Source: an optimization exercise on an open RTL-to-GDS flow (aim: small area, a short achievable clock period and few clock cycles per item). Production flows keep margins and buffers that such runs may drop.
At most, simulation tests tie the RTL to the original design; equivalence was not proved.
The series may have gaps, and a smaller design here may also do less where the tests do not look.
Only the layout flow was run in runs 2 to 5; the RTL was not checked for function there.
No activity file was given, so power comes from the tool's default toggle rates.

==> flow/design.v <==
module multicycle_arithmetic(
    input clk, rst, start, 
    input [1:0] op, 
    input [7:0] a, b, 
    output reg done, 
    output reg [15:0] result
);
    reg [2:0] state;
    parameter IDLE = 3'b000, LOAD = 3'b001, ADD = 3'b010, SUB = 3'b011, 
              MUL = 3'b100, DIV = 3'b101, DONE = 3'b110;
    always @(posedge clk or posedge rst) begin
        if (rst) begin
            state <= IDLE;
            done <= 0;
            result <= 0;
        end else begin
            case (state)
                IDLE: begin
                    done <= 0;
                    if (start) state <= LOAD;
                end
                LOAD: begin
                    case (op)
                        2'b00: state <= ADD;
                        2'b01: state <= SUB;
                        2'b10: state <= MUL;
                        2'b11: state <= DIV;
                        default: state <= DONE;
                    endcase
                end
                ADD: begin
                    result <= a + b;
                    state <= DONE;
                end
                SUB: begin
                    result <= a - b;
                    state <= DONE;
                end
                MUL: begin
                    result <= a * b;
                    state <= DONE;
                end
                DIV: begin
                    result <= (b != 0) ? a / b : 16'hFFFF;  
                    state <= DONE;
                end
                DONE: begin
                    done <= 1;
                    state <= IDLE;
                end
                default: state <= IDLE;
            endcase
        end
    end
endmodule
==> flow/run.sh <==
#!/bin/bash
# synth_recipe.tcl (not shown) runs the flow's synth.tcl, then flattens the netlist and writes it again
# the make line also repeats each setting of config.mk as NAME=value (left out here)
make -C /OpenROAD-flow-scripts/flow DESIGN_CONFIG=/design/flow/config.mk WORK_HOME=/design/flow/orfs CLKGATE_MAP_FILE= SYNTH_SCRIPT=/design/flow/synth_recipe.tcl finish
==> flow/config.mk <==
export PLATFORM = sky130hd
export DESIGN_NAME = multicycle_arithmetic
export DESIGN_NICKNAME = multicycle_arithmetic
export VERILOG_FILES = /design/flow/design.v
export SDC_FILE = /design/flow/constraint.sdc
export NUM_CORES = 4
export LEC_CHECK = 0
export CAP_MARGIN = 20
export CORE_MARGIN = 2
export CORE_UTILIZATION = 40
export SLEW_MARGIN = 20
==> flow/constraint.sdc <==
create_clock -name core_clock -period 35.0 [get_ports {clk}]
set_input_delay 7.0000 -clock core_clock [delete_from_list [all_inputs] [get_ports {clk}]]
set_output_delay 7.0000 -clock core_clock [all_outputs]
set_load 0.01 [all_outputs]
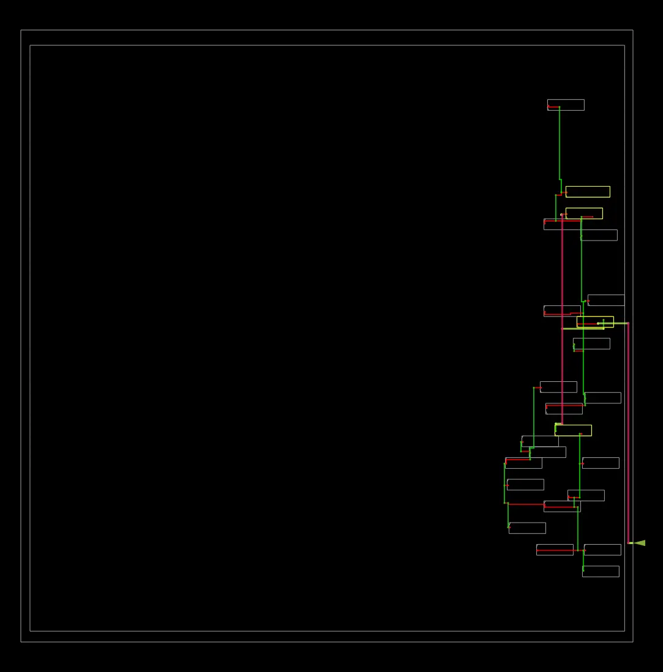
run_1/clock_nets.png
Clock buffer cells: 3
clock latency reported for the late side of the worst-skew pair: 0.26 ns
Clock Sinks: 20
number of buffers inserted during clock tree synthesis: 3
total clock network power: 0.0000328 W

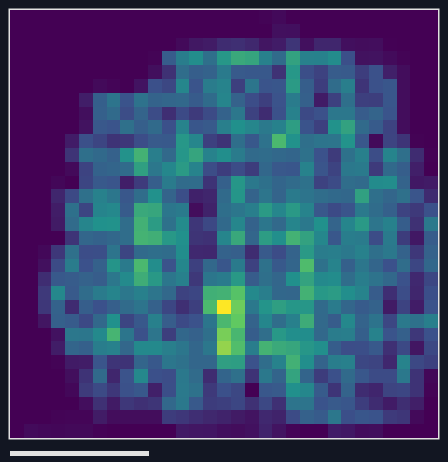
run_1/route_heat.png
Bar = 50 um. The die is cut into 31 by 31 equal tiles; dark purple is low, yellow is high, scaled to the fullest tile. Values are wire area over tile area, all layers added.
8.0% of the tiles are over half the peak. The emptiest ninth of the die: north-west. The fullest tile reaches 0.77.

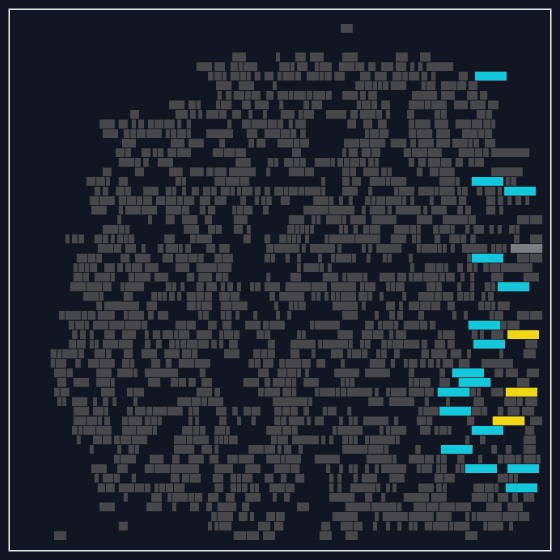
run_1/ff_map.png
Other sequential cells in the stronger grey, the rest of the logic in the fainter grey.
Yellow stands for state, sequential cells 3. Cyan stands for result, sequential cells 16.

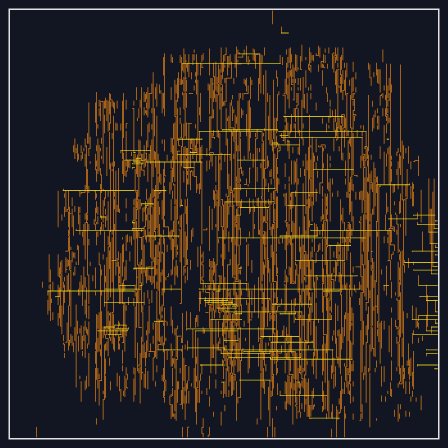
run_1/layers.png
Two of the layers only.
Orange stands for M2, wire length 12200 um. Yellow stands for M3, wire length 1310 um.

==> results.json, run 1 <==
{
  "final.signal_inverter_count": 102,
  "p_comb_w": 0.000896,
  "wl_per_cell_um": 18.0,
  "hold_depth": 2,
  "yosys_warnings": 1,
  "grt_first_pass_wirelength_um": 43600,
  "antenna_violations_before_repair": 0,
  "seq_power_w": 0.0000488,
  "clkCellAreaFrac_pct": 1.05,
  "met3_wirelength_um": 1310,
  "p_leak_nw": 4.69,
  "final_layout_size_suffix_gt1_share_pct": 9.00,
  "worstSetupPathDepth": 122,
  "share_of_the_synthesized_area_in_compound_gates_ao_oa_aoi_oai_pct": 25.7,
  "layout.cells.largest_class": "multi-input combinational cells",
  "vdd_drop_max_uv": 86.6,
  "syn_area_per_cell_um2": 7.54,
  "grt_start_max_net_pins": 32,
  "cts_tree": "yes",
  "required_ns": 35.12,
  "drt_pre_antenna_iters": 5,
  "post_cts_buffers": 0,
  "worst_slew_margin_rel_pct": 30.9,
  "reg2reg_slack_ns": 32.31,
  "worstRegToRegCells": 9,
  "power.switching_fraction_pct": 52.8,
  "yosys.area_share.xor_xnor_pct": 5.49,
  "comb_power_share_pct": 91.6,
  "dp_worst_setup_slack_ns": -0.302,
  "n_sequential_cell": 20,
  "ys_types": 90,
  "crit_start": "b[0]",
  "final_cell_mix": "154 x ha_1, 121 x nor2_1, 110 x nand2_1, 99 x inv_1, 83 x a21oi_1",
  "path_clk_slew_ns": 0.06,
  "largest_family_of_logic_cells_by_synthesized_area": "adder cells",
  "cpLargestDelayFamily": "compound AO/OA/AOI/OAI gates",
  "layout-area-overhead-vs-synth_pct": 11.9,
  "design.die.area_mm2": 0.0235,
  "proportion_of_cell_area_occupied_by_multi_input_gates_pct": 80.5,
  "grt.total_usage_pct": 22.6,
  "outcome": "finished clean",
  "crit_top_cell": "o21a_1",
  "num_antenna_cells": 0,
  "synthDominantCellAreaShare_pct": 21.6,
  "tap_cells": 280,
  "cp_num_buf_inv": 7
}
Testbench counts for the RTL of run 1, summed over its fixed seeds: cycles 12,800, items 3,200.
--- run 2 (diff from run 1) ---
==> flow/design.v (replaced) <==
module multicycle_arithmetic(
    input clk, rst, start,
    input [1:0] op,
    input [7:0] a, b,
    output reg done,
    output [15:0] result
);
    reg        busy;
    reg [1:0]  opr;
    reg [1:0]  cnt;
    reg [7:0]  B;
    reg [15:0] W;
    assign result = W;
    wire [1:0] j = (b[7] | b[6]) ? 2'd3 :
                   (b[5] | b[4]) ? 2'd2 :
                   (b[3] | b[2]) ? 2'd1 : 2'd0;
    reg [15:0] a_sh;
    always @* begin
        case (j)
            2'd0: a_sh = {8'b0, a};
            2'd1: a_sh = {6'b0, a, 2'b0};
            2'd2: a_sh = {4'b0, a, 4'b0};
            default: a_sh = {2'b0, a, 6'b0};
        endcase
    end
    wire is_mul = (opr == 2'd2);
    wire is_div = (opr == 2'd3);
    wire last   = (cnt == 2'd0);
    wire bz     = (B == 8'd0);
    wire [8:0] as_sum = {1'b0, W[7:0]} + {1'b0, B ^ {8{opr[0]}}} + {8'b0, opr[0]};
    wire [15:0] as_res = {{7{opr[0] & ~as_sum[8]}}, opr[0] ^ as_sum[8], as_sum[7:0]};
    wire [8:0] m1 = {1'b0, W[15:8]} + {1'b0, W[0] ? B : 8'd0};
    wire [8:0] m2 = {1'b0, m1[8:1]} + {1'b0, W[1] ? B : 8'd0};
    wire [15:0] mul_res = {m2, m1[0], W[7:2]};
    wire [8:0] x1 = {W[15:8], W[7]};
    wire [9:0] t1 = {1'b0, x1} - {2'b0, B};
    wire       g1 = ~t1[9];
    wire [7:0] r1 = g1 ? t1[7:0] : x1[7:0];
    wire [8:0] x2 = {r1, W[6]};
    wire [9:0] t2 = {1'b0, x2} - {2'b0, B};
    wire       g2 = ~t2[9];
    wire [7:0] r2 = g2 ? t2[7:0] : x2[7:0];
    wire [15:0] div_res = {last ? {8{bz}} : r2, W[5:0], g1, g2};
    always @(posedge clk or posedge rst) begin
        if (rst) begin
            busy <= 1'b0;
            done <= 1'b0;
        end else begin
            done <= busy & last;
            if (busy) begin
                if (last) busy <= 1'b0;
            end else if (start) begin
                busy <= 1'b1;
            end
        end
    end
    always @(posedge clk) begin
        if (busy) begin
            cnt <= cnt - 2'd1;
            case (opr)
                2'd0, 2'd1: W <= as_res;
                2'd2:       W <= mul_res;
                default:    W <= div_res;
            endcase
        end else begin
            B   <= b;
            opr <= op;
            if (op == 2'd3) begin
                W   <= a_sh;
                cnt <= 2'd3 - j;
            end else begin
                W   <= {8'b0, a};
                cnt <= op[1] ? 2'd3 : 2'd0;
            end
        end
    end
endmodule
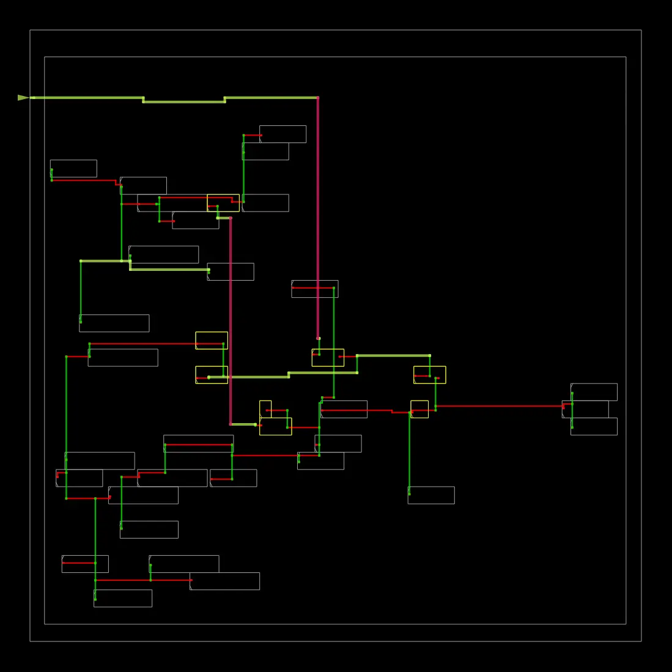
run_2/clock_nets.png
clock latency reported for the late side of the worst-skew pair: 0.29 ns
flip-flop and latch count: 30
Clock Sinks: 30

==> results.json, run 2 <==
{
  "cts-buffers-inserted": 5,
  "yosys_warnings": 1,
  "layout.cells.largest_class": "multi-input combinational cells",
  "largest_family_of_logic_cells_by_synthesized_area": "compound AO/OA/AOI/OAI gates",
  "required_ns": 35.20,
  "p_leak_nw": 1.71,
  "cts_tree": "yes",
  "p_comb_w": 0.000352,
  "outcome": "finished clean",
  "cpLargestDelayFamily": "compound AO/OA/AOI/OAI gates",
  "ys_types": 62,
  "post_cts_buffers": 0,
  "antenna_violations_before_repair": 0,
  "design.die.area_mm2": 0.00936,
  "worstSetupPathDepth": 6,
  "yosys.area_share.xor_xnor_pct": 6.88,
  "tap_cells": 105,
  "comb_power_share_pct": 76.2,
  "wl_per_cell_um": 17.1,
  "num_antenna_cells": 0,
  "cp_num_buf_inv": 1,
  "synthDominantCellAreaShare_pct": 15.3,
  "seq_power_w": 0.0000788,
  "dp_worst_setup_slack_ns": 26.12,
  "worst_slew_margin_rel_pct": 47.5,
  "crit_start": "b[2]",
  "clock_buffer_cells": 6
}
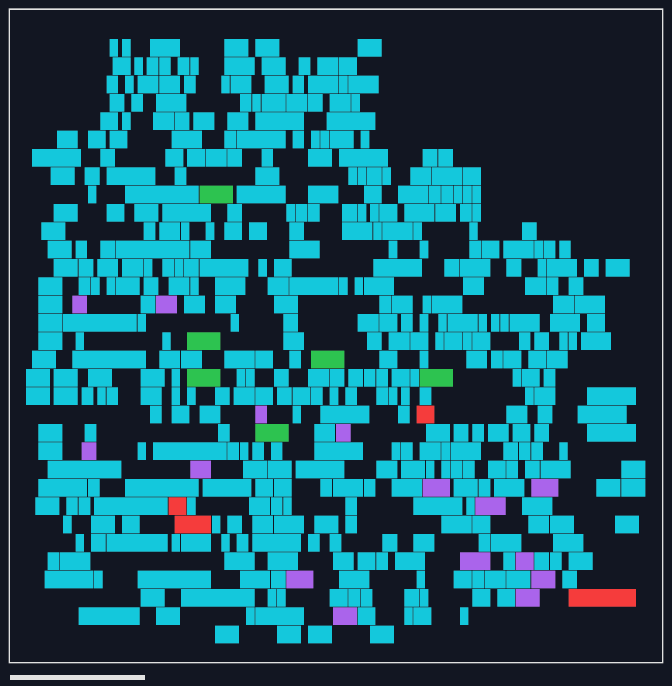
run_2/sizing.png
Bar = 20 um.
Purple stands for x2, cells 15, share 3.3%. Cyan stands for x1 and smaller, cells 427, share 94%. Green stands for x6 and larger, cells 6, share 1.3%. Red stands for x3 and x4, cells 4, share 0.88%.
area growth from synthesis to final layout: 15.7%
final standard cell area without fillers: 0.00398 mm2
Buffers, non-clock: 38
minimum setup slack in the final design: 26.38 ns

--- run 3 (diff from run 2) ---
--- a/flow/design.v
+++ b/flow/design.v
@@ -24,10 +24,8 @@
         endcase
     end
-    wire is_mul = (opr == 2'd2);
-    wire is_div = (opr == 2'd3);
-    wire last   = (cnt == 2'd0);
+        wire last   = (cnt == 2'd0);
     wire bz     = (B == 8'd0);
-    wire [8:0] as_sum = {1'b0, W[7:0]} + {1'b0, B ^ {8{opr[0]}}} + {8'b0, opr[0]};
-    wire [15:0] as_res = {{7{opr[0] & ~as_sum[8]}}, opr[0] ^ as_sum[8], as_sum[7:0]};
+    wire [8:0] as_sum = {1'b0, a} + {1'b0, b ^ {8{op[0]}}} + {8'b0, op[0]};
+    wire [15:0] as_res = {{7{op[0] & ~as_sum[8]}}, op[0] ^ as_sum[8], as_sum[7:0]};
     wire [8:0] m1 = {1'b0, W[15:8]} + {1'b0, W[0] ? B : 8'd0};
     wire [8:0] m2 = {1'b0, m1[8:1]} + {1'b0, W[1] ? B : 8'd0};
@@ -47,8 +45,8 @@
             done <= 1'b0;
         end else begin
-            done <= busy & last;
+            done <= busy ? last : (start & ~op[1]);
             if (busy) begin
                 if (last) busy <= 1'b0;
-            end else if (start) begin
+            end else if (start & op[1]) begin
                 busy <= 1'b1;
             end
@@ -58,9 +56,5 @@
         if (busy) begin
             cnt <= cnt - 2'd1;
-            case (opr)
-                2'd0, 2'd1: W <= as_res;
-                2'd2:       W <= mul_res;
-                default:    W <= div_res;
-            endcase
+            W <= opr[0] ? div_res : mul_res;
         end else begin
             B   <= b;
@@ -69,7 +63,10 @@
                 W   <= a_sh;
                 cnt <= 2'd3 - j;
+            end else if (op == 2'd2) begin
+                W   <= {8'b0, a};
+                cnt <= 2'd3;
             end else begin
-                W   <= {8'b0, a};
-                cnt <= op[1] ? 2'd3 : 2'd0;
+                W   <= as_res;
+                cnt <= 2'd0;
             end
         end
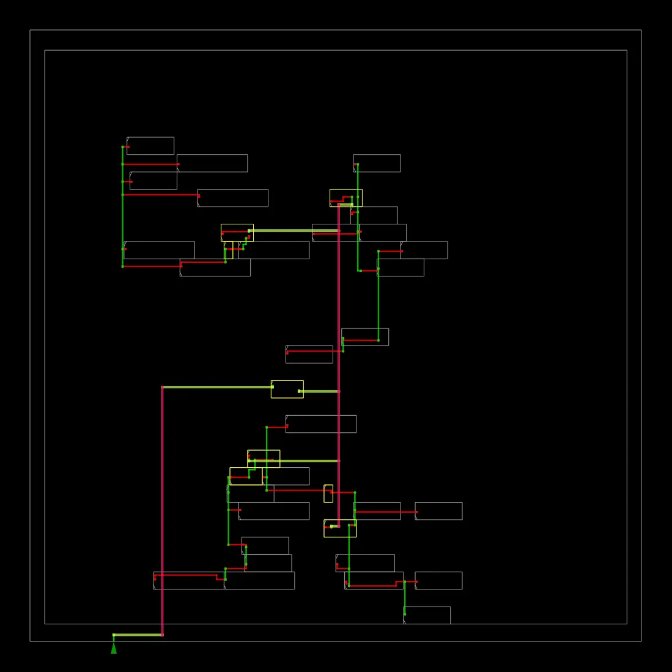
run_3/clock_nets.png
Clock Sinks: 29
total clock network power: 0.0000282 W

==> results.json, run 3 <==
{
  "outcome": "finished clean",
  "ys_types": 65,
  "power.switching_fraction_pct": 49.7,
  "grt_start_max_net_pins": 26,
  "wl_per_cell_um": 16.6,
  "reg2reg_slack_ns": 30.05,
  "antenna_violations_before_repair": 0,
  "worst_slew_margin_rel_pct": 32.9,
  "final_cell_mix": "41 x ha_1, 37 x clkdlybuf4s50_1, 29 x inv_1, 28 x a21oi_1, 26 x nor2_1",
  "p_leak_nw": 1.71,
  "share_of_the_synthesized_area_in_compound_gates_ao_oa_aoi_oai_pct": 25.2,
  "grt.total_usage_pct": 20.9,
  "worstSetupPathDepth": 17,
  "worstRegToRegCells": 15,
  "cts-buffers-inserted": 5,
  "final.signal_inverter_count": 29,
  "met3_wirelength_um": 350,
  "post_cts_buffers": 0,
  "largest_family_of_logic_cells_by_synthesized_area": "compound AO/OA/AOI/OAI gates",
  "proportion_of_cell_area_occupied_by_multi_input_gates_pct": 64.5,
  "crit_start": "op[0]",
  "syn_area_per_cell_um2": 8.36,
  "required_ns": 35.16,
  "postLayoutSetupSlackWorst_ns": 24.74,
  "num_antenna_cells": 0,
  "hold_depth": 1,
  "tap_cells": 105,
  "clock_buffer_cells": 8,
  "comb_power_share_pct": 77.1,
  "layout.cells.largest_class": "multi-input combinational cells",
  "cp_num_buf_inv": 2,
  "synthDominantCellAreaShare_pct": 15.3
}
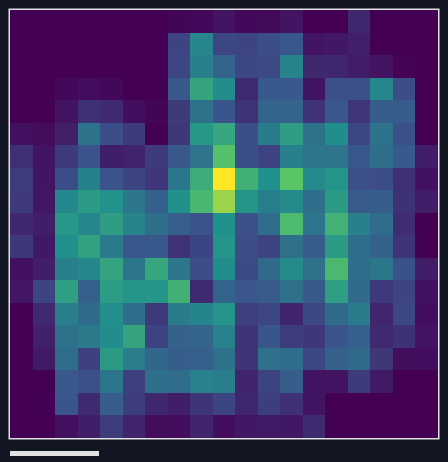
run_3/route_heat.png
Bar = 20 um. The die is cut into 19 by 19 equal tiles; dark purple is low, yellow is high, scaled to the fullest tile. Values are wire area over tile area, all layers added.
9.7% of the tiles are over half the peak. The mean over all tiles is 0.15. 18% of the tiles are nearly empty. The fullest tile reaches 0.66. The emptiest ninth of the die: north-west. The densest ninth of the die: centre.

--- run 4 (diff from run 3) ---
==> flow/design.v (replaced) <==
module multicycle_arithmetic(
    input clk, rst, start,
    input [1:0] op,
    input [7:0] a, b,
    output reg done,
    output [15:0] result
);
    reg        busy;
    reg [1:0]  opr;
    reg [1:0]  cnt;
    reg [7:0]  B;
    reg [16:0] W;
    assign result = W[15:0];
    function [8:0] rca8(input [7:0] x, input [7:0] y, input ci);
        integer i;
        reg c;
        begin
            c = ci;
            for (i = 0; i < 8; i = i + 1) begin
                rca8[i] = x[i] ^ y[i] ^ c;
                c = (x[i] & y[i]) | (x[i] & c) | (y[i] & c);
            end
            rca8[8] = c;
        end
    endfunction
    wire [1:0] j = (b[7] | b[6]) ? 2'd3 :
                   (b[5] | b[4]) ? 2'd2 :
                   (b[3] | b[2]) ? 2'd1 : 2'd0;
    reg [16:0] div_init;
    always @* begin
        case (j)
            2'd0: div_init = {8'b0, a, 1'b0};
            2'd1: div_init = {6'b0, a, 3'b0};
            2'd2: div_init = {4'b0, a, 5'b0};
            default: div_init = {2'b0, a, 7'b0};
        endcase
    end
    wire is_mul = (opr == 2'd2);
    wire is_div = (opr == 2'd3);
    wire inv    = opr[0];           
    wire last   = (cnt == 2'd0);
    wire bz     = (B == 8'd0);
    wire [7:0] y1 = (B & {8{~is_mul | W[0]}}) ^ {8{inv}};
    wire [8:0] s1 = rca8(W[15:8], y1, inv);
    wire       g1 = W[16] | s1[8];
    wire [7:0] r1 = g1 ? s1[7:0] : W[15:8];
    wire [7:0] x2 = is_mul ? s1[8:1] : {r1[6:0], W[7]};
    wire [7:0] y2 = (B & {8{~is_mul | W[1]}}) ^ {8{~is_mul}};
    wire [8:0] s2 = rca8(x2, y2, ~is_mul);
    wire       g2 = r1[7] | s2[8];
    wire [7:0] r2 = g2 ? s2[7:0] : x2;
    wire [16:0] as_res  = {1'b0, {7{inv & ~s1[8]}}, inv ^ s1[8], s1[7:0]};
    wire [16:0] mul_res = {1'b0, s2, s1[0], W[7:2]};
    wire [16:0] div_res = {last ? {9{bz}} : {r2, W[6]}, W[5:0], g1, g2};
    always @(posedge clk or posedge rst) begin
        if (rst) begin
            busy <= 1'b0;
            done <= 1'b0;
        end else begin
            done <= busy & last;
            if (busy) begin
                if (last) busy <= 1'b0;
            end else if (start) begin
                busy <= 1'b1;
            end
        end
    end
    always @(posedge clk) begin
        B   <= b;
        opr <= op;
        if (busy) begin
            cnt <= cnt - 2'd1;
            W   <= is_div ? div_res : is_mul ? mul_res : as_res;
        end else begin
            case (op)
                2'd3:    begin W <= div_init;            cnt <= 2'd3 - j; end
                2'd2:    begin W <= {9'b0, a};           cnt <= 2'd3;     end
                default: begin W <= {1'b0, a, 8'b0};     cnt <= 2'd0;     end
            endcase
        end
    end
endmodule
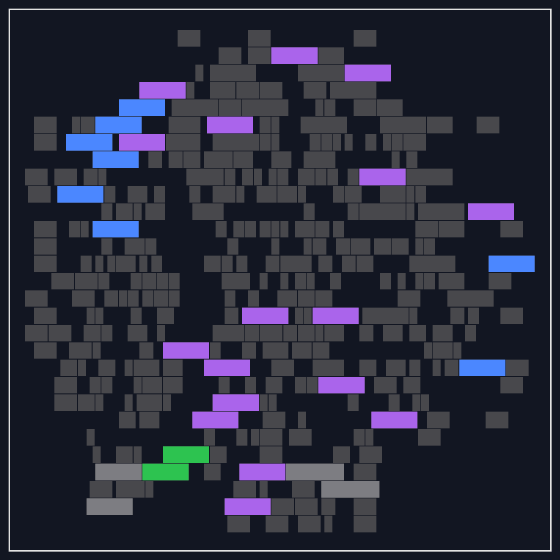
run_4/ff_map.png
Other sequential cells in the stronger grey, the rest of the logic in the fainter grey.
Blue stands for B, sequential cells 8. Purple stands for W, sequential cells 17. Green stands for opr, sequential cells 2.
Another 4 sequential cells are not coloured.

==> results.json, run 4 <==
{
  "outcome": "finished clean",
  "grt_start_max_net_pins": 35,
  "clock_sink_count": 31,
  "synthDominantCellAreaShare_pct": 22.3,
  "cts-buffers-inserted": 5,
  "postLayoutCellArea_mm2": 0.00297,
  "netSwitchingPower_w": 0.000140,
  "layout-area-overhead-vs-synth_pct": 14.2,
  "path_clk_slew_ns": 0.07,
  "share_of_the_synthesized_area_in_compound_gates_ao_oa_aoi_oai_pct": 24.1,
  "proportion_of_cell_area_occupied_by_multi_input_gates_pct": 57.6,
  "pg_clk_w": 0.0000288,
  "yosys_warnings": 1,
  "num_antenna_cells": 0,
  "clock_insertion_delay_worst_skew_ns": 0.29,
  "syn_area_per_cell_um2": 8.32,
  "final_cell_mix": "37 x clkdlybuf4s50_1, 31 x a21oi_1, 29 x dfxtp_1, 25 x nor2_1, 24 x nand2_1",
  "clkCellAreaFrac_pct": 2.99,
  "tap_cells": 77,
  "worstRegToRegCells": 29,
  "worst_slew_margin_rel_pct": 32.3,
  "worstSetupPathDepth": 5,
  "p_leak_nw": 1.17,
  "dp_worst_setup_slack_ns": 26.02,
  "largest_family_of_logic_cells_by_synthesized_area": "compound AO/OA/AOI/OAI gates",
  "p_comb_w": 0.000208,
  "reg2reg_slack_ns": 26.61,
  "crit_start": "b[2]",
  "postLayoutSetupSlackWorst_ns": 26.31,
  "seq_power_w": 0.0000605,
  "final.signal_inverter_count": 14,
  "antenna_violations_before_repair": 0,
  "layout.cells.largest_class": "multi-input combinational cells",
  "comb_power_share_pct": 69.9,
  "post_cts_buffers": 0,
  "grt_first_pass_wirelength_um": 11600,
  "met3_wirelength_um": 415,
  "yosys.area_share.xor_xnor_pct": 1.35,
  "cts_tree": "yes",
  "numPortBuffers": 37,
  "final_layout_size_suffix_gt1_share_pct": 8.28,
  "cpLargestDelayFamily": "simple AND/OR/NAND/NOR gates",
  "ys_types": 54,
  "vdd_drop_max_uv": 42.8,
  "required_ns": 35.16,
  "clock_buffer_cells": 5,
  "hold_depth": 2
}
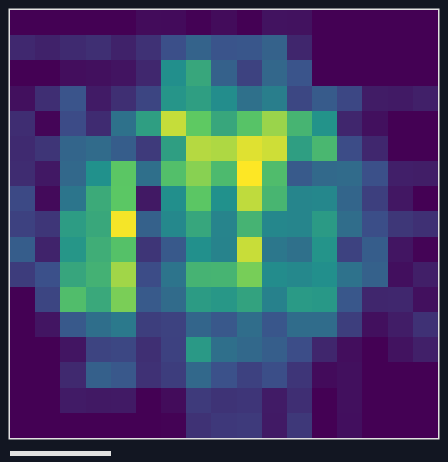
run_4/route_heat.png
Bar = 20 um. The die is cut into 17 by 17 equal tiles; dark purple is low, yellow is high, scaled to the fullest tile. Values are wire area over tile area, all layers added.
The fullest tile reaches 0.59. The mean over all tiles is 0.16. 19% of the tiles are over half the peak. The densest ninth of the die: centre. 20% of the tiles are nearly empty.
post-detailed-routing wire length: 7060 um
total track usage: 20.4%
number of vias in the routed layout: 2362
average wire per standard cell: 17.5 um

--- run 5 (diff from run 4) ---
==> flow/flow/run.sh (new file) <==
#!/bin/bash
# Standard ORFS layout, with the port buffers made from the smallest
# plain buffer instead of the delay cell buffer_ports picks by default.
set -euo pipefail
export BUFFER_PORTS_ARGS="-buffer_cell sky130_fd_sc_hd__buf_1"
bash standard.sh > standard.log 2>&1
==> flow/standard.sh (new file) <==
#!/bin/bash
# synth_recipe.tcl (not shown) runs the flow's synth.tcl, then flattens the netlist and writes it again
# the make line also repeats each setting of config.mk as NAME=value (left out here)
make -C /OpenROAD-flow-scripts/flow DESIGN_CONFIG=/design/flow/config.mk WORK_HOME=/design/flow/orfs CLKGATE_MAP_FILE= SYNTH_SCRIPT=/design/flow/synth_recipe.tcl "${@:-finish}"
removed: flow/run.sh
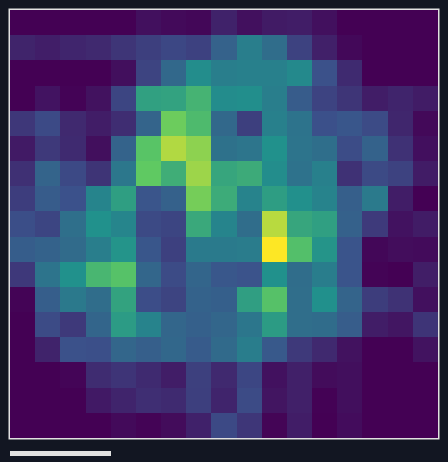
run_5/route_heat.png
Bar = 20 um. The die is cut into 17 by 17 equal tiles; dark purple is low, yellow is high, scaled to the fullest tile. Values are wire area over tile area, all layers added.
The densest ninth of the die: centre. The emptiest ninth of the die: south-east. The mean over all tiles is 0.16. The fullest tile reaches 0.67. 19% of the tiles are nearly empty. 12% of the tiles are over half the peak.
number of vias in the routed layout: 2344
total track usage: 21.0%

==> results.json, run 5 <==
{
  "num-nonclk-buffers": 39,
  "dp_worst_setup_slack_ns": 26.23,
  "path_clk_slew_ns": 0.07,
  "cp_num_buf_inv": 1,
  "share_of_the_synthesized_area_in_compound_gates_ao_oa_aoi_oai_pct": 24.1,
  "cpLargestDelayFamily": "simple AND/OR/NAND/NOR gates",
  "worst_slew_margin_rel_pct": 30.8,
  "ys_types": 54,
  "netSwitchingPower_w": 0.000139,
  "tap_cells": 77,
  "cts-buffers-inserted": 5,
  "syn_area_per_cell_um2": 8.32,
  "outcome": "finished clean",
  "p_comb_w": 0.000192,
  "met3_wirelength_um": 435,
  "layout.cells.largest_class": "multi-input combinational cells",
  "postLayoutCellArea_mm2": 0.00274,
  "required_ns": 35.16,
  "worstSetupPathDepth": 5,
  "grt_start_max_net_pins": 36,
  "drt_pre_antenna_iters": 5,
  "clock_insertion_delay_worst_skew_ns": 0.29,
  "pg_clk_w": 0.0000297,
  "antenna_violations_before_repair": 0,
  "clock_sink_count": 31,
  "post_cts_buffers": 0,
  "largest_family_of_logic_cells_by_synthesized_area": "compound AO/OA/AOI/OAI gates",
  "seq_power_w": 0.0000616,
  "final_layout_size_suffix_gt1_share_pct": 8.00,
  "power.switching_fraction_pct": 49.2,
  "vdd_drop_max_uv": 43.5,
  "design.die.area_mm2": 0.00717,
  "crit_start": "b[2]",
  "worstRegToRegCells": 28,
  "numPortBuffers": 37,
  "hold_depth": 2
}
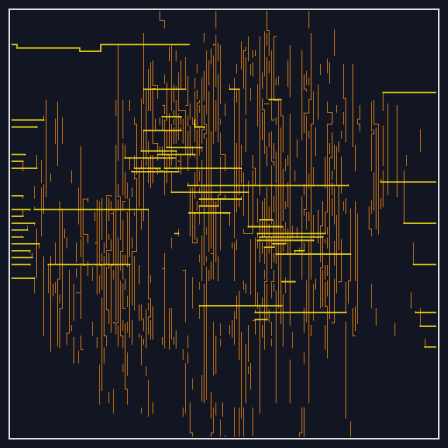
run_5/layers.png
Two of the layers only.
Yellow stands for M3, wire length 436 um. Orange stands for M2, wire length 3400 um.
post-detailed-routing wire length: 7330 um
average wire per standard cell: 18.2 um

--- run 6 (diff from run 5) ---
--- a/flow/design.v
+++ b/flow/design.v
@@ -9,5 +9,5 @@
     reg [1:0]  opr;
     reg [1:0]  cnt;
-    reg [7:0]  B;
+    reg [7:0]  Bx;      
     reg [16:0] W;
     assign result = W[15:0];
@@ -24,27 +24,16 @@
         end
     endfunction
-    wire [1:0] j = (b[7] | b[6]) ? 2'd3 :
-                   (b[5] | b[4]) ? 2'd2 :
-                   (b[3] | b[2]) ? 2'd1 : 2'd0;
-    reg [16:0] div_init;
-    always @* begin
-        case (j)
-            2'd0: div_init = {8'b0, a, 1'b0};
-            2'd1: div_init = {6'b0, a, 3'b0};
-            2'd2: div_init = {4'b0, a, 5'b0};
-            default: div_init = {2'b0, a, 7'b0};
-        endcase
-    end
+    wire big = b[7] | b[6];
     wire is_mul = (opr == 2'd2);
     wire is_div = (opr == 2'd3);
     wire inv    = opr[0];           
     wire last   = (cnt == 2'd0);
-    wire bz     = (B == 8'd0);
-    wire [7:0] y1 = (B & {8{~is_mul | W[0]}}) ^ {8{inv}};
+    wire bz     = &Bx;              
+    wire [7:0] y1 = Bx & {8{~is_mul | W[0]}};
     wire [8:0] s1 = rca8(W[15:8], y1, inv);
     wire       g1 = W[16] | s1[8];
     wire [7:0] r1 = g1 ? s1[7:0] : W[15:8];
     wire [7:0] x2 = is_mul ? s1[8:1] : {r1[6:0], W[7]};
-    wire [7:0] y2 = (B & {8{~is_mul | W[1]}}) ^ {8{~is_mul}};
+    wire [7:0] y2 = Bx & {8{~is_mul | W[1]}};
     wire [8:0] s2 = rca8(x2, y2, ~is_mul);
     wire       g2 = r1[7] | s2[8];
@@ -67,5 +56,5 @@
     end
     always @(posedge clk) begin
-        B   <= b;
+        Bx  <= b ^ {8{op[0]}};
         opr <= op;
         if (busy) begin
@@ -74,5 +63,6 @@
         end else begin
             case (op)
-                2'd3:    begin W <= div_init;            cnt <= 2'd3 - j; end
+                2'd3:    begin W <= big ? {2'b0, a, 7'b0} : {8'b0, a, 1'b0};
+                               cnt <= big ? 2'd0 : 2'd3; end
                 2'd2:    begin W <= {9'b0, a};           cnt <= 2'd3;     end
                 default: begin W <= {1'b0, a, 8'b0};     cnt <= 2'd0;     end
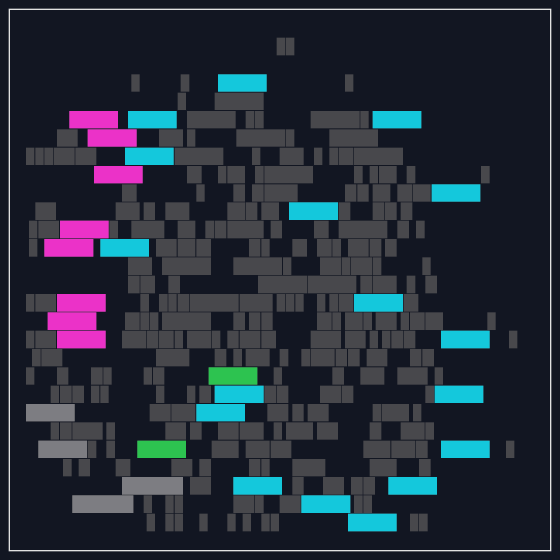
run_6/ff_map.png
Other sequential cells in the stronger grey, the rest of the logic in the fainter grey.
Cyan stands for W, sequential cells 17. Magenta stands for Bx, sequential cells 8. Green stands for opr, sequential cells 2.
share of the core filled with cells in the final layout: 43.8%
sequential group power: 0.0000664 W
share of the final layout cell area in sequential cells: 25.8%
Seq. cell area: 631 um2

==> results.json, run 6 <==
{
  "vdd_drop_max_uv": 53.1,
  "numPortBuffers": 37,
  "n_sequential_cell": 31,
  "largest_family_of_logic_cells_by_synthesized_area": "compound AO/OA/AOI/OAI gates",
  "comb_power_share_pct": 67.0,
  "netSwitchingPower_w": 0.000142,
  "drt_pre_antenna_iters": 4,
  "p_leak_nw": 0.980,
  "cp_num_buf_inv": 4,
  "grt_first_pass_wirelength_um": 9930,
  "proportion_of_cell_area_occupied_by_multi_input_gates_pct": 57.9,
  "required_ns": 35.17,
  "worstRegToRegCells": 29,
  "worst_slew_margin_rel_pct": 32.6,
  "grt_start_max_net_pins": 30,
  "outcome": "finished clean",
  "postLayoutSetupSlackWorst_ns": 26.35,
  "power.switching_fraction_pct": 49.3,
  "yosys.area_share.xor_xnor_pct": 3.39,
  "antenna_violations_before_repair": 0,
  "post_cts_buffers": 0,
  "worstSetupPathDepth": 29,
  "hold_depth": 1,
  "clkCellAreaFrac_pct": 3.49,
  "layout-area-overhead-vs-synth_pct": 5.06,
  "wl_per_cell_um": 17.1,
  "num-nonclk-buffers": 38,
  "clock_sink_count": 31,
  "final.signal_inverter_count": 20,
  "cts_tree": "yes",
  "design.die.area_mm2": 0.00643,
  "crit_top_cell": "fa_1",
  "p_comb_w": 0.000193,
  "num_antenna_cells": 0,
  "synthDominantCellAreaShare_pct": 25.0,
  "layout.cells.largest_class": "multi-input combinational cells",
  "final_layout_size_suffix_gt1_share_pct": 8.04,
  "ys_types": 43,
  "final_cell_mix": "37 x buf_1, 30 x a21oi_1, 29 x dfxtp_1, 24 x nor2_1, 19 x inv_1",
  "tap_cells": 72,
  "postLayoutCellArea_mm2": 0.00244,
  "syn_area_per_cell_um2": 8.54
}
Testbench counts for the RTL of run 6, summed over its fixed seeds: cycles 9,343, items 3,200.
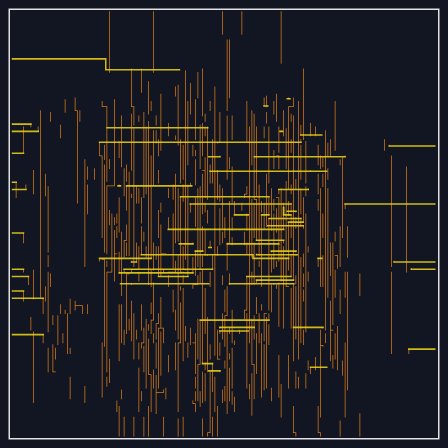
run_6/layers.png
Two of the layers only.
Orange stands for M2, wire length 2850 um. Yellow stands for M3, wire length 498 um.
number of vias in the routed layout: 2055
post-detailed-routing wire length: 6110 um
total track usage: 20.7%

--- run 7 (diff from run 6) ---
==> flow/flow/run.sh (replaced) <==
#!/bin/bash
# Standard ORFS layout, with the port buffers made from the smallest
# plain buffer, and timing repair asked to leave 27 ns of setup slack.
set -euo pipefail
export BUFFER_PORTS_ARGS="-buffer_cell sky130_fd_sc_hd__buf_1"
export SETUP_SLACK_MARGIN=27
bash standard.sh > standard.log 2>&1
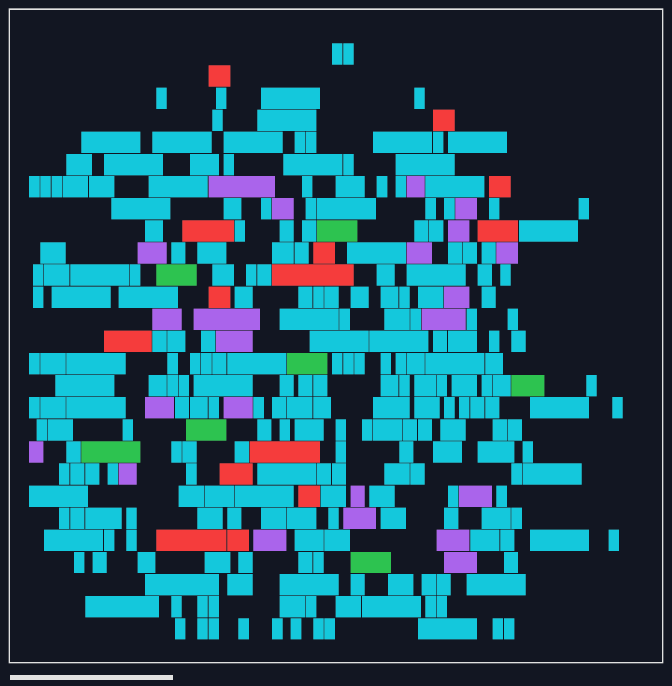
run_7/sizing.png
Bar = 20 um.
Red stands for x3 and x4, cells 14, share 4.8%. Cyan stands for x1 and smaller, cells 249, share 85%. Purple stands for x2, cells 23, share 7.8%. Green stands for x6 and larger, cells 7, share 2.4%.

==> results.json, run 7 <==
{
  "hold_depth": 1,
  "required_ns": 35.20,
  "tap_cells": 72,
  "core.rowCount": 27,
  "synthDominantCellAreaShare_pct": 25.0,
  "cts_tree": "yes",
  "final.signal_inverter_count": 20,
  "grt_first_pass_wirelength_um": 10000,
  "final_cell_mix": "36 x buf_1, 28 x a21oi_1, 27 x dfxtp_1, 22 x nor2_1, 19 x inv_1",
  "antenna_violations_before_repair": 0,
  "cpLargestDelayFamily": "simple AND/OR/NAND/NOR gates",
  "clock_buffer_cells": 6,
  "design.die.area_mm2": 0.00643,
  "power.switching_fraction_pct": 48.9,
  "clkCellAreaFrac_pct": 3.28,
  "vdd_drop_max_uv": 49.4,
  "drt_pre_antenna_iters": 5,
  "share_of_the_final_layout_cell_area_in_sequential_cells_pct": 24.6,
  "met3_wirelength_um": 472,
  "outcome": "finished clean",
  "worst_slew_margin_rel_pct": 42.5,
  "num_antenna_cells": 0,
  "dp_worst_setup_slack_ns": 26.13,
  "n_sequential_cell": 31,
  "share_of_the_synthesized_area_in_compound_gates_ao_oa_aoi_oai_pct": 23.6,
  "crit_start": "op[0]",
  "yosys_warnings": 1,
  "ys_types": 43,
  "worstSetupPathType": "input port to register",
  "largest_family_of_logic_cells_by_synthesized_area": "compound AO/OA/AOI/OAI gates",
  "worstSetupPathDepth": 5,
  "post_cts_buffers": 0,
  "syn_area_per_cell_um2": 8.54,
  "layout.cells.largest_class": "multi-input combinational cells",
  "final_layout_size_suffix_gt1_share_pct": 15.0,
  "path_clk_slew_ns": 0.07,
  "yosys.area_share.xor_xnor_pct": 3.39,
  "clock_sink_count": 31,
  "p_comb_w": 0.000212,
  "num-nonclk-buffers": 45,
  "comb_power_share_pct": 69.0,
  "cp_num_buf_inv": 1,
  "reg2reg_slack_ns": 27.35,
  "postLayoutSetupSlackWorst_ns": 27.03,
  "numPortBuffers": 37,
  "seq_power_w": 0.0000668,
  "postLayoutCellArea_mm2": 0.00259,
  "seq_cell_area_um2": 638,
  "pg_clk_w": 0.0000284,
  "clock_insertion_delay_worst_skew_ns": 0.29,
  "p_leak_nw": 1.03,
  "netSwitchingPower_w": 0.000150,
  "grt_start_max_net_pins": 30,
  "fin_util_pct": 46.5,
  "layout-area-overhead-vs-synth_pct": 11.6,
  "proportion_of_cell_area_occupied_by_multi_input_gates_pct": 57.4
}
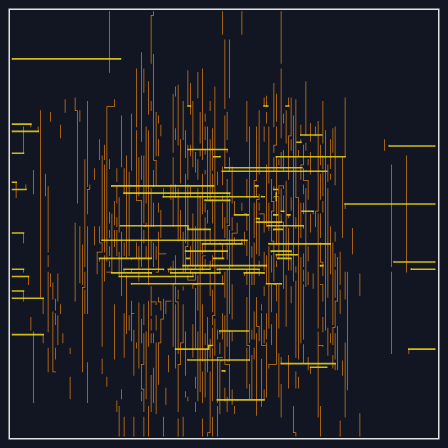
run_7/layers.png
Two of the layers only.
Yellow stands for M3, wire length 473 um. Orange stands for M2, wire length 3030 um.
number of vias in the routed layout: 2119
post-detailed-routing wire length: 6500 um
total track usage: 20.8%
average wire per standard cell: 17.8 um

--- run 8 (diff from run 7) ---
--- a/flow/config.mk
+++ b/flow/config.mk
@@ -8,4 +8,4 @@
 export CAP_MARGIN = 20
 export CORE_MARGIN = 2
-export CORE_UTILIZATION = 40
+export CORE_UTILIZATION = 65
 export SLEW_MARGIN = 20
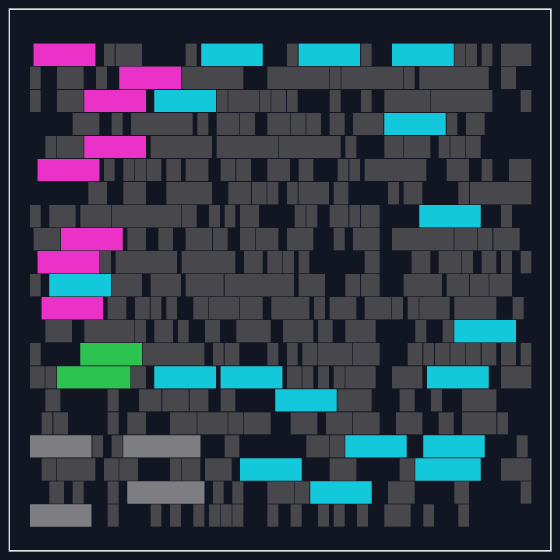
run_8/ff_map.png
Other sequential cells in the stronger grey, the rest of the logic in the fainter grey.
Green stands for opr, sequential cells 2. Cyan stands for W, sequential cells 17. Magenta stands for Bx, sequential cells 8.
share of the final layout cell area in sequential cells: 25.6%
sequential group power: 0.0000661 W
Seq. cell area: 636 um2
share of the core filled with cells in the final layout: 73.2%

==> results.json, run 8 <==
{
  "netSwitchingPower_w": 0.000141,
  "drt_pre_antenna_iters": 5,
  "clock_buffer_cells": 7,
  "tap_cells": 46,
  "required_ns": 28.00,
  "cpLargestDelayFamily": "flip-flops",
  "syn_area_per_cell_um2": 8.54,
  "proportion_of_cell_area_occupied_by_multi_input_gates_pct": 59.4,
  "wl_per_cell_um": 17.1,
  "antenna_violations_before_repair": 0,
  "layout.cells.largest_class": "multi-input combinational cells",
  "worstSetupPathType": "register to output pin",
  "reg2reg_slack_ns": 27.34,
  "largest_family_of_logic_cells_by_synthesized_area": "compound AO/OA/AOI/OAI gates",
  "final.signal_inverter_count": 20,
  "met3_wirelength_um": 423,
  "post_cts_buffers": 2,
  "outcome": "finished clean",
  "p_comb_w": 0.000201,
  "clkCellAreaFrac_pct": 2.02,
  "numPortBuffers": 37,
  "design.die.area_mm2": 0.00407,
  "grt_start_max_net_pins": 30,
  "dp_worst_setup_slack_ns": 26.12,
  "yosys_warnings": 1,
  "pg_clk_w": 0.0000202,
  "n_sequential_cell": 31,
  "hold_depth": 1,
  "path_clk_slew_ns": 0.09,
  "worst_slew_margin_rel_pct": 45.3,
  "detail_route.wirelength_um": 5760,
  "worstSetupPathDepth": 1,
  "layout-area-overhead-vs-synth_pct": 6.79,
  "grt_first_pass_wirelength_um": 9050,
  "clock_sink_count": 31,
  "clock_insertion_delay_worst_skew_ns": 0.34,
  "crit_start": "W[15]$_DFF_P_",
  "final_cell_mix": "36 x buf_1, 28 x a21oi_1, 27 x dfxtp_1, 22 x nor2_1, 19 x inv_1",
  "synthDominantCellAreaShare_pct": 25.0,
  "power.switching_fraction_pct": 49.1,
  "comb_power_share_pct": 70.0,
  "ys_types": 43,
  "cp_num_buf_inv": 1,
  "cts-buffers-inserted": 5,
  "routed-via-count": 2072,
  "postLayoutCellArea_mm2": 0.00248
}
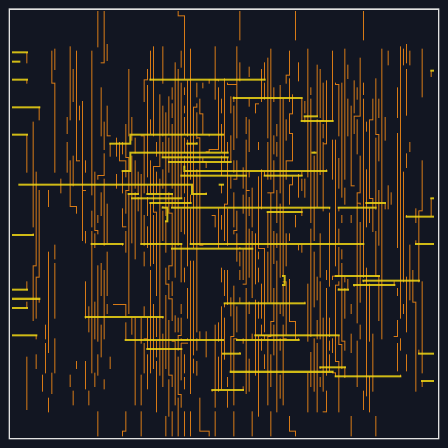
run_8/layers.png
Two of the layers only.
Orange stands for M2, wire length 2870 um. Yellow stands for M3, wire length 424 um.

--- run 9 (diff from run 8) ---
==> flow/flow/run.sh (replaced) <==
#!/bin/bash
# Standard ORFS layout, with the port buffers made from the smallest
# plain buffer, and timing repair asked to leave 26 ns of setup slack.
set -euo pipefail
export BUFFER_PORTS_ARGS="-buffer_cell sky130_fd_sc_hd__buf_1"
export SETUP_SLACK_MARGIN=26
bash standard.sh > standard.log 2>&1
--- a/flow/config.mk
+++ b/flow/config.mk
@@ -8,4 +8,4 @@
 export CAP_MARGIN = 20
 export CORE_MARGIN = 2
-export CORE_UTILIZATION = 65
+export CORE_UTILIZATION = 40
 export SLEW_MARGIN = 20
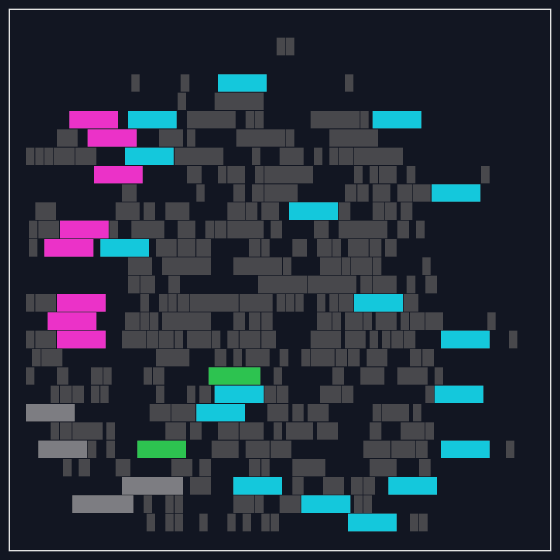
run_9/ff_map.png
Other sequential cells in the stronger grey, the rest of the logic in the fainter grey.
Cyan stands for W, sequential cells 17. Magenta stands for Bx, sequential cells 8. Green stands for opr, sequential cells 2.
Another 4 sequential cells are not coloured.
share of the final layout cell area in sequential cells: 25.9%
Seq. cell area: 632 um2

==> results.json, run 9 <==
{
  "dp_worst_setup_slack_ns": 26.13,
  "layout.cells.largest_class": "multi-input combinational cells",
  "seq_power_w": 0.0000665,
  "ys_types": 43,
  "wl_per_cell_um": 17.1,
  "clkCellAreaFrac_pct": 3.48,
  "final_layout_size_suffix_gt1_share_pct": 8.39,
  "share_of_the_synthesized_area_in_compound_gates_ao_oa_aoi_oai_pct": 23.6,
  "n_sequential_cell": 31,
  "num-nonclk-buffers": 38,
  "clock_insertion_delay_worst_skew_ns": 0.29,
  "largest_family_of_logic_cells_by_synthesized_area": "compound AO/OA/AOI/OAI gates",
  "hold_depth": 1,
  "final.signal_inverter_count": 20,
  "drt_pre_antenna_iters": 4,
  "pg_clk_w": 0.0000284,
  "required_ns": 35.22,
  "routed-via-count": 2055,
  "proportion_of_cell_area_occupied_by_multi_input_gates_pct": 57.9,
  "antenna_violations_before_repair": 0,
  "vdd_drop_max_uv": 53.1,
  "cts-buffers-inserted": 5,
  "comb_power_share_pct": 67.0,
  "worst_slew_margin_rel_pct": 32.6,
  "layout-area-overhead-vs-synth_pct": 5.12,
  "numPortBuffers": 37,
  "outcome": "finished clean",
  "yosys_warnings": 1,
  "grt_start_max_net_pins": 30,
  "core.rowCount": 27,
  "design.die.area_mm2": 0.00643,
  "cpLargestDelayFamily": "simple AND/OR/NAND/NOR gates",
  "path_clk_slew_ns": 0.07,
  "tap_cells": 72,
  "yosys.area_share.xor_xnor_pct": 3.39,
  "worstRegToRegCells": 29,
  "syn_area_per_cell_um2": 8.54,
  "final_cell_mix": "37 x buf_1, 30 x a21oi_1, 28 x dfxtp_1, 24 x nor2_1, 19 x inv_1"
}
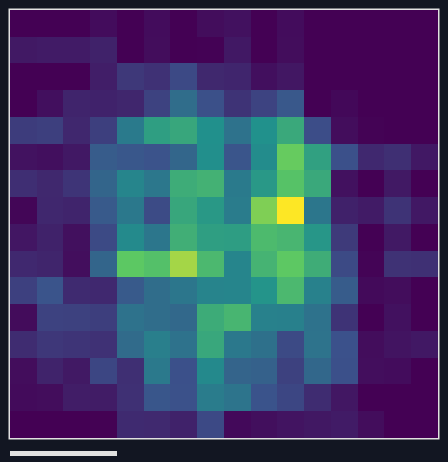
run_9/route_heat.png
Bar = 20 um. The die is cut into 16 by 16 equal tiles; dark purple is low, yellow is high, scaled to the fullest tile. Values are wire area over tile area, all layers added.
The emptiest ninth of the die: north-east. The fullest tile reaches 0.75. The mean over all tiles is 0.16. 13% of the tiles are over half the peak. 22% of the tiles are nearly empty.

--- run 10 (diff from run 9) ---
==> flow/flow/run.sh (replaced) <==
#!/bin/bash
# Standard ORFS layout, with the port buffers made from the smallest
# plain buffer, and timing repair asked to leave 28 ns of setup slack.
set -euo pipefail
export BUFFER_PORTS_ARGS="-buffer_cell sky130_fd_sc_hd__buf_1"
export SETUP_SLACK_MARGIN=28
bash standard.sh > standard.log 2>&1
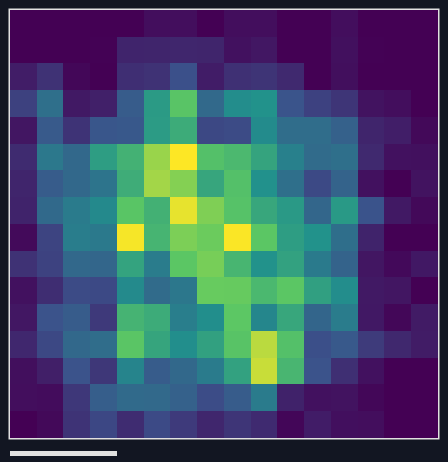
run_10/route_heat.png
Bar = 20 um. The die is cut into 16 by 16 equal tiles; dark purple is low, yellow is high, scaled to the fullest tile. Values are wire area over tile area, all layers added.
The fullest tile reaches 0.66. 16% of the tiles are nearly empty. The emptiest ninth of the die: north-east. The mean over all tiles is 0.19.
average wire per standard cell: 18.2 um
number of vias in the routed layout: 2325
total track usage: 23.6%

==> results.json, run 10 <==
{
  "cts-buffers-inserted": 5,
  "outcome": "finished clean",
  "fin_util_pct": 62.0,
  "syn_area_per_cell_um2": 8.54,
  "cpLargestDelayFamily": "flip-flops",
  "drt_pre_antenna_iters": 5,
  "detail_route.wirelength_um": 7320,
  "worstRegToRegCells": 30,
  "postLayoutCellArea_mm2": 0.00346,
  "dp_worst_setup_slack_ns": 26.41,
  "layout.cells.largest_class": "multi-input combinational cells",
  "tap_cells": 72,
  "power.switching_fraction_pct": 44.0,
  "num_antenna_cells": 0,
  "yosys.area_share.xor_xnor_pct": 3.39,
  "vdd_drop_max_uv": 53.2,
  "hold_depth": 1,
  "clock_buffer_cells": 6,
  "numPortBuffers": 37,
  "pg_clk_w": 0.0000376,
  "share_of_the_final_layout_cell_area_in_sequential_cells_pct": 19.3,
  "largest_family_of_logic_cells_by_synthesized_area": "compound AO/OA/AOI/OAI gates",
  "cp_num_buf_inv": 1,
  "design.die.area_mm2": 0.00643,
  "grt_first_pass_wirelength_um": 11500,
  "p_leak_nw": 1.44,
  "ys_types": 43,
  "reg2reg_slack_ns": 27.91
}
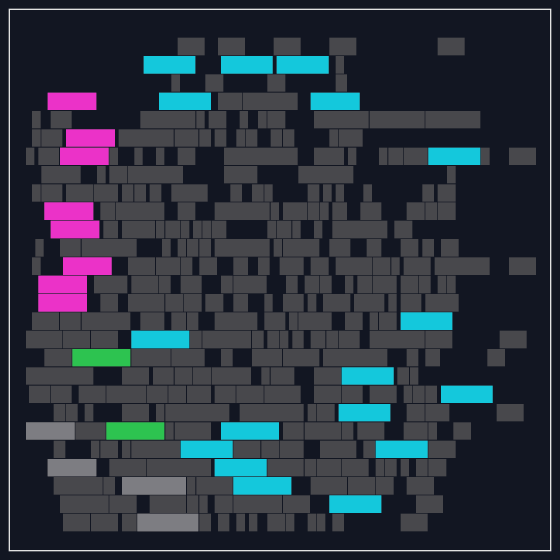
run_10/ff_map.png
Other sequential cells in the stronger grey, the rest of the logic in the fainter grey.
Cyan stands for W, sequential cells 17. Green stands for opr, sequential cells 2. Magenta stands for Bx, sequential cells 8.
Another 4 sequential cells are not coloured.

--- run 11 (diff from run 10) ---
==> flow/flow/run.sh (replaced) <==
#!/bin/bash
# Standard ORFS layout, with the port buffers made from the smallest
# plain buffer, and timing repair asked to leave 27.5 ns of setup slack.
set -euo pipefail
export BUFFER_PORTS_ARGS="-buffer_cell sky130_fd_sc_hd__buf_1"
export SETUP_SLACK_MARGIN=27.5
bash standard.sh > standard.log 2>&1
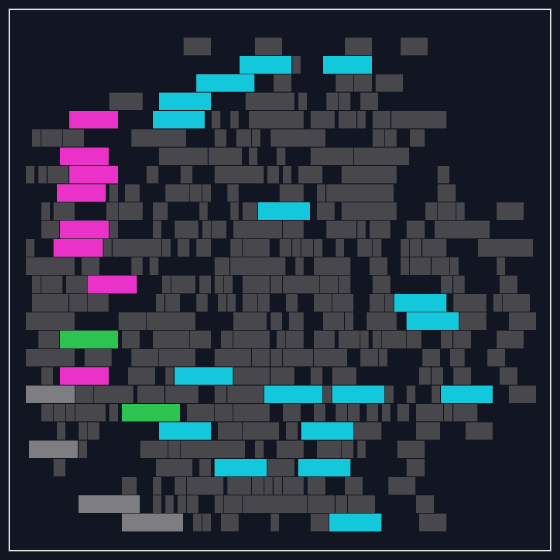
run_11/ff_map.png
Other sequential cells in the stronger grey, the rest of the logic in the fainter grey.
Magenta stands for Bx, sequential cells 8. Cyan stands for W, sequential cells 17. Green stands for opr, sequential cells 2.
Another 4 sequential cells are not coloured.

==> results.json, run 11 <==
{
  "outcome": "finished clean",
  "clock_sink_count": 31,
  "largest_family_of_logic_cells_by_synthesized_area": "compound AO/OA/AOI/OAI gates",
  "routed-via-count": 2222,
  "final_layout_size_suffix_gt1_share_pct": 41.6,
  "num_antenna_cells": 0,
  "postLayoutCellArea_mm2": 0.00318,
  "share_of_the_synthesized_area_in_compound_gates_ao_oa_aoi_oai_pct": 23.6,
  "clock_insertion_delay_worst_skew_ns": 0.29,
  "cp_num_buf_inv": 1,
  "reg2reg_slack_ns": 27.72,
  "p_comb_w": 0.000254,
  "clkCellAreaFrac_pct": 2.56,
  "drt_pre_antenna_iters": 5,
  "layout.cells.largest_class": "multi-input combinational cells",
  "final_cell_mix": "31 x buf_4, 27 x a21oi_1, 21 x nor2_1, 21 x buf_6, 18 x inv_1",
  "dp_worst_setup_slack_ns": 26.10,
  "cpLargestDelayFamily": "flip-flops",
  "netSwitchingPower_w": 0.000160,
  "seq_power_w": 0.0000695,
  "design.die.area_mm2": 0.00643,
  "comb_power_share_pct": 72.3,
  "grt_first_pass_wirelength_um": 10900,
  "core.rowCount": 27,
  "layout-area-overhead-vs-synth_pct": 36.8,
  "yosys.area_share.xor_xnor_pct": 3.39,
  "postLayoutSetupSlackWorst_ns": 27.23,
  "hold_depth": 1,
  "detail_route.wirelength.met1_um": 3020,
  "met3_wirelength_um": 457,
  "synthDominantCellAreaShare_pct": 25.0,
  "num-nonclk-buffers": 74,
  "proportion_of_cell_area_occupied_by_multi_input_gates_pct": 51.7,
  "syn_area_per_cell_um2": 8.54,
  "place.detailed.instances": 350,
  "cts-buffers-inserted": 5,
  "cts_tree": "yes",
  "grt_start_max_net_pins": 30,
  "n_sequential_cell": 31,
  "worstRegToRegCells": 29,
  "p_leak_nw": 1.32,
  "worst_slew_margin_rel_pct": 21.1,
  "post_cts_buffers": 20,
  "crit_start": "done$_DFF_PP0_",
  "vdd_drop_max_uv": 51.9,
  "fin_util_pct": 57.0,
  "path_clk_slew_ns": 0.07,
  "numPortBuffers": 37,
  "final.signal_inverter_count": 20,
  "seq_cell_area_um2": 666,
  "grt.total_usage_pct": 22.6,
  "clock_buffer_cells": 7,
  "share_of_the_final_layout_cell_area_in_sequential_cells_pct": 20.9,
  "drcViolationCount": 0,
  "required_ns": 28.00
}
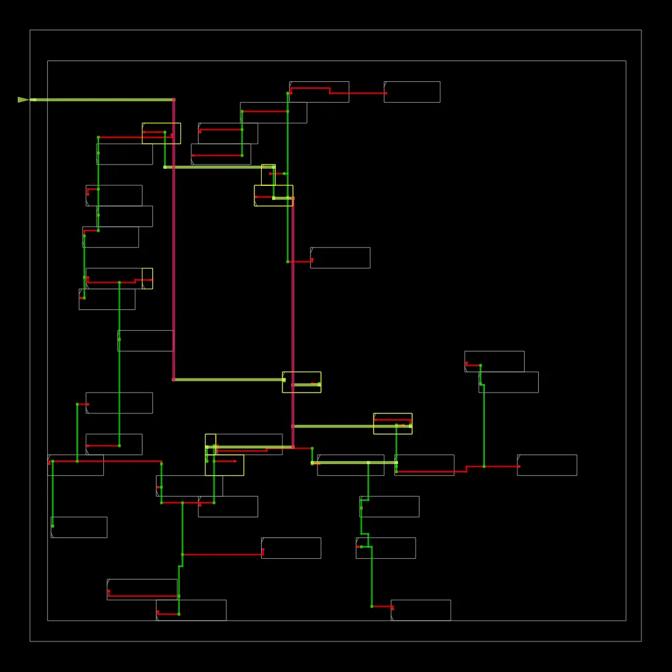
run_11/clock_nets.png
total clock network power: 0.0000277 W
post-route clock skew: 0.00820 ns

--- run 12 (diff from run 11) ---
==> flow/flow/run.sh (replaced) <==
#!/bin/bash
# Standard ORFS layout, with the port buffers made from the smallest
# plain buffer, and timing repair asked to leave 27 ns of setup slack.
set -euo pipefail
export BUFFER_PORTS_ARGS="-buffer_cell sky130_fd_sc_hd__buf_1"
export SETUP_SLACK_MARGIN=27
bash standard.sh > standard.log 2>&1
--- a/flow/config.mk
+++ b/flow/config.mk
@@ -9,3 +9,6 @@
 export CORE_MARGIN = 2
 export CORE_UTILIZATION = 40
+export CTS_BUF_LIST = sky130_fd_sc_hd__clkbuf_4
+export CTS_CLUSTER_DIAMETER = 100
+export CTS_CLUSTER_SIZE = 40
 export SLEW_MARGIN = 20
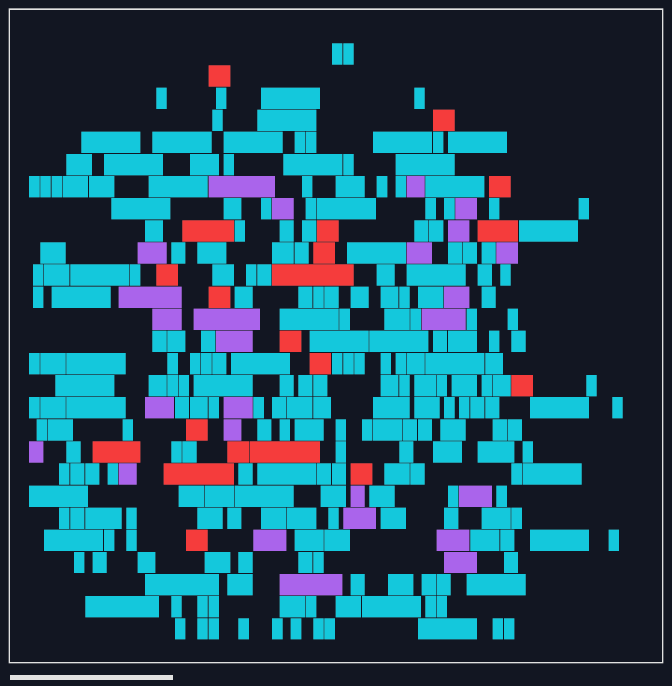
run_12/sizing.png
Bar = 20 um.
Cyan stands for x1 and smaller, cells 246, share 84%. Red stands for x3 and x4, cells 20, share 6.8%. Purple stands for x2, cells 26, share 8.9%.
minimum setup slack in the final design: 27.04 ns
Buffers, non-clock: 44

==> results.json, run 12 <==
{
  "proportion_of_cell_area_occupied_by_multi_input_gates_pct": 58.4,
  "yosys_warnings": 1,
  "grt_first_pass_wirelength_um": 10000,
  "clkCellAreaFrac_pct": 2.27,
  "hold_depth": 1,
  "detail_route.wirelength_um": 6440,
  "cp_num_buf_inv": 1,
  "cpLargestDelayFamily": "flip-flops",
  "grt.total_usage_pct": 20.8,
  "outcome": "finished clean",
  "drcViolationCount": 0,
  "power.switching_fraction_pct": 49.6,
  "netSwitchingPower_w": 0.000150,
  "final.signal_inverter_count": 20,
  "crit_start": "W[7]$_DFF_P_",
  "n_sequential_cell": 31,
  "num_antenna_cells": 0,
  "grt_start_max_net_pins": 30,
  "final_layout_size_suffix_gt1_share_pct": 15.8,
  "seq_power_w": 0.0000669,
  "vdd_drop_max_uv": 50.0,
  "layout-area-overhead-vs-synth_pct": 9.26,
  "cts_tree": "yes",
  "largest_family_of_logic_cells_by_synthesized_area": "compound AO/OA/AOI/OAI gates",
  "tap_cells": 72,
  "clock_buffer_cells": 6,
  "place.detailed.instances": 350
}
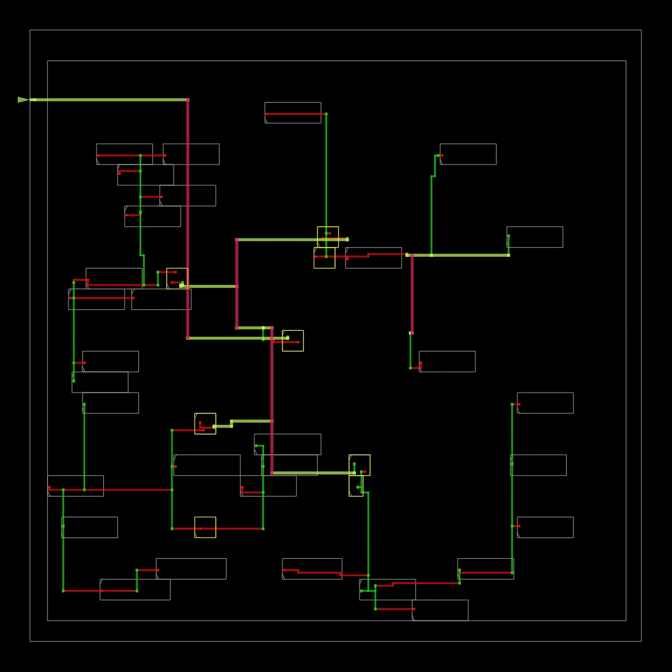
run_12/clock_nets.png
Clock Sinks: 31
total clock network power: 0.0000224 W
post-route clock skew: 0.0119 ns
clock latency reported for the late side of the worst-skew pair: 0.35 ns

--- run 13 (diff from run 12) ---
--- a/flow/config.mk
+++ b/flow/config.mk
@@ -8,5 +8,5 @@
 export CAP_MARGIN = 20
 export CORE_MARGIN = 2
-export CORE_UTILIZATION = 40
+export CORE_UTILIZATION = 65
 export CTS_BUF_LIST = sky130_fd_sc_hd__clkbuf_4
 export CTS_CLUSTER_DIAMETER = 100
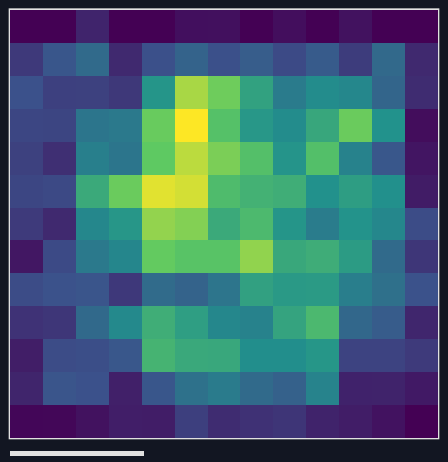
run_13/route_heat.png
Bar = 20 um. The die is cut into 13 by 13 equal tiles; dark purple is low, yellow is high, scaled to the fullest tile. Values are wire area over tile area, all layers added.
The mean over all tiles is 0.23. The densest ninth of the die: centre. 6.5% of the tiles are nearly empty. 30% of the tiles are over half the peak.
total track usage: 29.0%
number of vias in the routed layout: 2067

==> results.json, run 13 <==
{
  "cts_tree": "yes",
  "final.signal_inverter_count": 20,
  "comb_power_share_pct": 70.0,
  "clock_buffer_cells": 7,
  "crit_path_end": "result[15]",
  "core.rowCount": 21,
  "wl_per_cell_um": 17.1,
  "p_leak_nw": 1.02,
  "yosys.area_share.xor_xnor_pct": 3.39,
  "required_ns": 28.00,
  "numPortBuffers": 37,
  "worstSetupPathDepth": 1,
  "ios": 38,
  "p_comb_w": 0.000205,
  "grt_start_max_net_pins": 30,
  "final_cell_mix": "36 x buf_1, 28 x a21oi_1, 27 x dfxtp_1, 22 x nor2_1, 19 x inv_1",
  "antenna_violations_before_repair": 0,
  "detail_route.wirelength_um": 5770,
  "outcome": "finished clean",
  "cpLargestDelayFamily": "flip-flops",
  "n_sequential_cell": 31,
  "postLayoutCellArea_mm2": 0.00250,
  "clkCellAreaFrac_pct": 2.30,
  "seq_power_w": 0.0000661,
  "cts-buffers-inserted": 5,
  "final_layout_size_suffix_gt1_share_pct": 15.5,
  "syn_area_per_cell_um2": 8.54,
  "largest_family_of_logic_cells_by_synthesized_area": "compound AO/OA/AOI/OAI gates",
  "num_antenna_cells": 0,
  "globalRouteMet3Util_pct": 5.46,
  "worst_slew_margin_rel_pct": 44.2,
  "mappedNetlistArea_mm2": 0.00232,
  "path_clk_slew_ns": 0.09,
  "proportion_of_cell_area_occupied_by_multi_input_gates_pct": 59.1,
  "yosys_warnings": 1,
  "reg2reg_slack_ns": 27.31,
  "drcViolationCount": 0,
  "design.die.area_mm2": 0.00407,
  "layout-area-overhead-vs-synth_pct": 7.70,
  "synth-edff-count": 0,
  "clock_sink_count": 31,
  "grt.busiest_layer": "met2",
  "crit_start": "W[15]$_DFF_P_",
  "hold_depth": 1,
  "worstRegToRegCells": 30,
  "asyncSetResetFlopFracSynth_pct": 6.45,
  "clock_insertion_delay_worst_skew_ns": 0.34,
  "share_of_the_synthesized_area_in_compound_gates_ao_oa_aoi_oai_pct": 23.6,
  "power.switching_fraction_pct": 48.7,
  "tap_cells": 46,
  "worstSetupPathType": "register to output pin",
  "dp_worst_setup_slack_ns": 26.12,
  "synthDominantCellAreaShare_pct": 25.0,
  "finalClockSkew_ns": 0.00945,
  "cp_num_buf_inv": 1,
  "met3_wirelength_um": 383,
  "grt_first_pass_wirelength_um": 9060
}
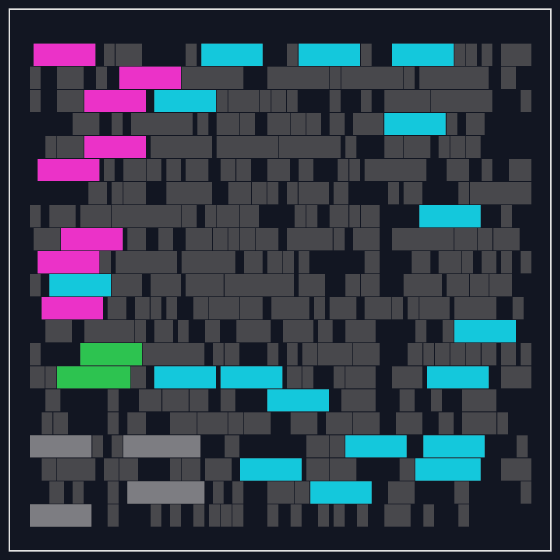
run_13/ff_map.png
Other sequential cells in the stronger grey, the rest of the logic in the fainter grey.
Green stands for opr, sequential cells 2. Magenta stands for Bx, sequential cells 8. Cyan stands for W, sequential cells 17.
Another 4 sequential cells are not coloured.
Seq. cell area: 636 um2
share of the final layout cell area in sequential cells: 25.4%
share of the core filled with cells in the final layout: 73.8%

--- run 14 (diff from run 13) ---
--- a/flow/config.mk
+++ b/flow/config.mk
@@ -8,7 +8,7 @@
 export CAP_MARGIN = 20
 export CORE_MARGIN = 2
-export CORE_UTILIZATION = 65
-export CTS_BUF_LIST = sky130_fd_sc_hd__clkbuf_4
-export CTS_CLUSTER_DIAMETER = 100
+export CORE_UTILIZATION = 80
+export CTS_BUF_LIST = sky130_fd_sc_hd__clkbuf_2 sky130_fd_sc_hd__clkbuf_4
+export CTS_CLUSTER_DIAMETER = 200
 export CTS_CLUSTER_SIZE = 40
 export SLEW_MARGIN = 20
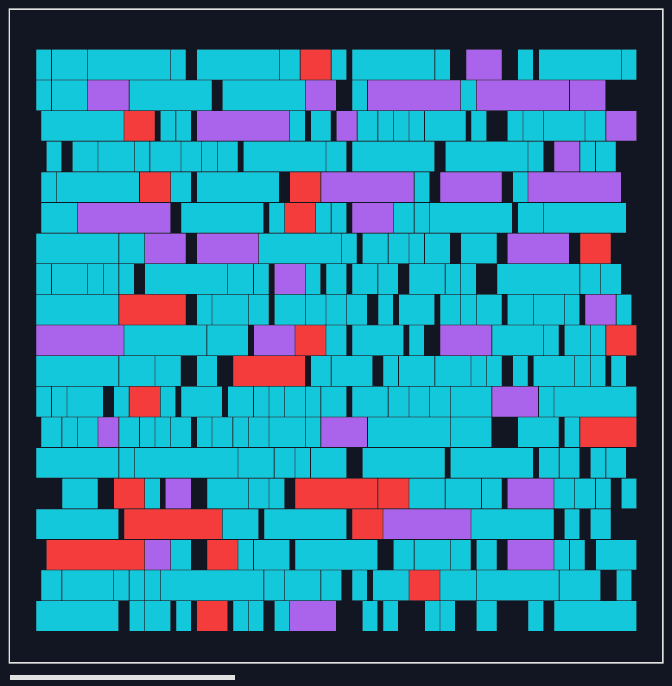
run_14/sizing.png
Bar = 20 um.
Red stands for x3 and x4, cells 21, share 7.2%. Purple stands for x2, cells 32, share 11%. Cyan stands for x1 and smaller, cells 240, share 82%.

==> results.json, run 14 <==
{
  "path_clk_slew_ns": 0.10,
  "grt.total_usage_pct": 36.9,
  "comb_power_share_pct": 71.3,
  "grt_first_pass_wirelength_um": 9240,
  "yosys.area_share.xor_xnor_pct": 3.39,
  "syn_area_per_cell_um2": 8.54,
  "p_leak_nw": 1.02,
  "cts-buffers-inserted": 5,
  "detail_route.wirelength_um": 6710,
  "num-nonclk-buffers": 45,
  "postLayoutSetupSlackWorst_ns": 27.05,
  "clkCellAreaFrac_pct": 2.29,
  "wl_per_cell_um": 20.7,
  "synth-edff-count": 0,
  "layout-area-overhead-vs-synth_pct": 8.13,
  "outcome": "finished clean",
  "globalRouteMet3Util_pct": 7.37,
  "num_antenna_cells": 0,
  "ys_types": 43,
  "antenna_violations_before_repair": 0,
  "routed-via-count": 2326,
  "tap_cells": 31,
  "final.signal_inverter_count": 20,
  "power.switching_fraction_pct": 49.6,
  "finalClockSkew_ns": 0.00911,
  "crit_start": "W[1]$_DFF_P_",
  "hold_depth": 1,
  "final_layout_size_suffix_gt1_share_pct": 18.1,
  "crit_path_end": "result[1]",
  "n_sequential_cell": 31,
  "clock_insertion_delay_worst_skew_ns": 0.34,
  "proportion_of_cell_area_occupied_by_multi_input_gates_pct": 59.7,
  "postLayoutCellArea_mm2": 0.00251,
  "clock_sink_count": 31,
  "mappedNetlistArea_mm2": 0.00232,
  "worstRegToRegCells": 30,
  "drt_pre_antenna_iters": 6,
  "asyncSetResetFlopFracSynth_pct": 6.45,
  "netSwitchingPower_w": 0.000155,
  "required_ns": 28.00
}
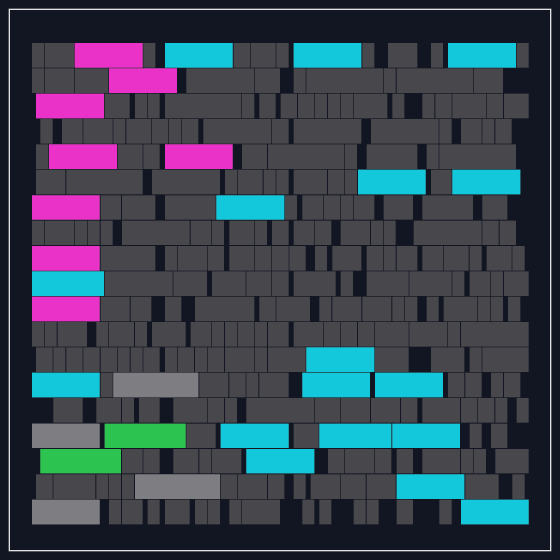
run_14/ff_map.png
Other sequential cells in the stronger grey, the rest of the logic in the fainter grey.
Cyan stands for W, sequential cells 17, where spread over the die. Green stands for opr, sequential cells 2. Magenta stands for Bx, sequential cells 8.
Another 4 sequential cells are not coloured.

--- run 15 (diff from run 14) ---
==> flow/flow/run.sh (replaced) <==
#!/bin/bash
# The standard ORFS layout (standard.sh) with three changes:
#  - synthesis maps the logic with an area-oriented ABC script
#    (flow/abc_area.script, via flow/synth.tcl);
#  - port buffers are the smallest plain buffer (buf_1) instead of a
#    delay cell;
#  - timing repair keeps 27 ns of setup slack, i.e. aims at an 8 ns
#    period instead of stopping at the 35 ns clock.
# make's output goes to standard.log; ORFS keeps each step's log in orfs/logs.
set -euo pipefail
export FLOW_WORK=$PWD
export MY_ABC_SCRIPT=$PWD/flow/abc_area.script
export BUFFER_PORTS_ARGS="-buffer_cell sky130_fd_sc_hd__buf_1"
export SETUP_SLACK_MARGIN=27
sed "s#SYNTH_SCRIPT=[^ ]*#SYNTH_SCRIPT=$PWD/flow/synth.tcl#" standard.sh > flow_standard.sh
grep -q "SYNTH_SCRIPT=$PWD/flow/synth.tcl" flow_standard.sh
bash flow_standard.sh > standard.log 2>&1
==> flow/flow/abc_area.script (new file) <==
&get -n
&st

&dch -f
&nf -R 1000 -F 8 -A 4
&put
mfs2
&get -n
&st
&dch -f
&nf -R 1000 -F 8 -A 4
&put
topo
stime -c
buffer -c
upsize -c
dnsize -c
==> flow/flow/synth.tcl (new file) <==
# The standard synthesis (synth_recipe.tcl, which sources ORFS's
# synth.tcl), except that the final ABC technology mapping of the
# combinational logic uses flow/abc_area.script. Registers are mapped
# before ABC runs, so they are the standard synthesis's.
proc abc {args} {
  set i [lsearch -exact $args -script]
  if {$i >= 0} { lset args [expr {$i + 1}] $::env(MY_ABC_SCRIPT) }
  yosys abc {*}$args
}
source $::env(FLOW_WORK)/synth_recipe.tcl
--- a/flow/config.mk
+++ b/flow/config.mk
@@ -8,7 +8,7 @@
 export CAP_MARGIN = 20
 export CORE_MARGIN = 2
-export CORE_UTILIZATION = 80
-export CTS_BUF_LIST = sky130_fd_sc_hd__clkbuf_2 sky130_fd_sc_hd__clkbuf_4
-export CTS_CLUSTER_DIAMETER = 200
+export CORE_UTILIZATION = 65
+export CTS_BUF_LIST = sky130_fd_sc_hd__clkbuf_4
+export CTS_CLUSTER_DIAMETER = 100
 export CTS_CLUSTER_SIZE = 40
 export SLEW_MARGIN = 20
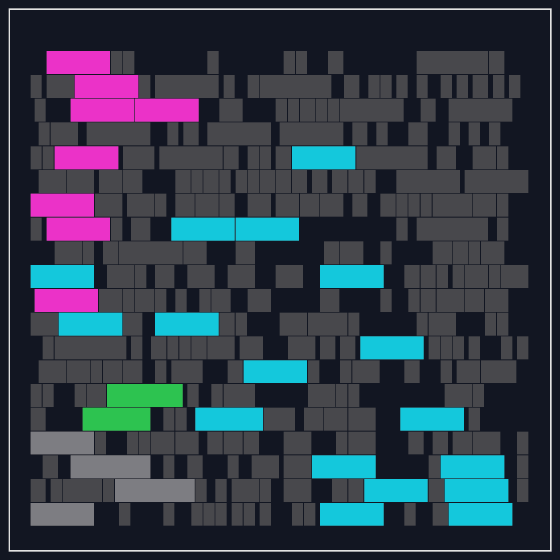
run_15/ff_map.png
Other sequential cells in the stronger grey, the rest of the logic in the fainter grey.
Green stands for opr, sequential cells 2. Cyan stands for W, sequential cells 17. Magenta stands for Bx, sequential cells 8, where north-west.
Another 4 sequential cells are not coloured.
sequential group power: 0.0000652 W
share of the core filled with cells in the final layout: 74.4%

==> results.json, run 15 <==
{
  "clkCellAreaFrac_pct": 2.49,
  "design.die.area_mm2": 0.00382,
  "final_cell_mix": "37 x nand2_1, 36 x buf_1, 27 x a21oi_1, 26 x dfxtp_1, 25 x nor2_1",
  "crit_path_end": "result[7]",
  "hold_depth": 1,
  "antenna_violations_before_repair": 0,
  "grt_start_max_net_pins": 29,
  "detail_route.wirelength.met1_um": 2350,
  "num_antenna_cells": 0,
  "worst_slew_margin_rel_pct": 42.0,
  "synthDominantCellAreaShare_pct": 26.8,
  "required_ns": 28.00,
  "worstSetupPathDepth": 1,
  "layout.cells.largest_class": "multi-input combinational cells",
  "tap_cells": 44,
  "syn_area_per_cell_um2": 8.16,
  "netSwitchingPower_w": 0.000138,
  "dp_worst_setup_slack_ns": 26.46,
  "grt_first_pass_wirelength_um": 8760,
  "n_sequential_cell": 31,
  "reg2reg_slack_ns": 27.34,
  "worstSetupPathType": "register to output pin",
  "globalRouteMet3Util_pct": 6.63,
  "outcome": "finished clean",
  "wl_per_cell_um": 17.3,
  "ys_types": 35,
  "core.rowCount": 20,
  "p_leak_nw": 0.926,
  "routed-via-count": 2036,
  "final.signal_inverter_count": 19,
  "yosys.area_share.xor_xnor_pct": 3.23,
  "vdd_drop_max_uv": 78.0,
  "seq_cell_area_um2": 637,
  "asyncSetResetFlopFracSynth_pct": 6.45,
  "ios": 38,
  "mappedNetlistArea_mm2": 0.00217,
  "share_of_the_synthesized_area_in_compound_gates_ao_oa_aoi_oai_pct": 25.5,
  "num-nonclk-buffers": 41,
  "met3_wirelength_um": 493,
  "proportion_of_cell_area_occupied_by_multi_input_gates_pct": 57.1,
  "cp_num_buf_inv": 1,
  "worstRegToRegCells": 34,
  "share_of_the_final_layout_cell_area_in_sequential_cells_pct": 27.6
}
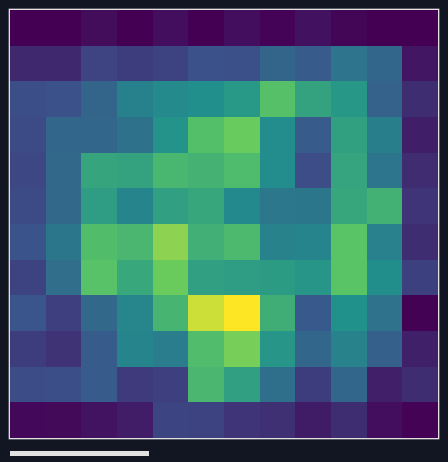
run_15/route_heat.png
Bar = 20 um. The die is cut into 12 by 12 equal tiles; dark purple is low, yellow is high, scaled to the fullest tile. Values are wire area over tile area, all layers added.
6.9% of the tiles are nearly empty. The mean over all tiles is 0.25. The densest ninth of the die: centre.

--- run 16 (diff from run 15) ---
==> flow/flow/abc_area.script (replaced) <==
&get -n
&st
&deepsyn -T 30
&nf -R 1000 -F 8 -A 4
&put
mfs2
&get -n
&st
&dch -f
&nf -R 1000 -F 8 -A 4
&put
topo
stime -c
buffer -c
upsize -c
dnsize -c
--- a/flow/config.mk
+++ b/flow/config.mk
@@ -9,6 +9,3 @@
 export CORE_MARGIN = 2
 export CORE_UTILIZATION = 65
-export CTS_BUF_LIST = sky130_fd_sc_hd__clkbuf_4
-export CTS_CLUSTER_DIAMETER = 100
-export CTS_CLUSTER_SIZE = 40
 export SLEW_MARGIN = 20
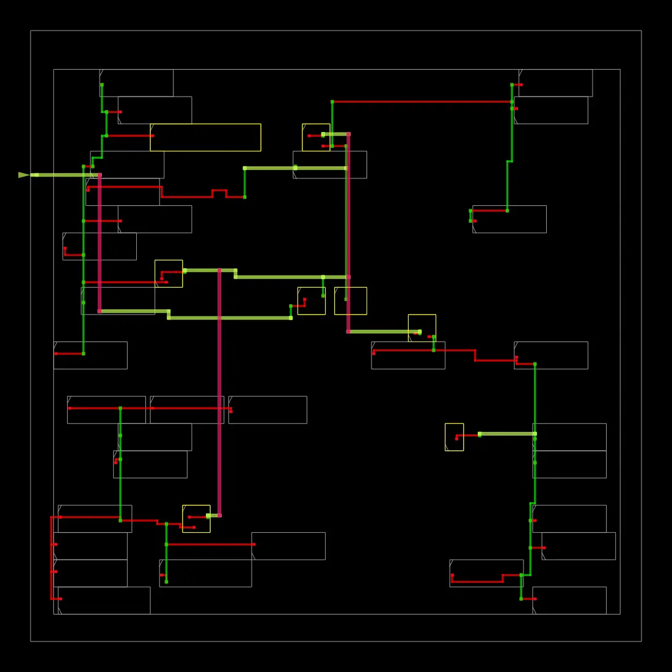
run_16/clock_nets.png
post-route clock skew: 0.0206 ns
total clock network power: 0.0000291 W
clock latency reported for the late side of the worst-skew pair: 0.36 ns
number of buffers inserted during clock tree synthesis: 5
flip-flop and latch count: 31

==> results.json, run 16 <==
{
  "syn_area_per_cell_um2": 8.45,
  "detail_route.wirelength.met1_um": 2190,
  "clock_buffer_cells": 5,
  "crit_path_end": "result[0]",
  "antenna_violations_before_repair": 0,
  "power.switching_fraction_pct": 49.6,
  "grt_start_max_net_pins": 14,
  "drcViolationCount": 0,
  "clkCellAreaFrac_pct": 3.48,
  "layout-area-overhead-vs-synth_pct": 10.5,
  "core.rowCount": 20,
  "worstSetupPathDepth": 1,
  "worstSetupPathType": "register to output pin",
  "design.die.area_mm2": 0.00372,
  "grt_first_pass_wirelength_um": 9030,
  "reg2reg_slack_ns": 27.27,
  "share_of_the_synthesized_area_in_compound_gates_ao_oa_aoi_oai_pct": 21.6,
  "numPortBuffers": 37,
  "share_of_the_final_layout_cell_area_in_sequential_cells_pct": 27.1,
  "hold_depth": 1,
  "postLayoutSetupSlackWorst_ns": 27.04,
  "yosys_warnings": 1,
  "post_cts_buffers": 1,
  "fin_util_pct": 75.9,
  "cp_num_buf_inv": 1,
  "path_clk_slew_ns": 0.10,
  "grt.total_usage_pct": 34.3,
  "final_layout_size_suffix_gt1_share_pct": 13.0,
  "wl_per_cell_um": 18.0,
  "yosys.area_share.xor_xnor_pct": 3.32,
  "dp_worst_setup_slack_ns": 26.16,
  "place.detailed.instances": 306,
  "routed-via-count": 1995,
  "final_cell_mix": "36 x buf_1, 29 x nand2_1, 27 x dfxtp_1",
  "mappedNetlistArea_mm2": 0.00211,
  "synth-edff-count": 0,
  "synthDominantCellAreaShare_pct": 27.5,
  "met3_wirelength_um": 706,
  "proportion_of_cell_area_occupied_by_multi_input_gates_pct": 55.9,
  "outcome": "finished clean",
  "comb_power_share_pct": 66.1,
  "final.signal_inverter_count": 21,
  "required_ns": 28.00,
  "num-nonclk-buffers": 42
}
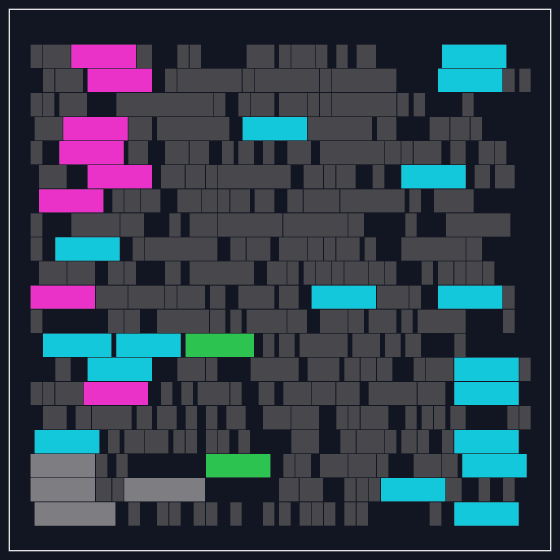
run_16/ff_map.png
Other sequential cells in the stronger grey, the rest of the logic in the fainter grey.
Magenta stands for Bx, sequential cells 8. Green stands for opr, sequential cells 2. Cyan stands for W, sequential cells 17, where spread over the die.
Another 4 sequential cells are not coloured.
sequential group power: 0.0000632 W
Seq. cell area: 633 um2

--- run 17 (diff from run 16) ---
==> flow/flow/abc_area.script (replaced) <==
&get -n
&st
&dch -f
&nf -R 1000 -F 8 -A 4
&put
mfs2
&get -n
&st
&dch -f
&nf -R 1000 -F 8 -A 4
&put
mfs2
&get -n
&st
&dch -f
&nf -R 1000 -F 8 -A 4
&put
topo
stime -c
buffer -c
upsize -c
dnsize -c
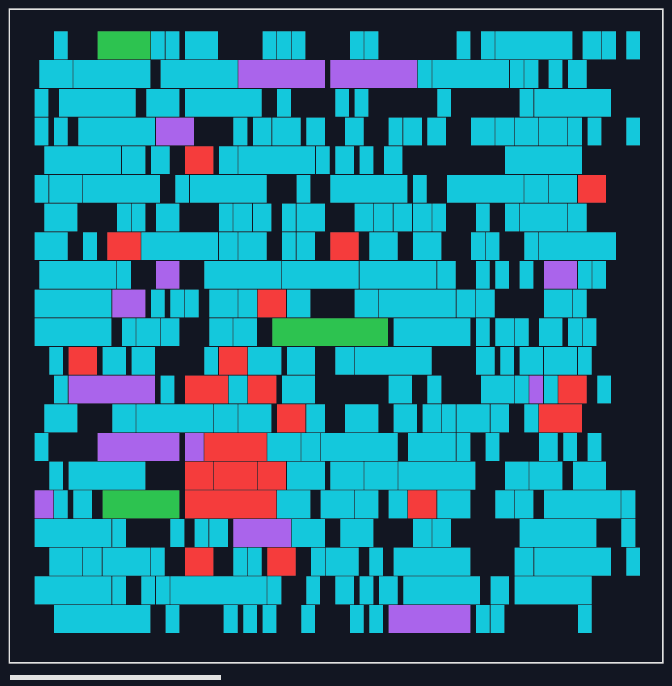
run_17/sizing.png
Bar = 20 um.
Green stands for x6 and larger, cells 3, share 1.0%. Red stands for x3 and x4, cells 20, share 6.9%. Purple stands for x2, cells 13, share 4.5%. Cyan stands for x1 and smaller, cells 255, share 88%.
minimum setup slack in the final design: 27.04 ns
Buffers, non-clock: 45
final standard cell area without fillers: 0.00241 mm2

==> results.json, run 17 <==
{
  "post_cts_buffers": 1,
  "clock_buffer_cells": 6,
  "synthDominantCellAreaShare_pct": 26.7,
  "required_ns": 28.00,
  "ys_types": 39,
  "power.switching_fraction_pct": 48.6,
  "share_of_the_synthesized_area_in_compound_gates_ao_oa_aoi_oai_pct": 25.8,
  "finalClockSkew_ns": 0.00708,
  "met3_wirelength_um": 376,
  "yosys_warnings": 1,
  "netSwitchingPower_w": 0.000135,
  "hold_depth": 1,
  "final_layout_size_suffix_gt1_share_pct": 12.4,
  "p_comb_w": 0.000184,
  "asyncSetResetFlopFracSynth_pct": 6.45,
  "proportion_of_cell_area_occupied_by_multi_input_gates_pct": 56.2,
  "vdd_drop_max_uv": 84.8,
  "cpLargestDelayFamily": "flip-flops",
  "grt_first_pass_wirelength_um": 8740,
  "worstSetupPathDepth": 1,
  "reg2reg_slack_ns": 27.39,
  "wl_per_cell_um": 16.4,
  "worstSetupPathType": "register to output pin",
  "cp_num_buf_inv": 1,
  "clock_sink_count": 31,
  "crit_start": "W[7]$_DFF_P_",
  "pg_clk_w": 0.0000295,
  "place.detailed.instances": 322,
  "antenna_violations_before_repair": 0,
  "tap_cells": 46,
  "comb_power_share_pct": 66.0,
  "cts-buffers-inserted": 5,
  "detail_route.wirelength.met1_um": 2360,
  "drt_pre_antenna_iters": 5,
  "numPortBuffers": 37,
  "outcome": "finished clean",
  "yosys.area_share.xor_xnor_pct": 3.22,
  "grt.busiest_layer": "met2",
  "mappedNetlistArea_mm2": 0.00217,
  "synth-edff-count": 0,
  "cts_tree": "yes",
  "routed-via-count": 2029,
  "p_leak_nw": 0.964,
  "layout-area-overhead-vs-synth_pct": 10.8,
  "seq_power_w": 0.0000650,
  "grt_start_max_net_pins": 27,
  "final.signal_inverter_count": 19,
  "clkCellAreaFrac_pct": 3.58,
  "layout.cells.largest_class": "multi-input combinational cells",
  "grt.total_usage_pct": 32.4
}
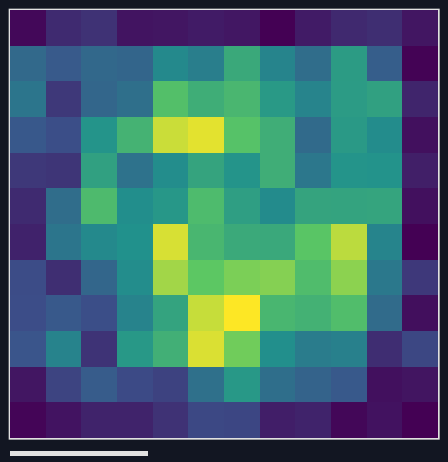
run_17/route_heat.png
Bar = 20 um. The die is cut into 12 by 12 equal tiles; dark purple is low, yellow is high, scaled to the fullest tile. Values are wire area over tile area, all layers added.
36% of the tiles are over half the peak. The densest ninth of the die: centre. The mean over all tiles is 0.24.

--- run 18 (diff from run 17) ---
==> flow/flow/abc_area.script (replaced) <==
&get -n
&st

&dch -f
&nf -R 1000 -F 8 -A 4
&put
mfs2
&get -n
&st
&dch -f
&nf -R 1000 -F 8 -A 4
&put
topo
stime -c
buffer -c
upsize -c
dnsize -c
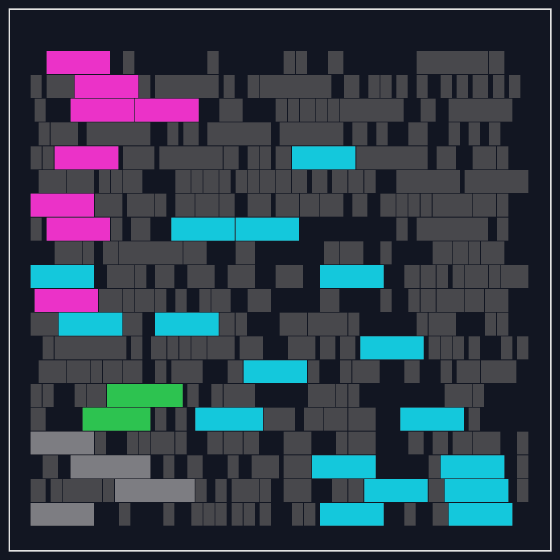
run_18/ff_map.png
Other sequential cells in the stronger grey, the rest of the logic in the fainter grey.
Green stands for opr, sequential cells 2. Magenta stands for Bx, sequential cells 8, where north-west. Cyan stands for W, sequential cells 17.

==> results.json, run 18 <==
{
  "outcome": "finished clean",
  "clkCellAreaFrac_pct": 2.18,
  "final_layout_size_suffix_gt1_share_pct": 10.4,
  "synth-edff-count": 0,
  "tap_cells": 44,
  "layout.cells.largest_class": "multi-input combinational cells",
  "p_leak_nw": 0.919,
  "num-nonclk-buffers": 41,
  "required_ns": 28.00,
  "core.rowCount": 20,
  "grt.total_usage_pct": 32.7,
  "grt_start_max_net_pins": 29,
  "final_cell_mix": "37 x nand2_1, 36 x buf_1, 27 x a21oi_1, 26 x dfxtp_1, 25 x nor2_1",
  "antenna_violations_before_repair": 0,
  "asyncSetResetFlopFracSynth_pct": 6.45,
  "drt_pre_antenna_iters": 5,
  "cts_tree": "yes",
  "proportion_of_cell_area_occupied_by_multi_input_gates_pct": 57.3,
  "seq_cell_area_um2": 637,
  "path_clk_slew_ns": 0.10,
  "comb_power_share_pct": 68.7,
  "grt_first_pass_wirelength_um": 8710,
  "postLayoutCellArea_mm2": 0.00230,
  "grt.busiest_layer": "met2",
  "worst_slew_margin_rel_pct": 42.5,
  "worstSetupPathDepth": 1,
  "final.signal_inverter_count": 19,
  "power.switching_fraction_pct": 50.3
}
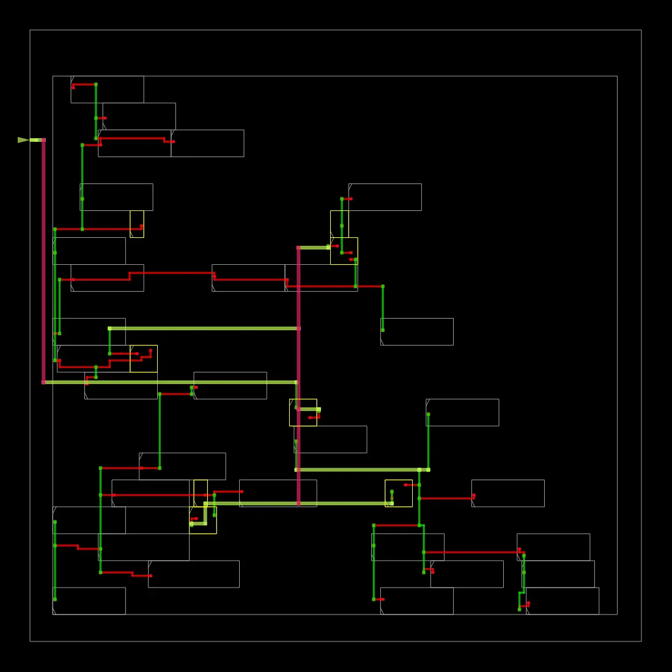
run_18/clock_nets.png
clock latency reported for the late side of the worst-skew pair: 0.34 ns
post-route clock skew: 0.00921 ns
total clock network power: 0.0000202 W

--- run 19 (diff from run 18) ---
--- a/flow/config.mk
+++ b/flow/config.mk
@@ -8,4 +8,4 @@
 export CAP_MARGIN = 20
 export CORE_MARGIN = 2
-export CORE_UTILIZATION = 65
+export CORE_UTILIZATION = 75
 export SLEW_MARGIN = 20
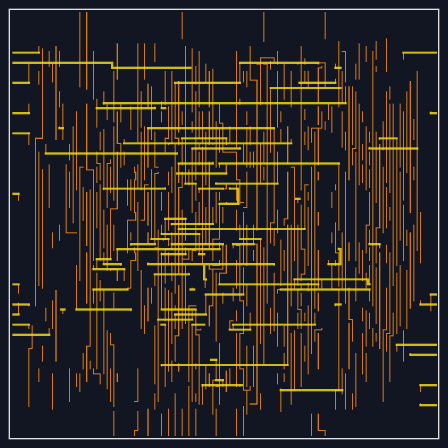
run_19/layers.png
Two of the layers only.
Orange stands for M2, wire length 2520 um. Yellow stands for M3, wire length 493 um.
total track usage: 35.0%
average wire per standard cell: 17.0 um
post-detailed-routing wire length: 5380 um

==> results.json, run 19 <==
{
  "met3_wirelength_um": 492,
  "vdd_drop_max_uv": 119,
  "share_of_the_synthesized_area_in_compound_gates_ao_oa_aoi_oai_pct": 25.5,
  "grt_first_pass_wirelength_um": 8670,
  "finalClockSkew_ns": 0.00907,
  "syn_area_per_cell_um2": 8.16,
  "cpLargestDelayFamily": "flip-flops",
  "comb_power_share_pct": 68.3,
  "power.switching_fraction_pct": 50.1,
  "mappedNetlistArea_mm2": 0.00217,
  "cts_tree": "yes",
  "detail_route.wirelength.met1_um": 2180,
  "p_comb_w": 0.000183,
  "required_ns": 28.00,
  "post_cts_buffers": 0,
  "drcViolationCount": 0,
  "asyncSetResetFlopFracSynth_pct": 6.45,
  "p_leak_nw": 0.909,
  "cp_num_buf_inv": 1,
  "synthDominantCellAreaShare_pct": 26.8,
  "clkCellAreaFrac_pct": 2.37,
  "worstRegToRegCells": 34,
  "worstSetupPathType": "register to output pin",
  "netSwitchingPower_w": 0.000135,
  "ios": 38,
  "grt.busiest_layer": "met2",
  "postLayoutCellArea_mm2": 0.00227,
  "yosys.area_share.xor_xnor_pct": 3.23,
  "yosys_warnings": 1,
  "pg_clk_w": 0.0000201,
  "num_antenna_cells": 0,
  "outcome": "finished clean",
  "share_of_the_final_layout_cell_area_in_sequential_cells_pct": 28.1,
  "path_clk_slew_ns": 0.10,
  "worst_slew_margin_rel_pct": 43.7
}
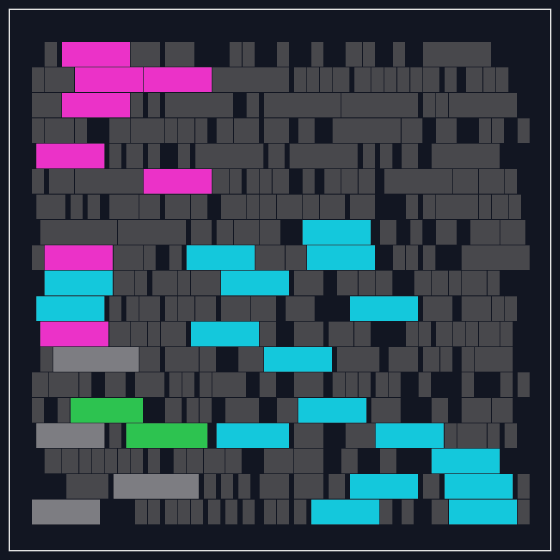
run_19/ff_map.png
Other sequential cells in the stronger grey, the rest of the logic in the fainter grey.
Magenta stands for Bx, sequential cells 8. Green stands for opr, sequential cells 2. Cyan stands for W, sequential cells 17.
Another 4 sequential cells are not coloured.

--- run 20 (diff from run 19) ---
--- a/flow/config.mk
+++ b/flow/config.mk
@@ -8,4 +8,4 @@
 export CAP_MARGIN = 20
 export CORE_MARGIN = 2
-export CORE_UTILIZATION = 75
+export CORE_UTILIZATION = 70
 export SLEW_MARGIN = 20
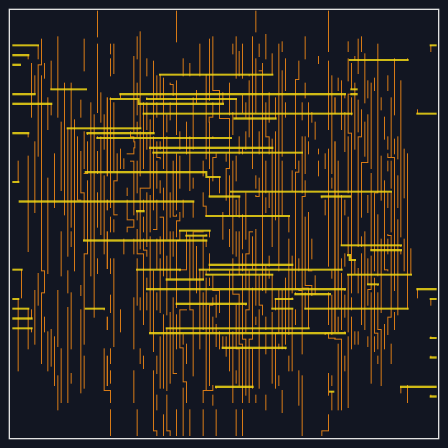
run_20/layers.png
Two of the layers only.
Yellow stands for M3, wire length 551 um. Orange stands for M2, wire length 2720 um.

==> results.json, run 20 <==
{
  "comb_power_share_pct": 67.0,
  "layout-area-overhead-vs-synth_pct": 6.06,
  "ios": 38,
  "finalClockSkew_ns": 0.0157,
  "cts_tree": "yes",
  "final_layout_size_suffix_gt1_share_pct": 10.5,
  "clock_buffer_cells": 7,
  "postLayoutSetupSlackWorst_ns": 27.06,
  "final_cell_mix": "38 x nand2_1, 36 x buf_1, 27 x a21oi_1, 25 x dfxtp_1, 25 x nor2_1",
  "yosys.area_share.xor_xnor_pct": 3.23,
  "num-nonclk-buffers": 40,
  "n_sequential_cell": 31,
  "core.rowCount": 20,
  "clkCellAreaFrac_pct": 3.15,
  "drcViolationCount": 0,
  "tap_cells": 33,
  "power.switching_fraction_pct": 49.5,
  "outcome": "finished clean",
  "synth-edff-count": 0,
  "yosys_warnings": 1,
  "largest_family_of_logic_cells_by_synthesized_area": "compound AO/OA/AOI/OAI gates",
  "numPortBuffers": 37,
  "num_antenna_cells": 0,
  "synthDominantCellAreaShare_pct": 26.8,
  "ys_types": 35,
  "place.detailed.instances": 311,
  "fin_util_pct": 76.6,
  "grt_start_max_net_pins": 29,
  "hold_depth": 1,
  "grt_first_pass_wirelength_um": 8530
}
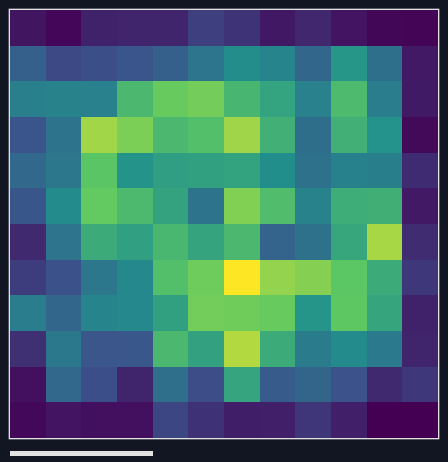
run_20/route_heat.png
Bar = 20 um. The die is cut into 12 by 12 equal tiles; dark purple is low, yellow is high, scaled to the fullest tile. Values are wire area over tile area, all layers added.
The fullest tile reaches 0.64. The emptiest ninth of the die: south-west. 3.5% of the tiles are nearly empty.

--- run 21 (diff from run 20) ---
==> flow/flow/abc_area.script (replaced) <==
&get -n
&st
&dch -f
&nf -R 1000
&put
mfs2
&get -n
&st
&dch -f
&nf -R 1000
&put
topo
stime -c
buffer -c
upsize -c
dnsize -c
--- a/flow/config.mk
+++ b/flow/config.mk
@@ -8,4 +8,4 @@
 export CAP_MARGIN = 20
 export CORE_MARGIN = 2
-export CORE_UTILIZATION = 70
+export CORE_UTILIZATION = 65
 export SLEW_MARGIN = 20
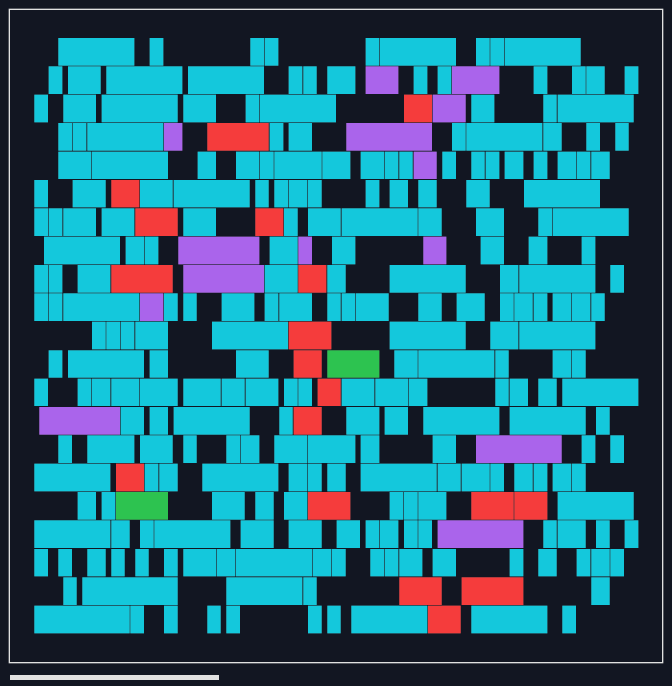
run_21/sizing.png
Bar = 20 um.
Cyan stands for x1 and smaller, cells 249, share 88%. Purple stands for x2, cells 14, share 4.9%. Red stands for x3 and x4, cells 18, share 6.4%. Green stands for x6 and larger, cells 2, share 0.71%.

==> results.json, run 21 <==
{
  "synthDominantCellAreaShare_pct": 26.1,
  "drt_pre_antenna_iters": 6,
  "layout-area-overhead-vs-synth_pct": 6.13,
  "post_cts_buffers": 0,
  "detail_route.wirelength.met1_um": 2460,
  "clock_insertion_delay_worst_skew_ns": 0.34,
  "comb_power_share_pct": 68.6,
  "p_comb_w": 0.000198,
  "postLayoutSetupSlackWorst_ns": 27.05,
  "yosys_warnings": 1,
  "final.signal_inverter_count": 19,
  "reg2reg_slack_ns": 27.33,
  "syn_area_per_cell_um2": 8.42,
  "asyncSetResetFlopFracSynth_pct": 6.45,
  "ys_types": 44,
  "ios": 38,
  "numPortBuffers": 37,
  "seq_power_w": 0.0000657,
  "final_cell_mix": "36 x buf_1, 35 x nand2_1, 26 x dfxtp_1, 24 x a21oi_1, 20 x nor2_1",
  "power.switching_fraction_pct": 50.3,
  "grt_start_max_net_pins": 28,
  "clock_sink_count": 31,
  "place.detailed.instances": 320,
  "globalRouteMet3Util_pct": 4.86,
  "layout.cells.largest_class": "multi-input combinational cells",
  "grt_first_pass_wirelength_um": 9880,
  "hold_depth": 1,
  "clkCellAreaFrac_pct": 3.08,
  "grt.total_usage_pct": 32.4,
  "wl_per_cell_um": 18.1,
  "seq_cell_area_um2": 634,
  "fin_util_pct": 71.3,
  "mappedNetlistArea_mm2": 0.00222,
  "dp_worst_setup_slack_ns": 26.44,
  "core.rowCount": 21,
  "met3_wirelength_um": 615,
  "worstSetupPathType": "register to output pin",
  "grt.busiest_layer": "met2",
  "crit_path_end": "result[1]",
  "worstSetupPathDepth": 1,
  "drcViolationCount": 0,
  "largest_family_of_logic_cells_by_synthesized_area": "compound AO/OA/AOI/OAI gates",
  "cp_num_buf_inv": 1,
  "worstRegToRegCells": 31,
  "cpLargestDelayFamily": "flip-flops",
  "detail_route.wirelength_um": 5950,
  "num_antenna_cells": 0,
  "antenna_violations_before_repair": 0,
  "netSwitchingPower_w": 0.000145,
  "routed-via-count": 2043,
  "crit_start": "W[1]$_DFF_P_",
  "vdd_drop_max_uv": 66.7,
  "share_of_the_final_layout_cell_area_in_sequential_cells_pct": 26.9,
  "worst_slew_margin_rel_pct": 45.9,
  "outcome": "finished clean",
  "n_sequential_cell": 31,
  "synth-edff-count": 0,
  "required_ns": 28.00,
  "cts_tree": "yes",
  "p_leak_nw": 0.925
}
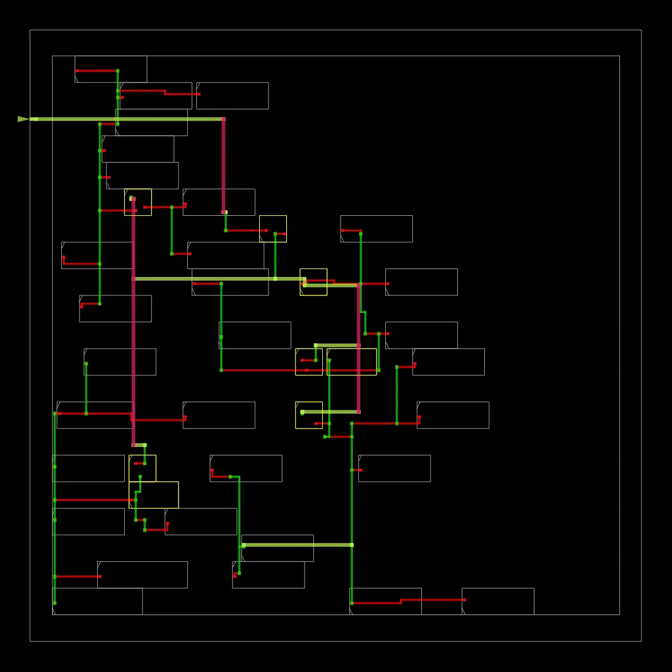
run_21/clock_nets.png
post-route clock skew: 0.0108 ns
Clock buffer cells: 7
total clock network power: 0.0000249 W

--- run 22 (diff from run 21) ---
--- a/flow/flow/run.sh
+++ b/flow/flow/run.sh
@@ -13,4 +13,5 @@
 export BUFFER_PORTS_ARGS="-buffer_cell sky130_fd_sc_hd__buf_1"
 export SETUP_SLACK_MARGIN=27
+export RECOVER_POWER=100
 sed "s#SYNTH_SCRIPT=[^ ]*#SYNTH_SCRIPT=$PWD/flow/synth.tcl#" standard.sh > flow_standard.sh
 grep -q "SYNTH_SCRIPT=$PWD/flow/synth.tcl" flow_standard.sh
==> flow/flow/abc_area.script (replaced) <==
&get -n
&st

&dch -f
&nf -R 1000 -F 8 -A 4
&put
mfs2
&get -n
&st
&dch -f
&nf -R 1000 -F 8 -A 4
&put
topo
stime -c
buffer -c
upsize -c
dnsize -c
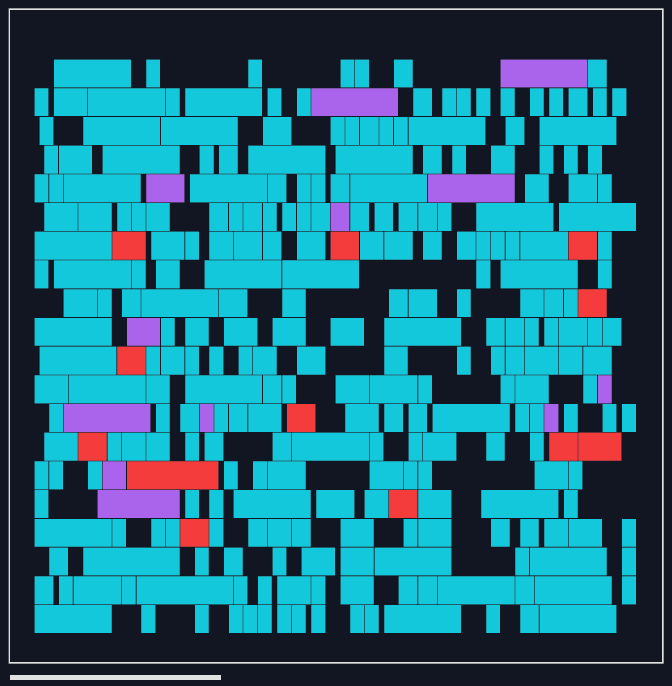
run_22/sizing.png
Bar = 20 um.
Cyan stands for x1 and smaller, cells 264, share 92%. Purple stands for x2, cells 12, share 4.2%. Red stands for x3 and x4, cells 12, share 4.2%.

==> results.json, run 22 <==
{
  "finalClockSkew_ns": 0.00983,
  "clock_insertion_delay_worst_skew_ns": 0.34,
  "num_antenna_cells": 0,
  "layout-area-overhead-vs-synth_pct": 5.42,
  "required_ns": 35.26,
  "crit_start": "op[0]",
  "antenna_violations_before_repair": 0,
  "outcome": "finished clean",
  "post_cts_buffers": 0,
  "path_clk_slew_ns": 0.09,
  "worstRegToRegCells": 34,
  "cts-buffers-inserted": 5,
  "grt_first_pass_wirelength_um": 8710,
  "clock_sink_count": 31,
  "ys_types": 35,
  "grt_start_max_net_pins": 29,
  "yosys_warnings": 1,
  "netSwitchingPower_w": 0.000136,
  "syn_area_per_cell_um2": 8.16,
  "vdd_drop_max_uv": 79.8,
  "yosys.area_share.xor_xnor_pct": 3.23,
  "cp_num_buf_inv": 1,
  "met3_wirelength_um": 471,
  "seq_cell_area_um2": 636,
  "share_of_the_synthesized_area_in_compound_gates_ao_oa_aoi_oai_pct": 25.5,
  "globalRouteMet3Util_pct": 6.63,
  "final.signal_inverter_count": 19
}
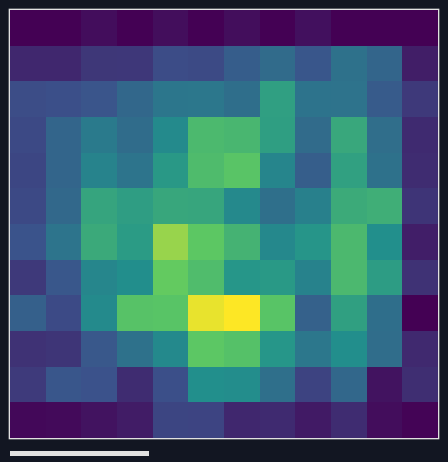
run_22/route_heat.png
Bar = 20 um. The die is cut into 12 by 12 equal tiles; dark purple is low, yellow is high, scaled to the fullest tile. Values are wire area over tile area, all layers added.
The fullest tile reaches 0.71. The densest ninth of the die: centre. 6.9% of the tiles are nearly empty.
average wire per standard cell: 17.3 um
post-detailed-routing wire length: 5730 um
number of vias in the routed layout: 2023
total track usage: 32.7%

--- run 23 (diff from run 22) ---
--- a/flow/flow/run.sh
+++ b/flow/flow/run.sh
@@ -13,5 +13,4 @@
 export BUFFER_PORTS_ARGS="-buffer_cell sky130_fd_sc_hd__buf_1"
 export SETUP_SLACK_MARGIN=27
-export RECOVER_POWER=100
 sed "s#SYNTH_SCRIPT=[^ ]*#SYNTH_SCRIPT=$PWD/flow/synth.tcl#" standard.sh > flow_standard.sh
 grep -q "SYNTH_SCRIPT=$PWD/flow/synth.tcl" flow_standard.sh
--- a/flow/config.mk
+++ b/flow/config.mk
@@ -9,3 +9,4 @@
 export CORE_MARGIN = 2
 export CORE_UTILIZATION = 65
+export PLACE_DENSITY = 0.85
 export SLEW_MARGIN = 20
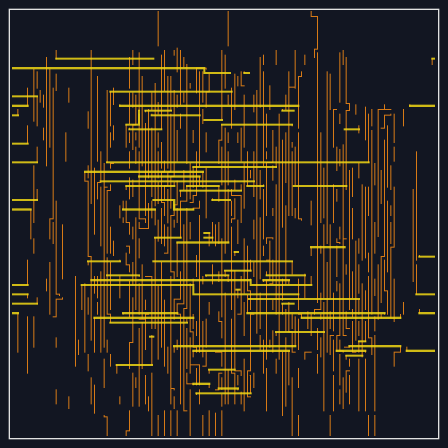
run_23/layers.png
Two of the layers only.
Yellow stands for M3, wire length 595 um. Orange stands for M2, wire length 2580 um.

==> results.json, run 23 <==
{
  "asyncSetResetFlopFracSynth_pct": 6.45,
  "grt_start_max_net_pins": 29,
  "clkCellAreaFrac_pct": 2.35,
  "vdd_drop_max_uv": 61.3,
  "proportion_of_cell_area_occupied_by_multi_input_gates_pct": 57.5,
  "tap_cells": 44,
  "crit_start": "W[1]$_DFF_P_",
  "worst_slew_margin_rel_pct": 38.0,
  "outcome": "finished clean",
  "fin_util_pct": 73.8,
  "design.die.area_mm2": 0.00382,
  "num_antenna_cells": 0,
  "drt_pre_antenna_iters": 5,
  "layout.cells.largest_class": "multi-input combinational cells",
  "yosys_warnings": 1,
  "cts_tree": "yes",
  "clock_buffer_cells": 6,
  "p_comb_w": 0.000183,
  "grt.busiest_layer": "met2",
  "final.signal_inverter_count": 19,
  "grt.total_usage_pct": 31.9,
  "detail_route.wirelength_um": 5490,
  "crit_path_end": "result[1]",
  "worstSetupPathDepth": 1,
  "numPortBuffers": 37,
  "final_cell_mix": "38 x nand2_1, 36 x buf_1, 27 x a21oi_1, 26 x dfxtp_1, 25 x nor2_1",
  "wl_per_cell_um": 16.6,
  "postLayoutCellArea_mm2": 0.00229,
  "worstSetupPathType": "register to output pin",
  "synth-edff-count": 0
}
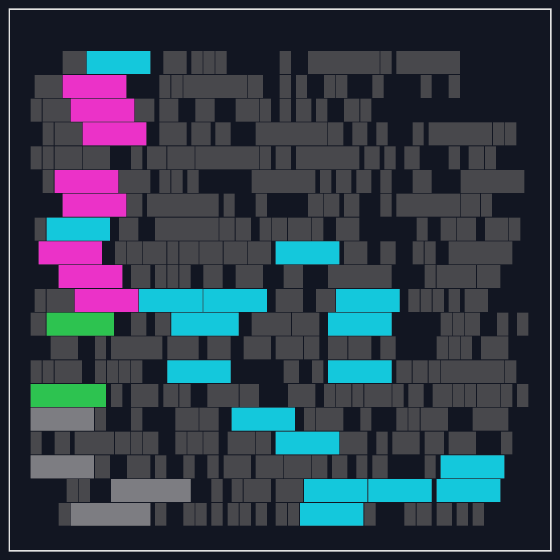
run_23/ff_map.png
Other sequential cells in the stronger grey, the rest of the logic in the fainter grey.
Cyan stands for W, sequential cells 17. Magenta stands for Bx, sequential cells 8. Green stands for opr, sequential cells 2.
Another 4 sequential cells are not coloured.

--- run 24 (diff from run 23) ---
--- a/flow/config.mk
+++ b/flow/config.mk
@@ -6,7 +6,6 @@
 export NUM_CORES = 4
 export LEC_CHECK = 0
-export CAP_MARGIN = 20
+export CAP_MARGIN = 0
 export CORE_MARGIN = 2
 export CORE_UTILIZATION = 65
-export PLACE_DENSITY = 0.85
-export SLEW_MARGIN = 20
+export SLEW_MARGIN = 0
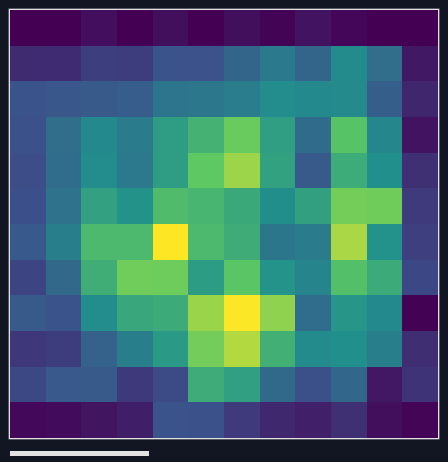
run_24/route_heat.png
Bar = 20 um. The die is cut into 12 by 12 equal tiles; dark purple is low, yellow is high, scaled to the fullest tile. Values are wire area over tile area, all layers added.
6.9% of the tiles are nearly empty. 31% of the tiles are over half the peak. The densest ninth of the die: centre. The fullest tile reaches 0.65. The emptiest ninth of the die: north-west.
number of vias in the routed layout: 2055
average wire per standard cell: 17.3 um
post-detailed-routing wire length: 5740 um

==> results.json, run 24 <==
{
  "globalRouteMet3Util_pct": 6.63,
  "final_layout_size_suffix_gt1_share_pct": 10.4,
  "outcome": "finished clean",
  "clkCellAreaFrac_pct": 2.18,
  "antenna_violations_before_repair": 0,
  "path_clk_slew_ns": 0.10,
  "proportion_of_cell_area_occupied_by_multi_input_gates_pct": 57.3,
  "detail_route.wirelength.met1_um": 2450,
  "power.switching_fraction_pct": 50.3,
  "p_comb_w": 0.000188,
  "largest_family_of_logic_cells_by_synthesized_area": "compound AO/OA/AOI/OAI gates",
  "asyncSetResetFlopFracSynth_pct": 6.45,
  "drt_pre_antenna_iters": 5,
  "cts-buffers-inserted": 5,
  "numPortBuffers": 37,
  "share_of_the_final_layout_cell_area_in_sequential_cells_pct": 27.7,
  "cts_tree": "yes",
  "worstRegToRegCells": 34,
  "layout.cells.largest_class": "multi-input combinational cells",
  "yosys_warnings": 1,
  "grt.busiest_layer": "met2",
  "reg2reg_slack_ns": 27.35,
  "vdd_drop_max_uv": 77.0,
  "comb_power_share_pct": 68.7,
  "ios": 38,
  "finalClockSkew_ns": 0.00921,
  "final.signal_inverter_count": 19
}
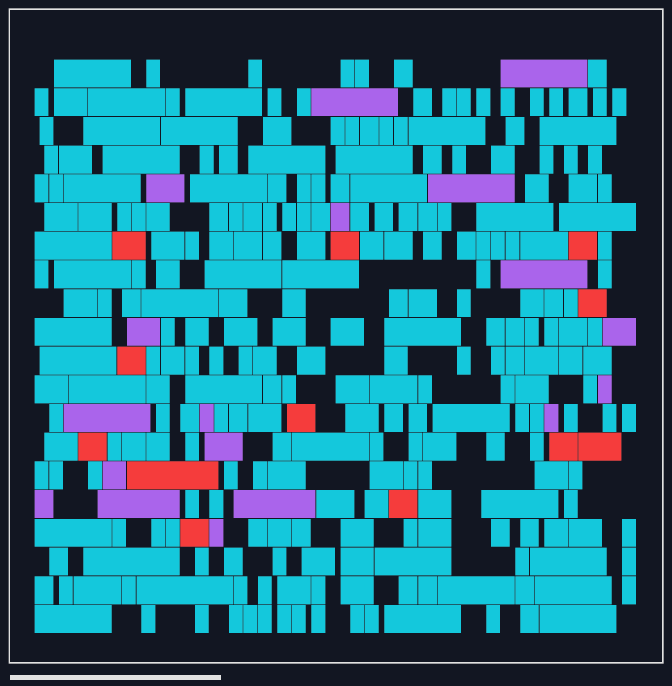
run_24/sizing.png
Bar = 20 um.
Cyan stands for x1 and smaller, cells 258, share 90%. Red stands for x3 and x4, cells 12, share 4.2%. Purple stands for x2, cells 18, share 6.3%.
final standard cell area without fillers: 0.00230 mm2
area growth from synthesis to final layout: 6.06%
minimum setup slack in the final design: 27.04 ns


==> layout pictures side by side <==
Sizing map.
picture 1
Bar = 50 um.
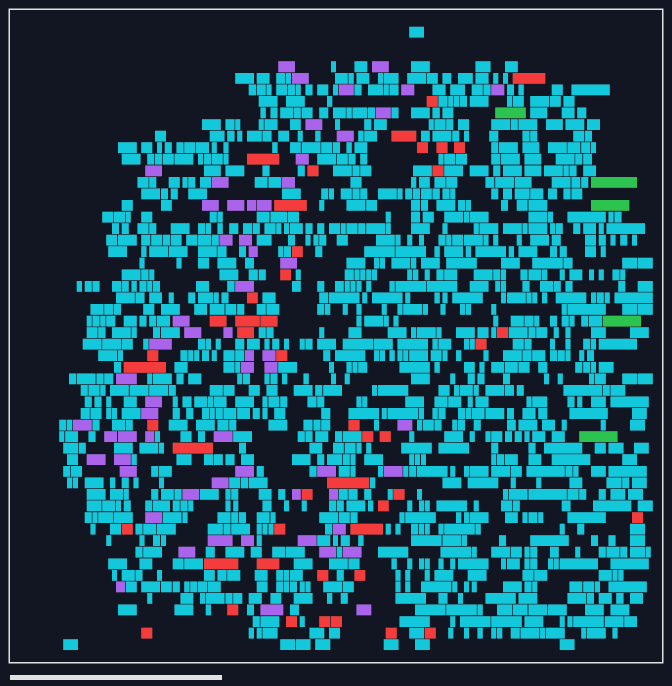
picture 2
Bar = 20 um.
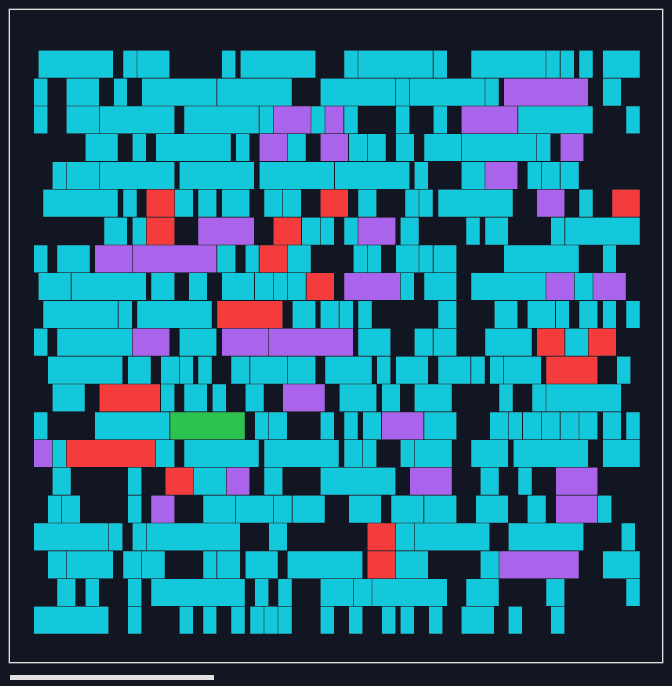
picture 3
Bar = 20 um.
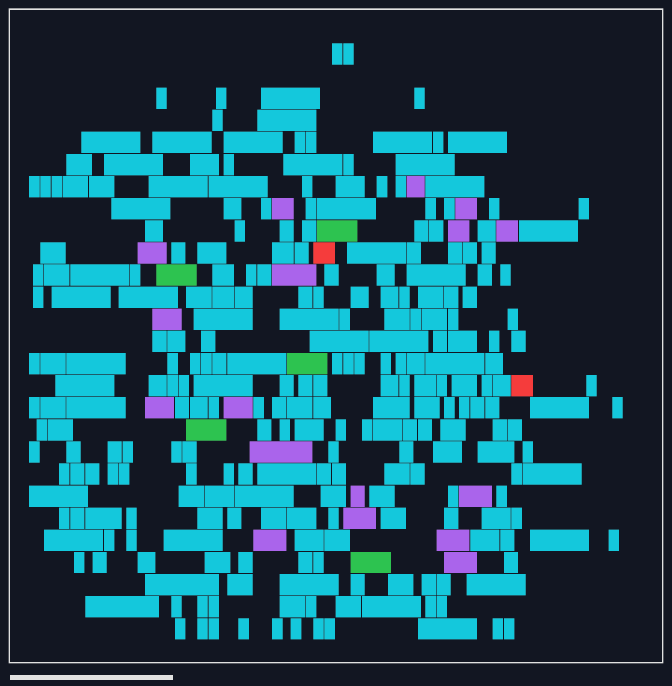
picture 4
Bar = 20 um.
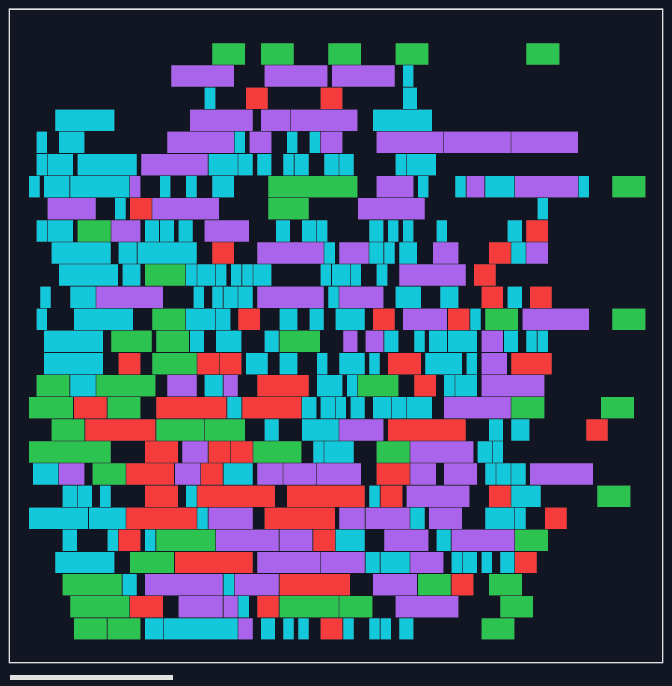
picture 5
Bar = 20 um.
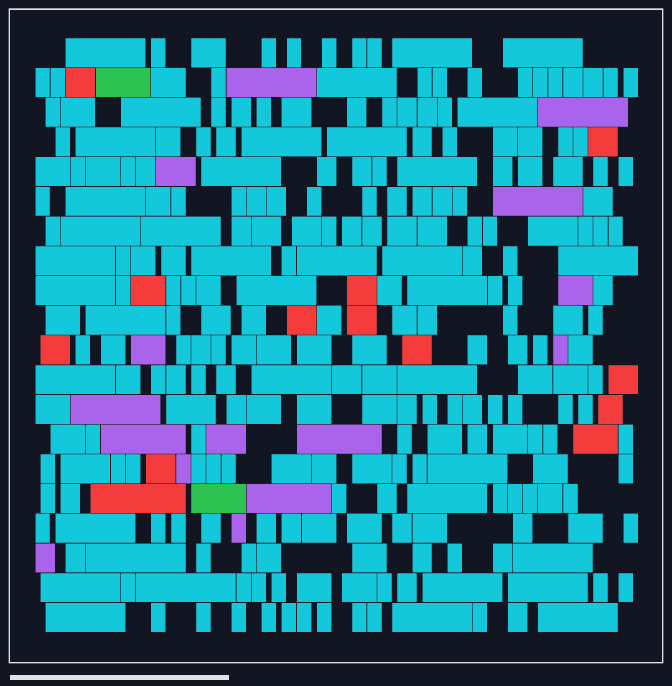
picture 6
Bar = 20 um.
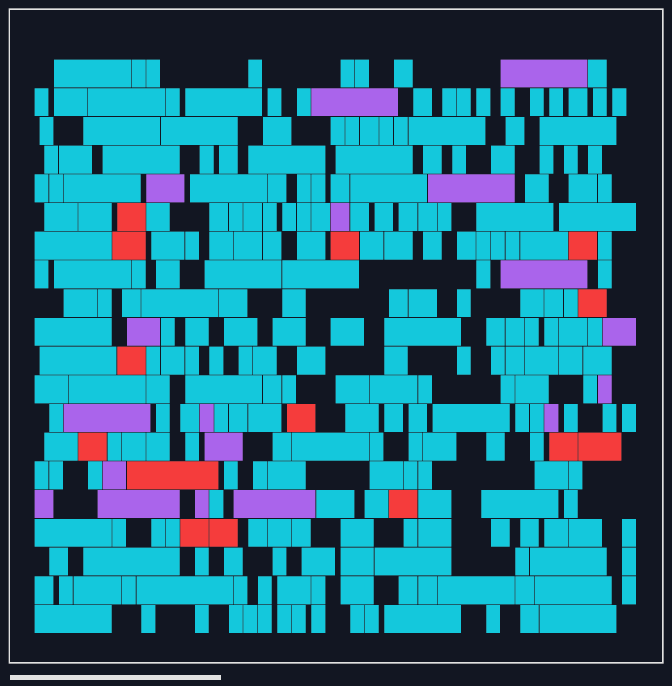
- run 10 = picture 4
- run 13 = picture 2
- run 1 = picture 1
- run 20 = picture 5
- run 9 = picture 3
- run 15 = picture 6

Key to picture 2:
Green stands for x6 and larger, cells 1, share 0.34%. Purple stands for x2, cells 28, share 9.6%. Cyan stands for x1 and smaller, cells 246, share 85%. Red stands for x3 and x4, cells 16, share 5.5%.


==> layout pictures side by side <==
Sizing map.
Bar = 20 um.
Plate I
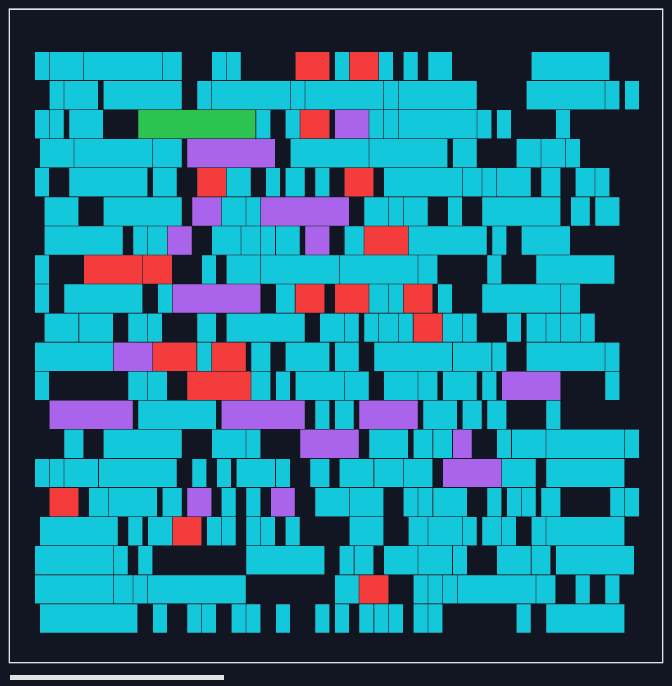
Plate II
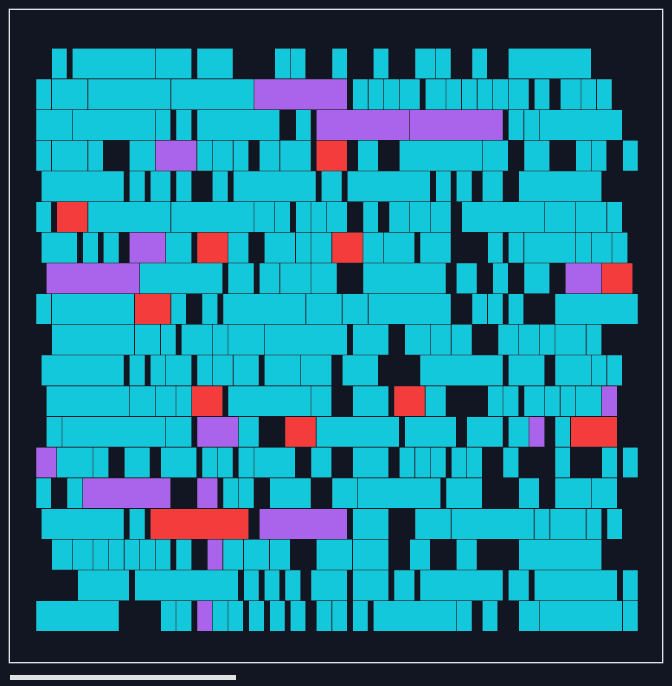
Plate III
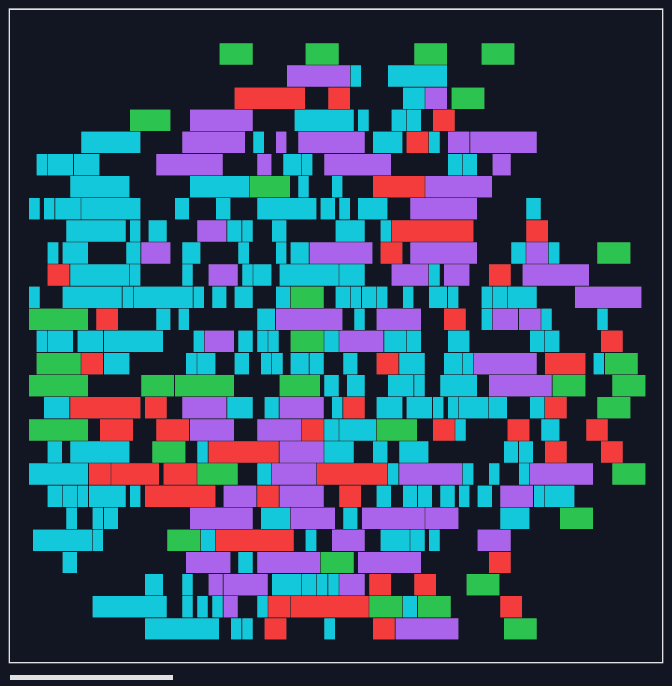
Plate IV
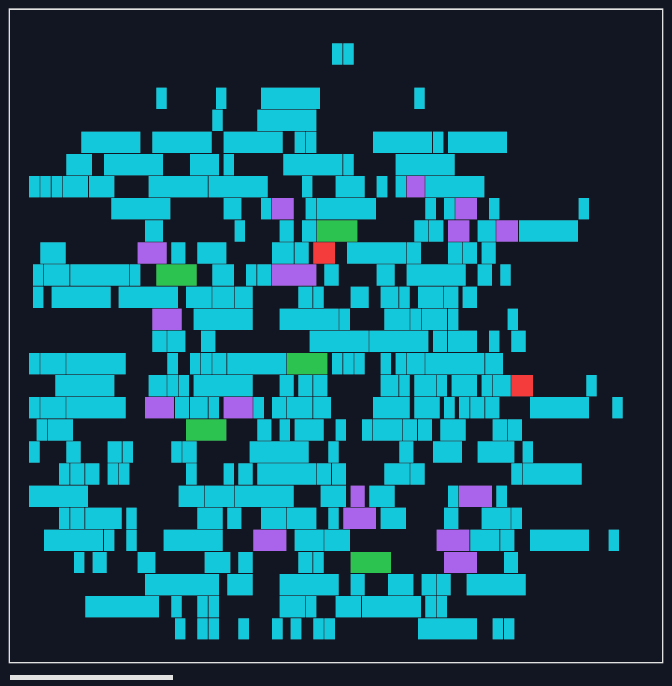
Plate V
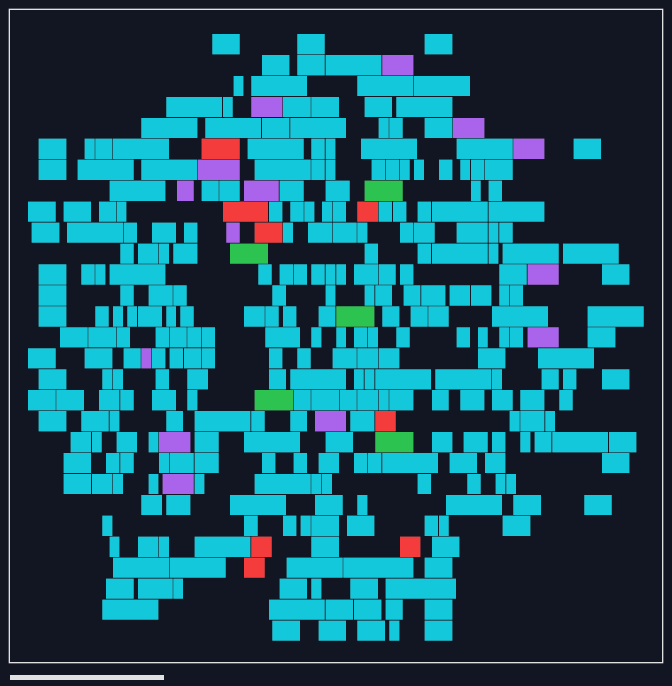
- run 16 = Plate I
- run 19 = Plate II
- run 11 = Plate III
- run 4 = Plate V
- run 6 = Plate IV

Check on run 24: ideal ports give 27.044 ns setup slack; a clkbuf_16 on the clock port and buf_2 on the inputs give 27.021 ns; moving port delays by the midpoint clock arrival (0.357 ns) as well gives 26.713 ns.
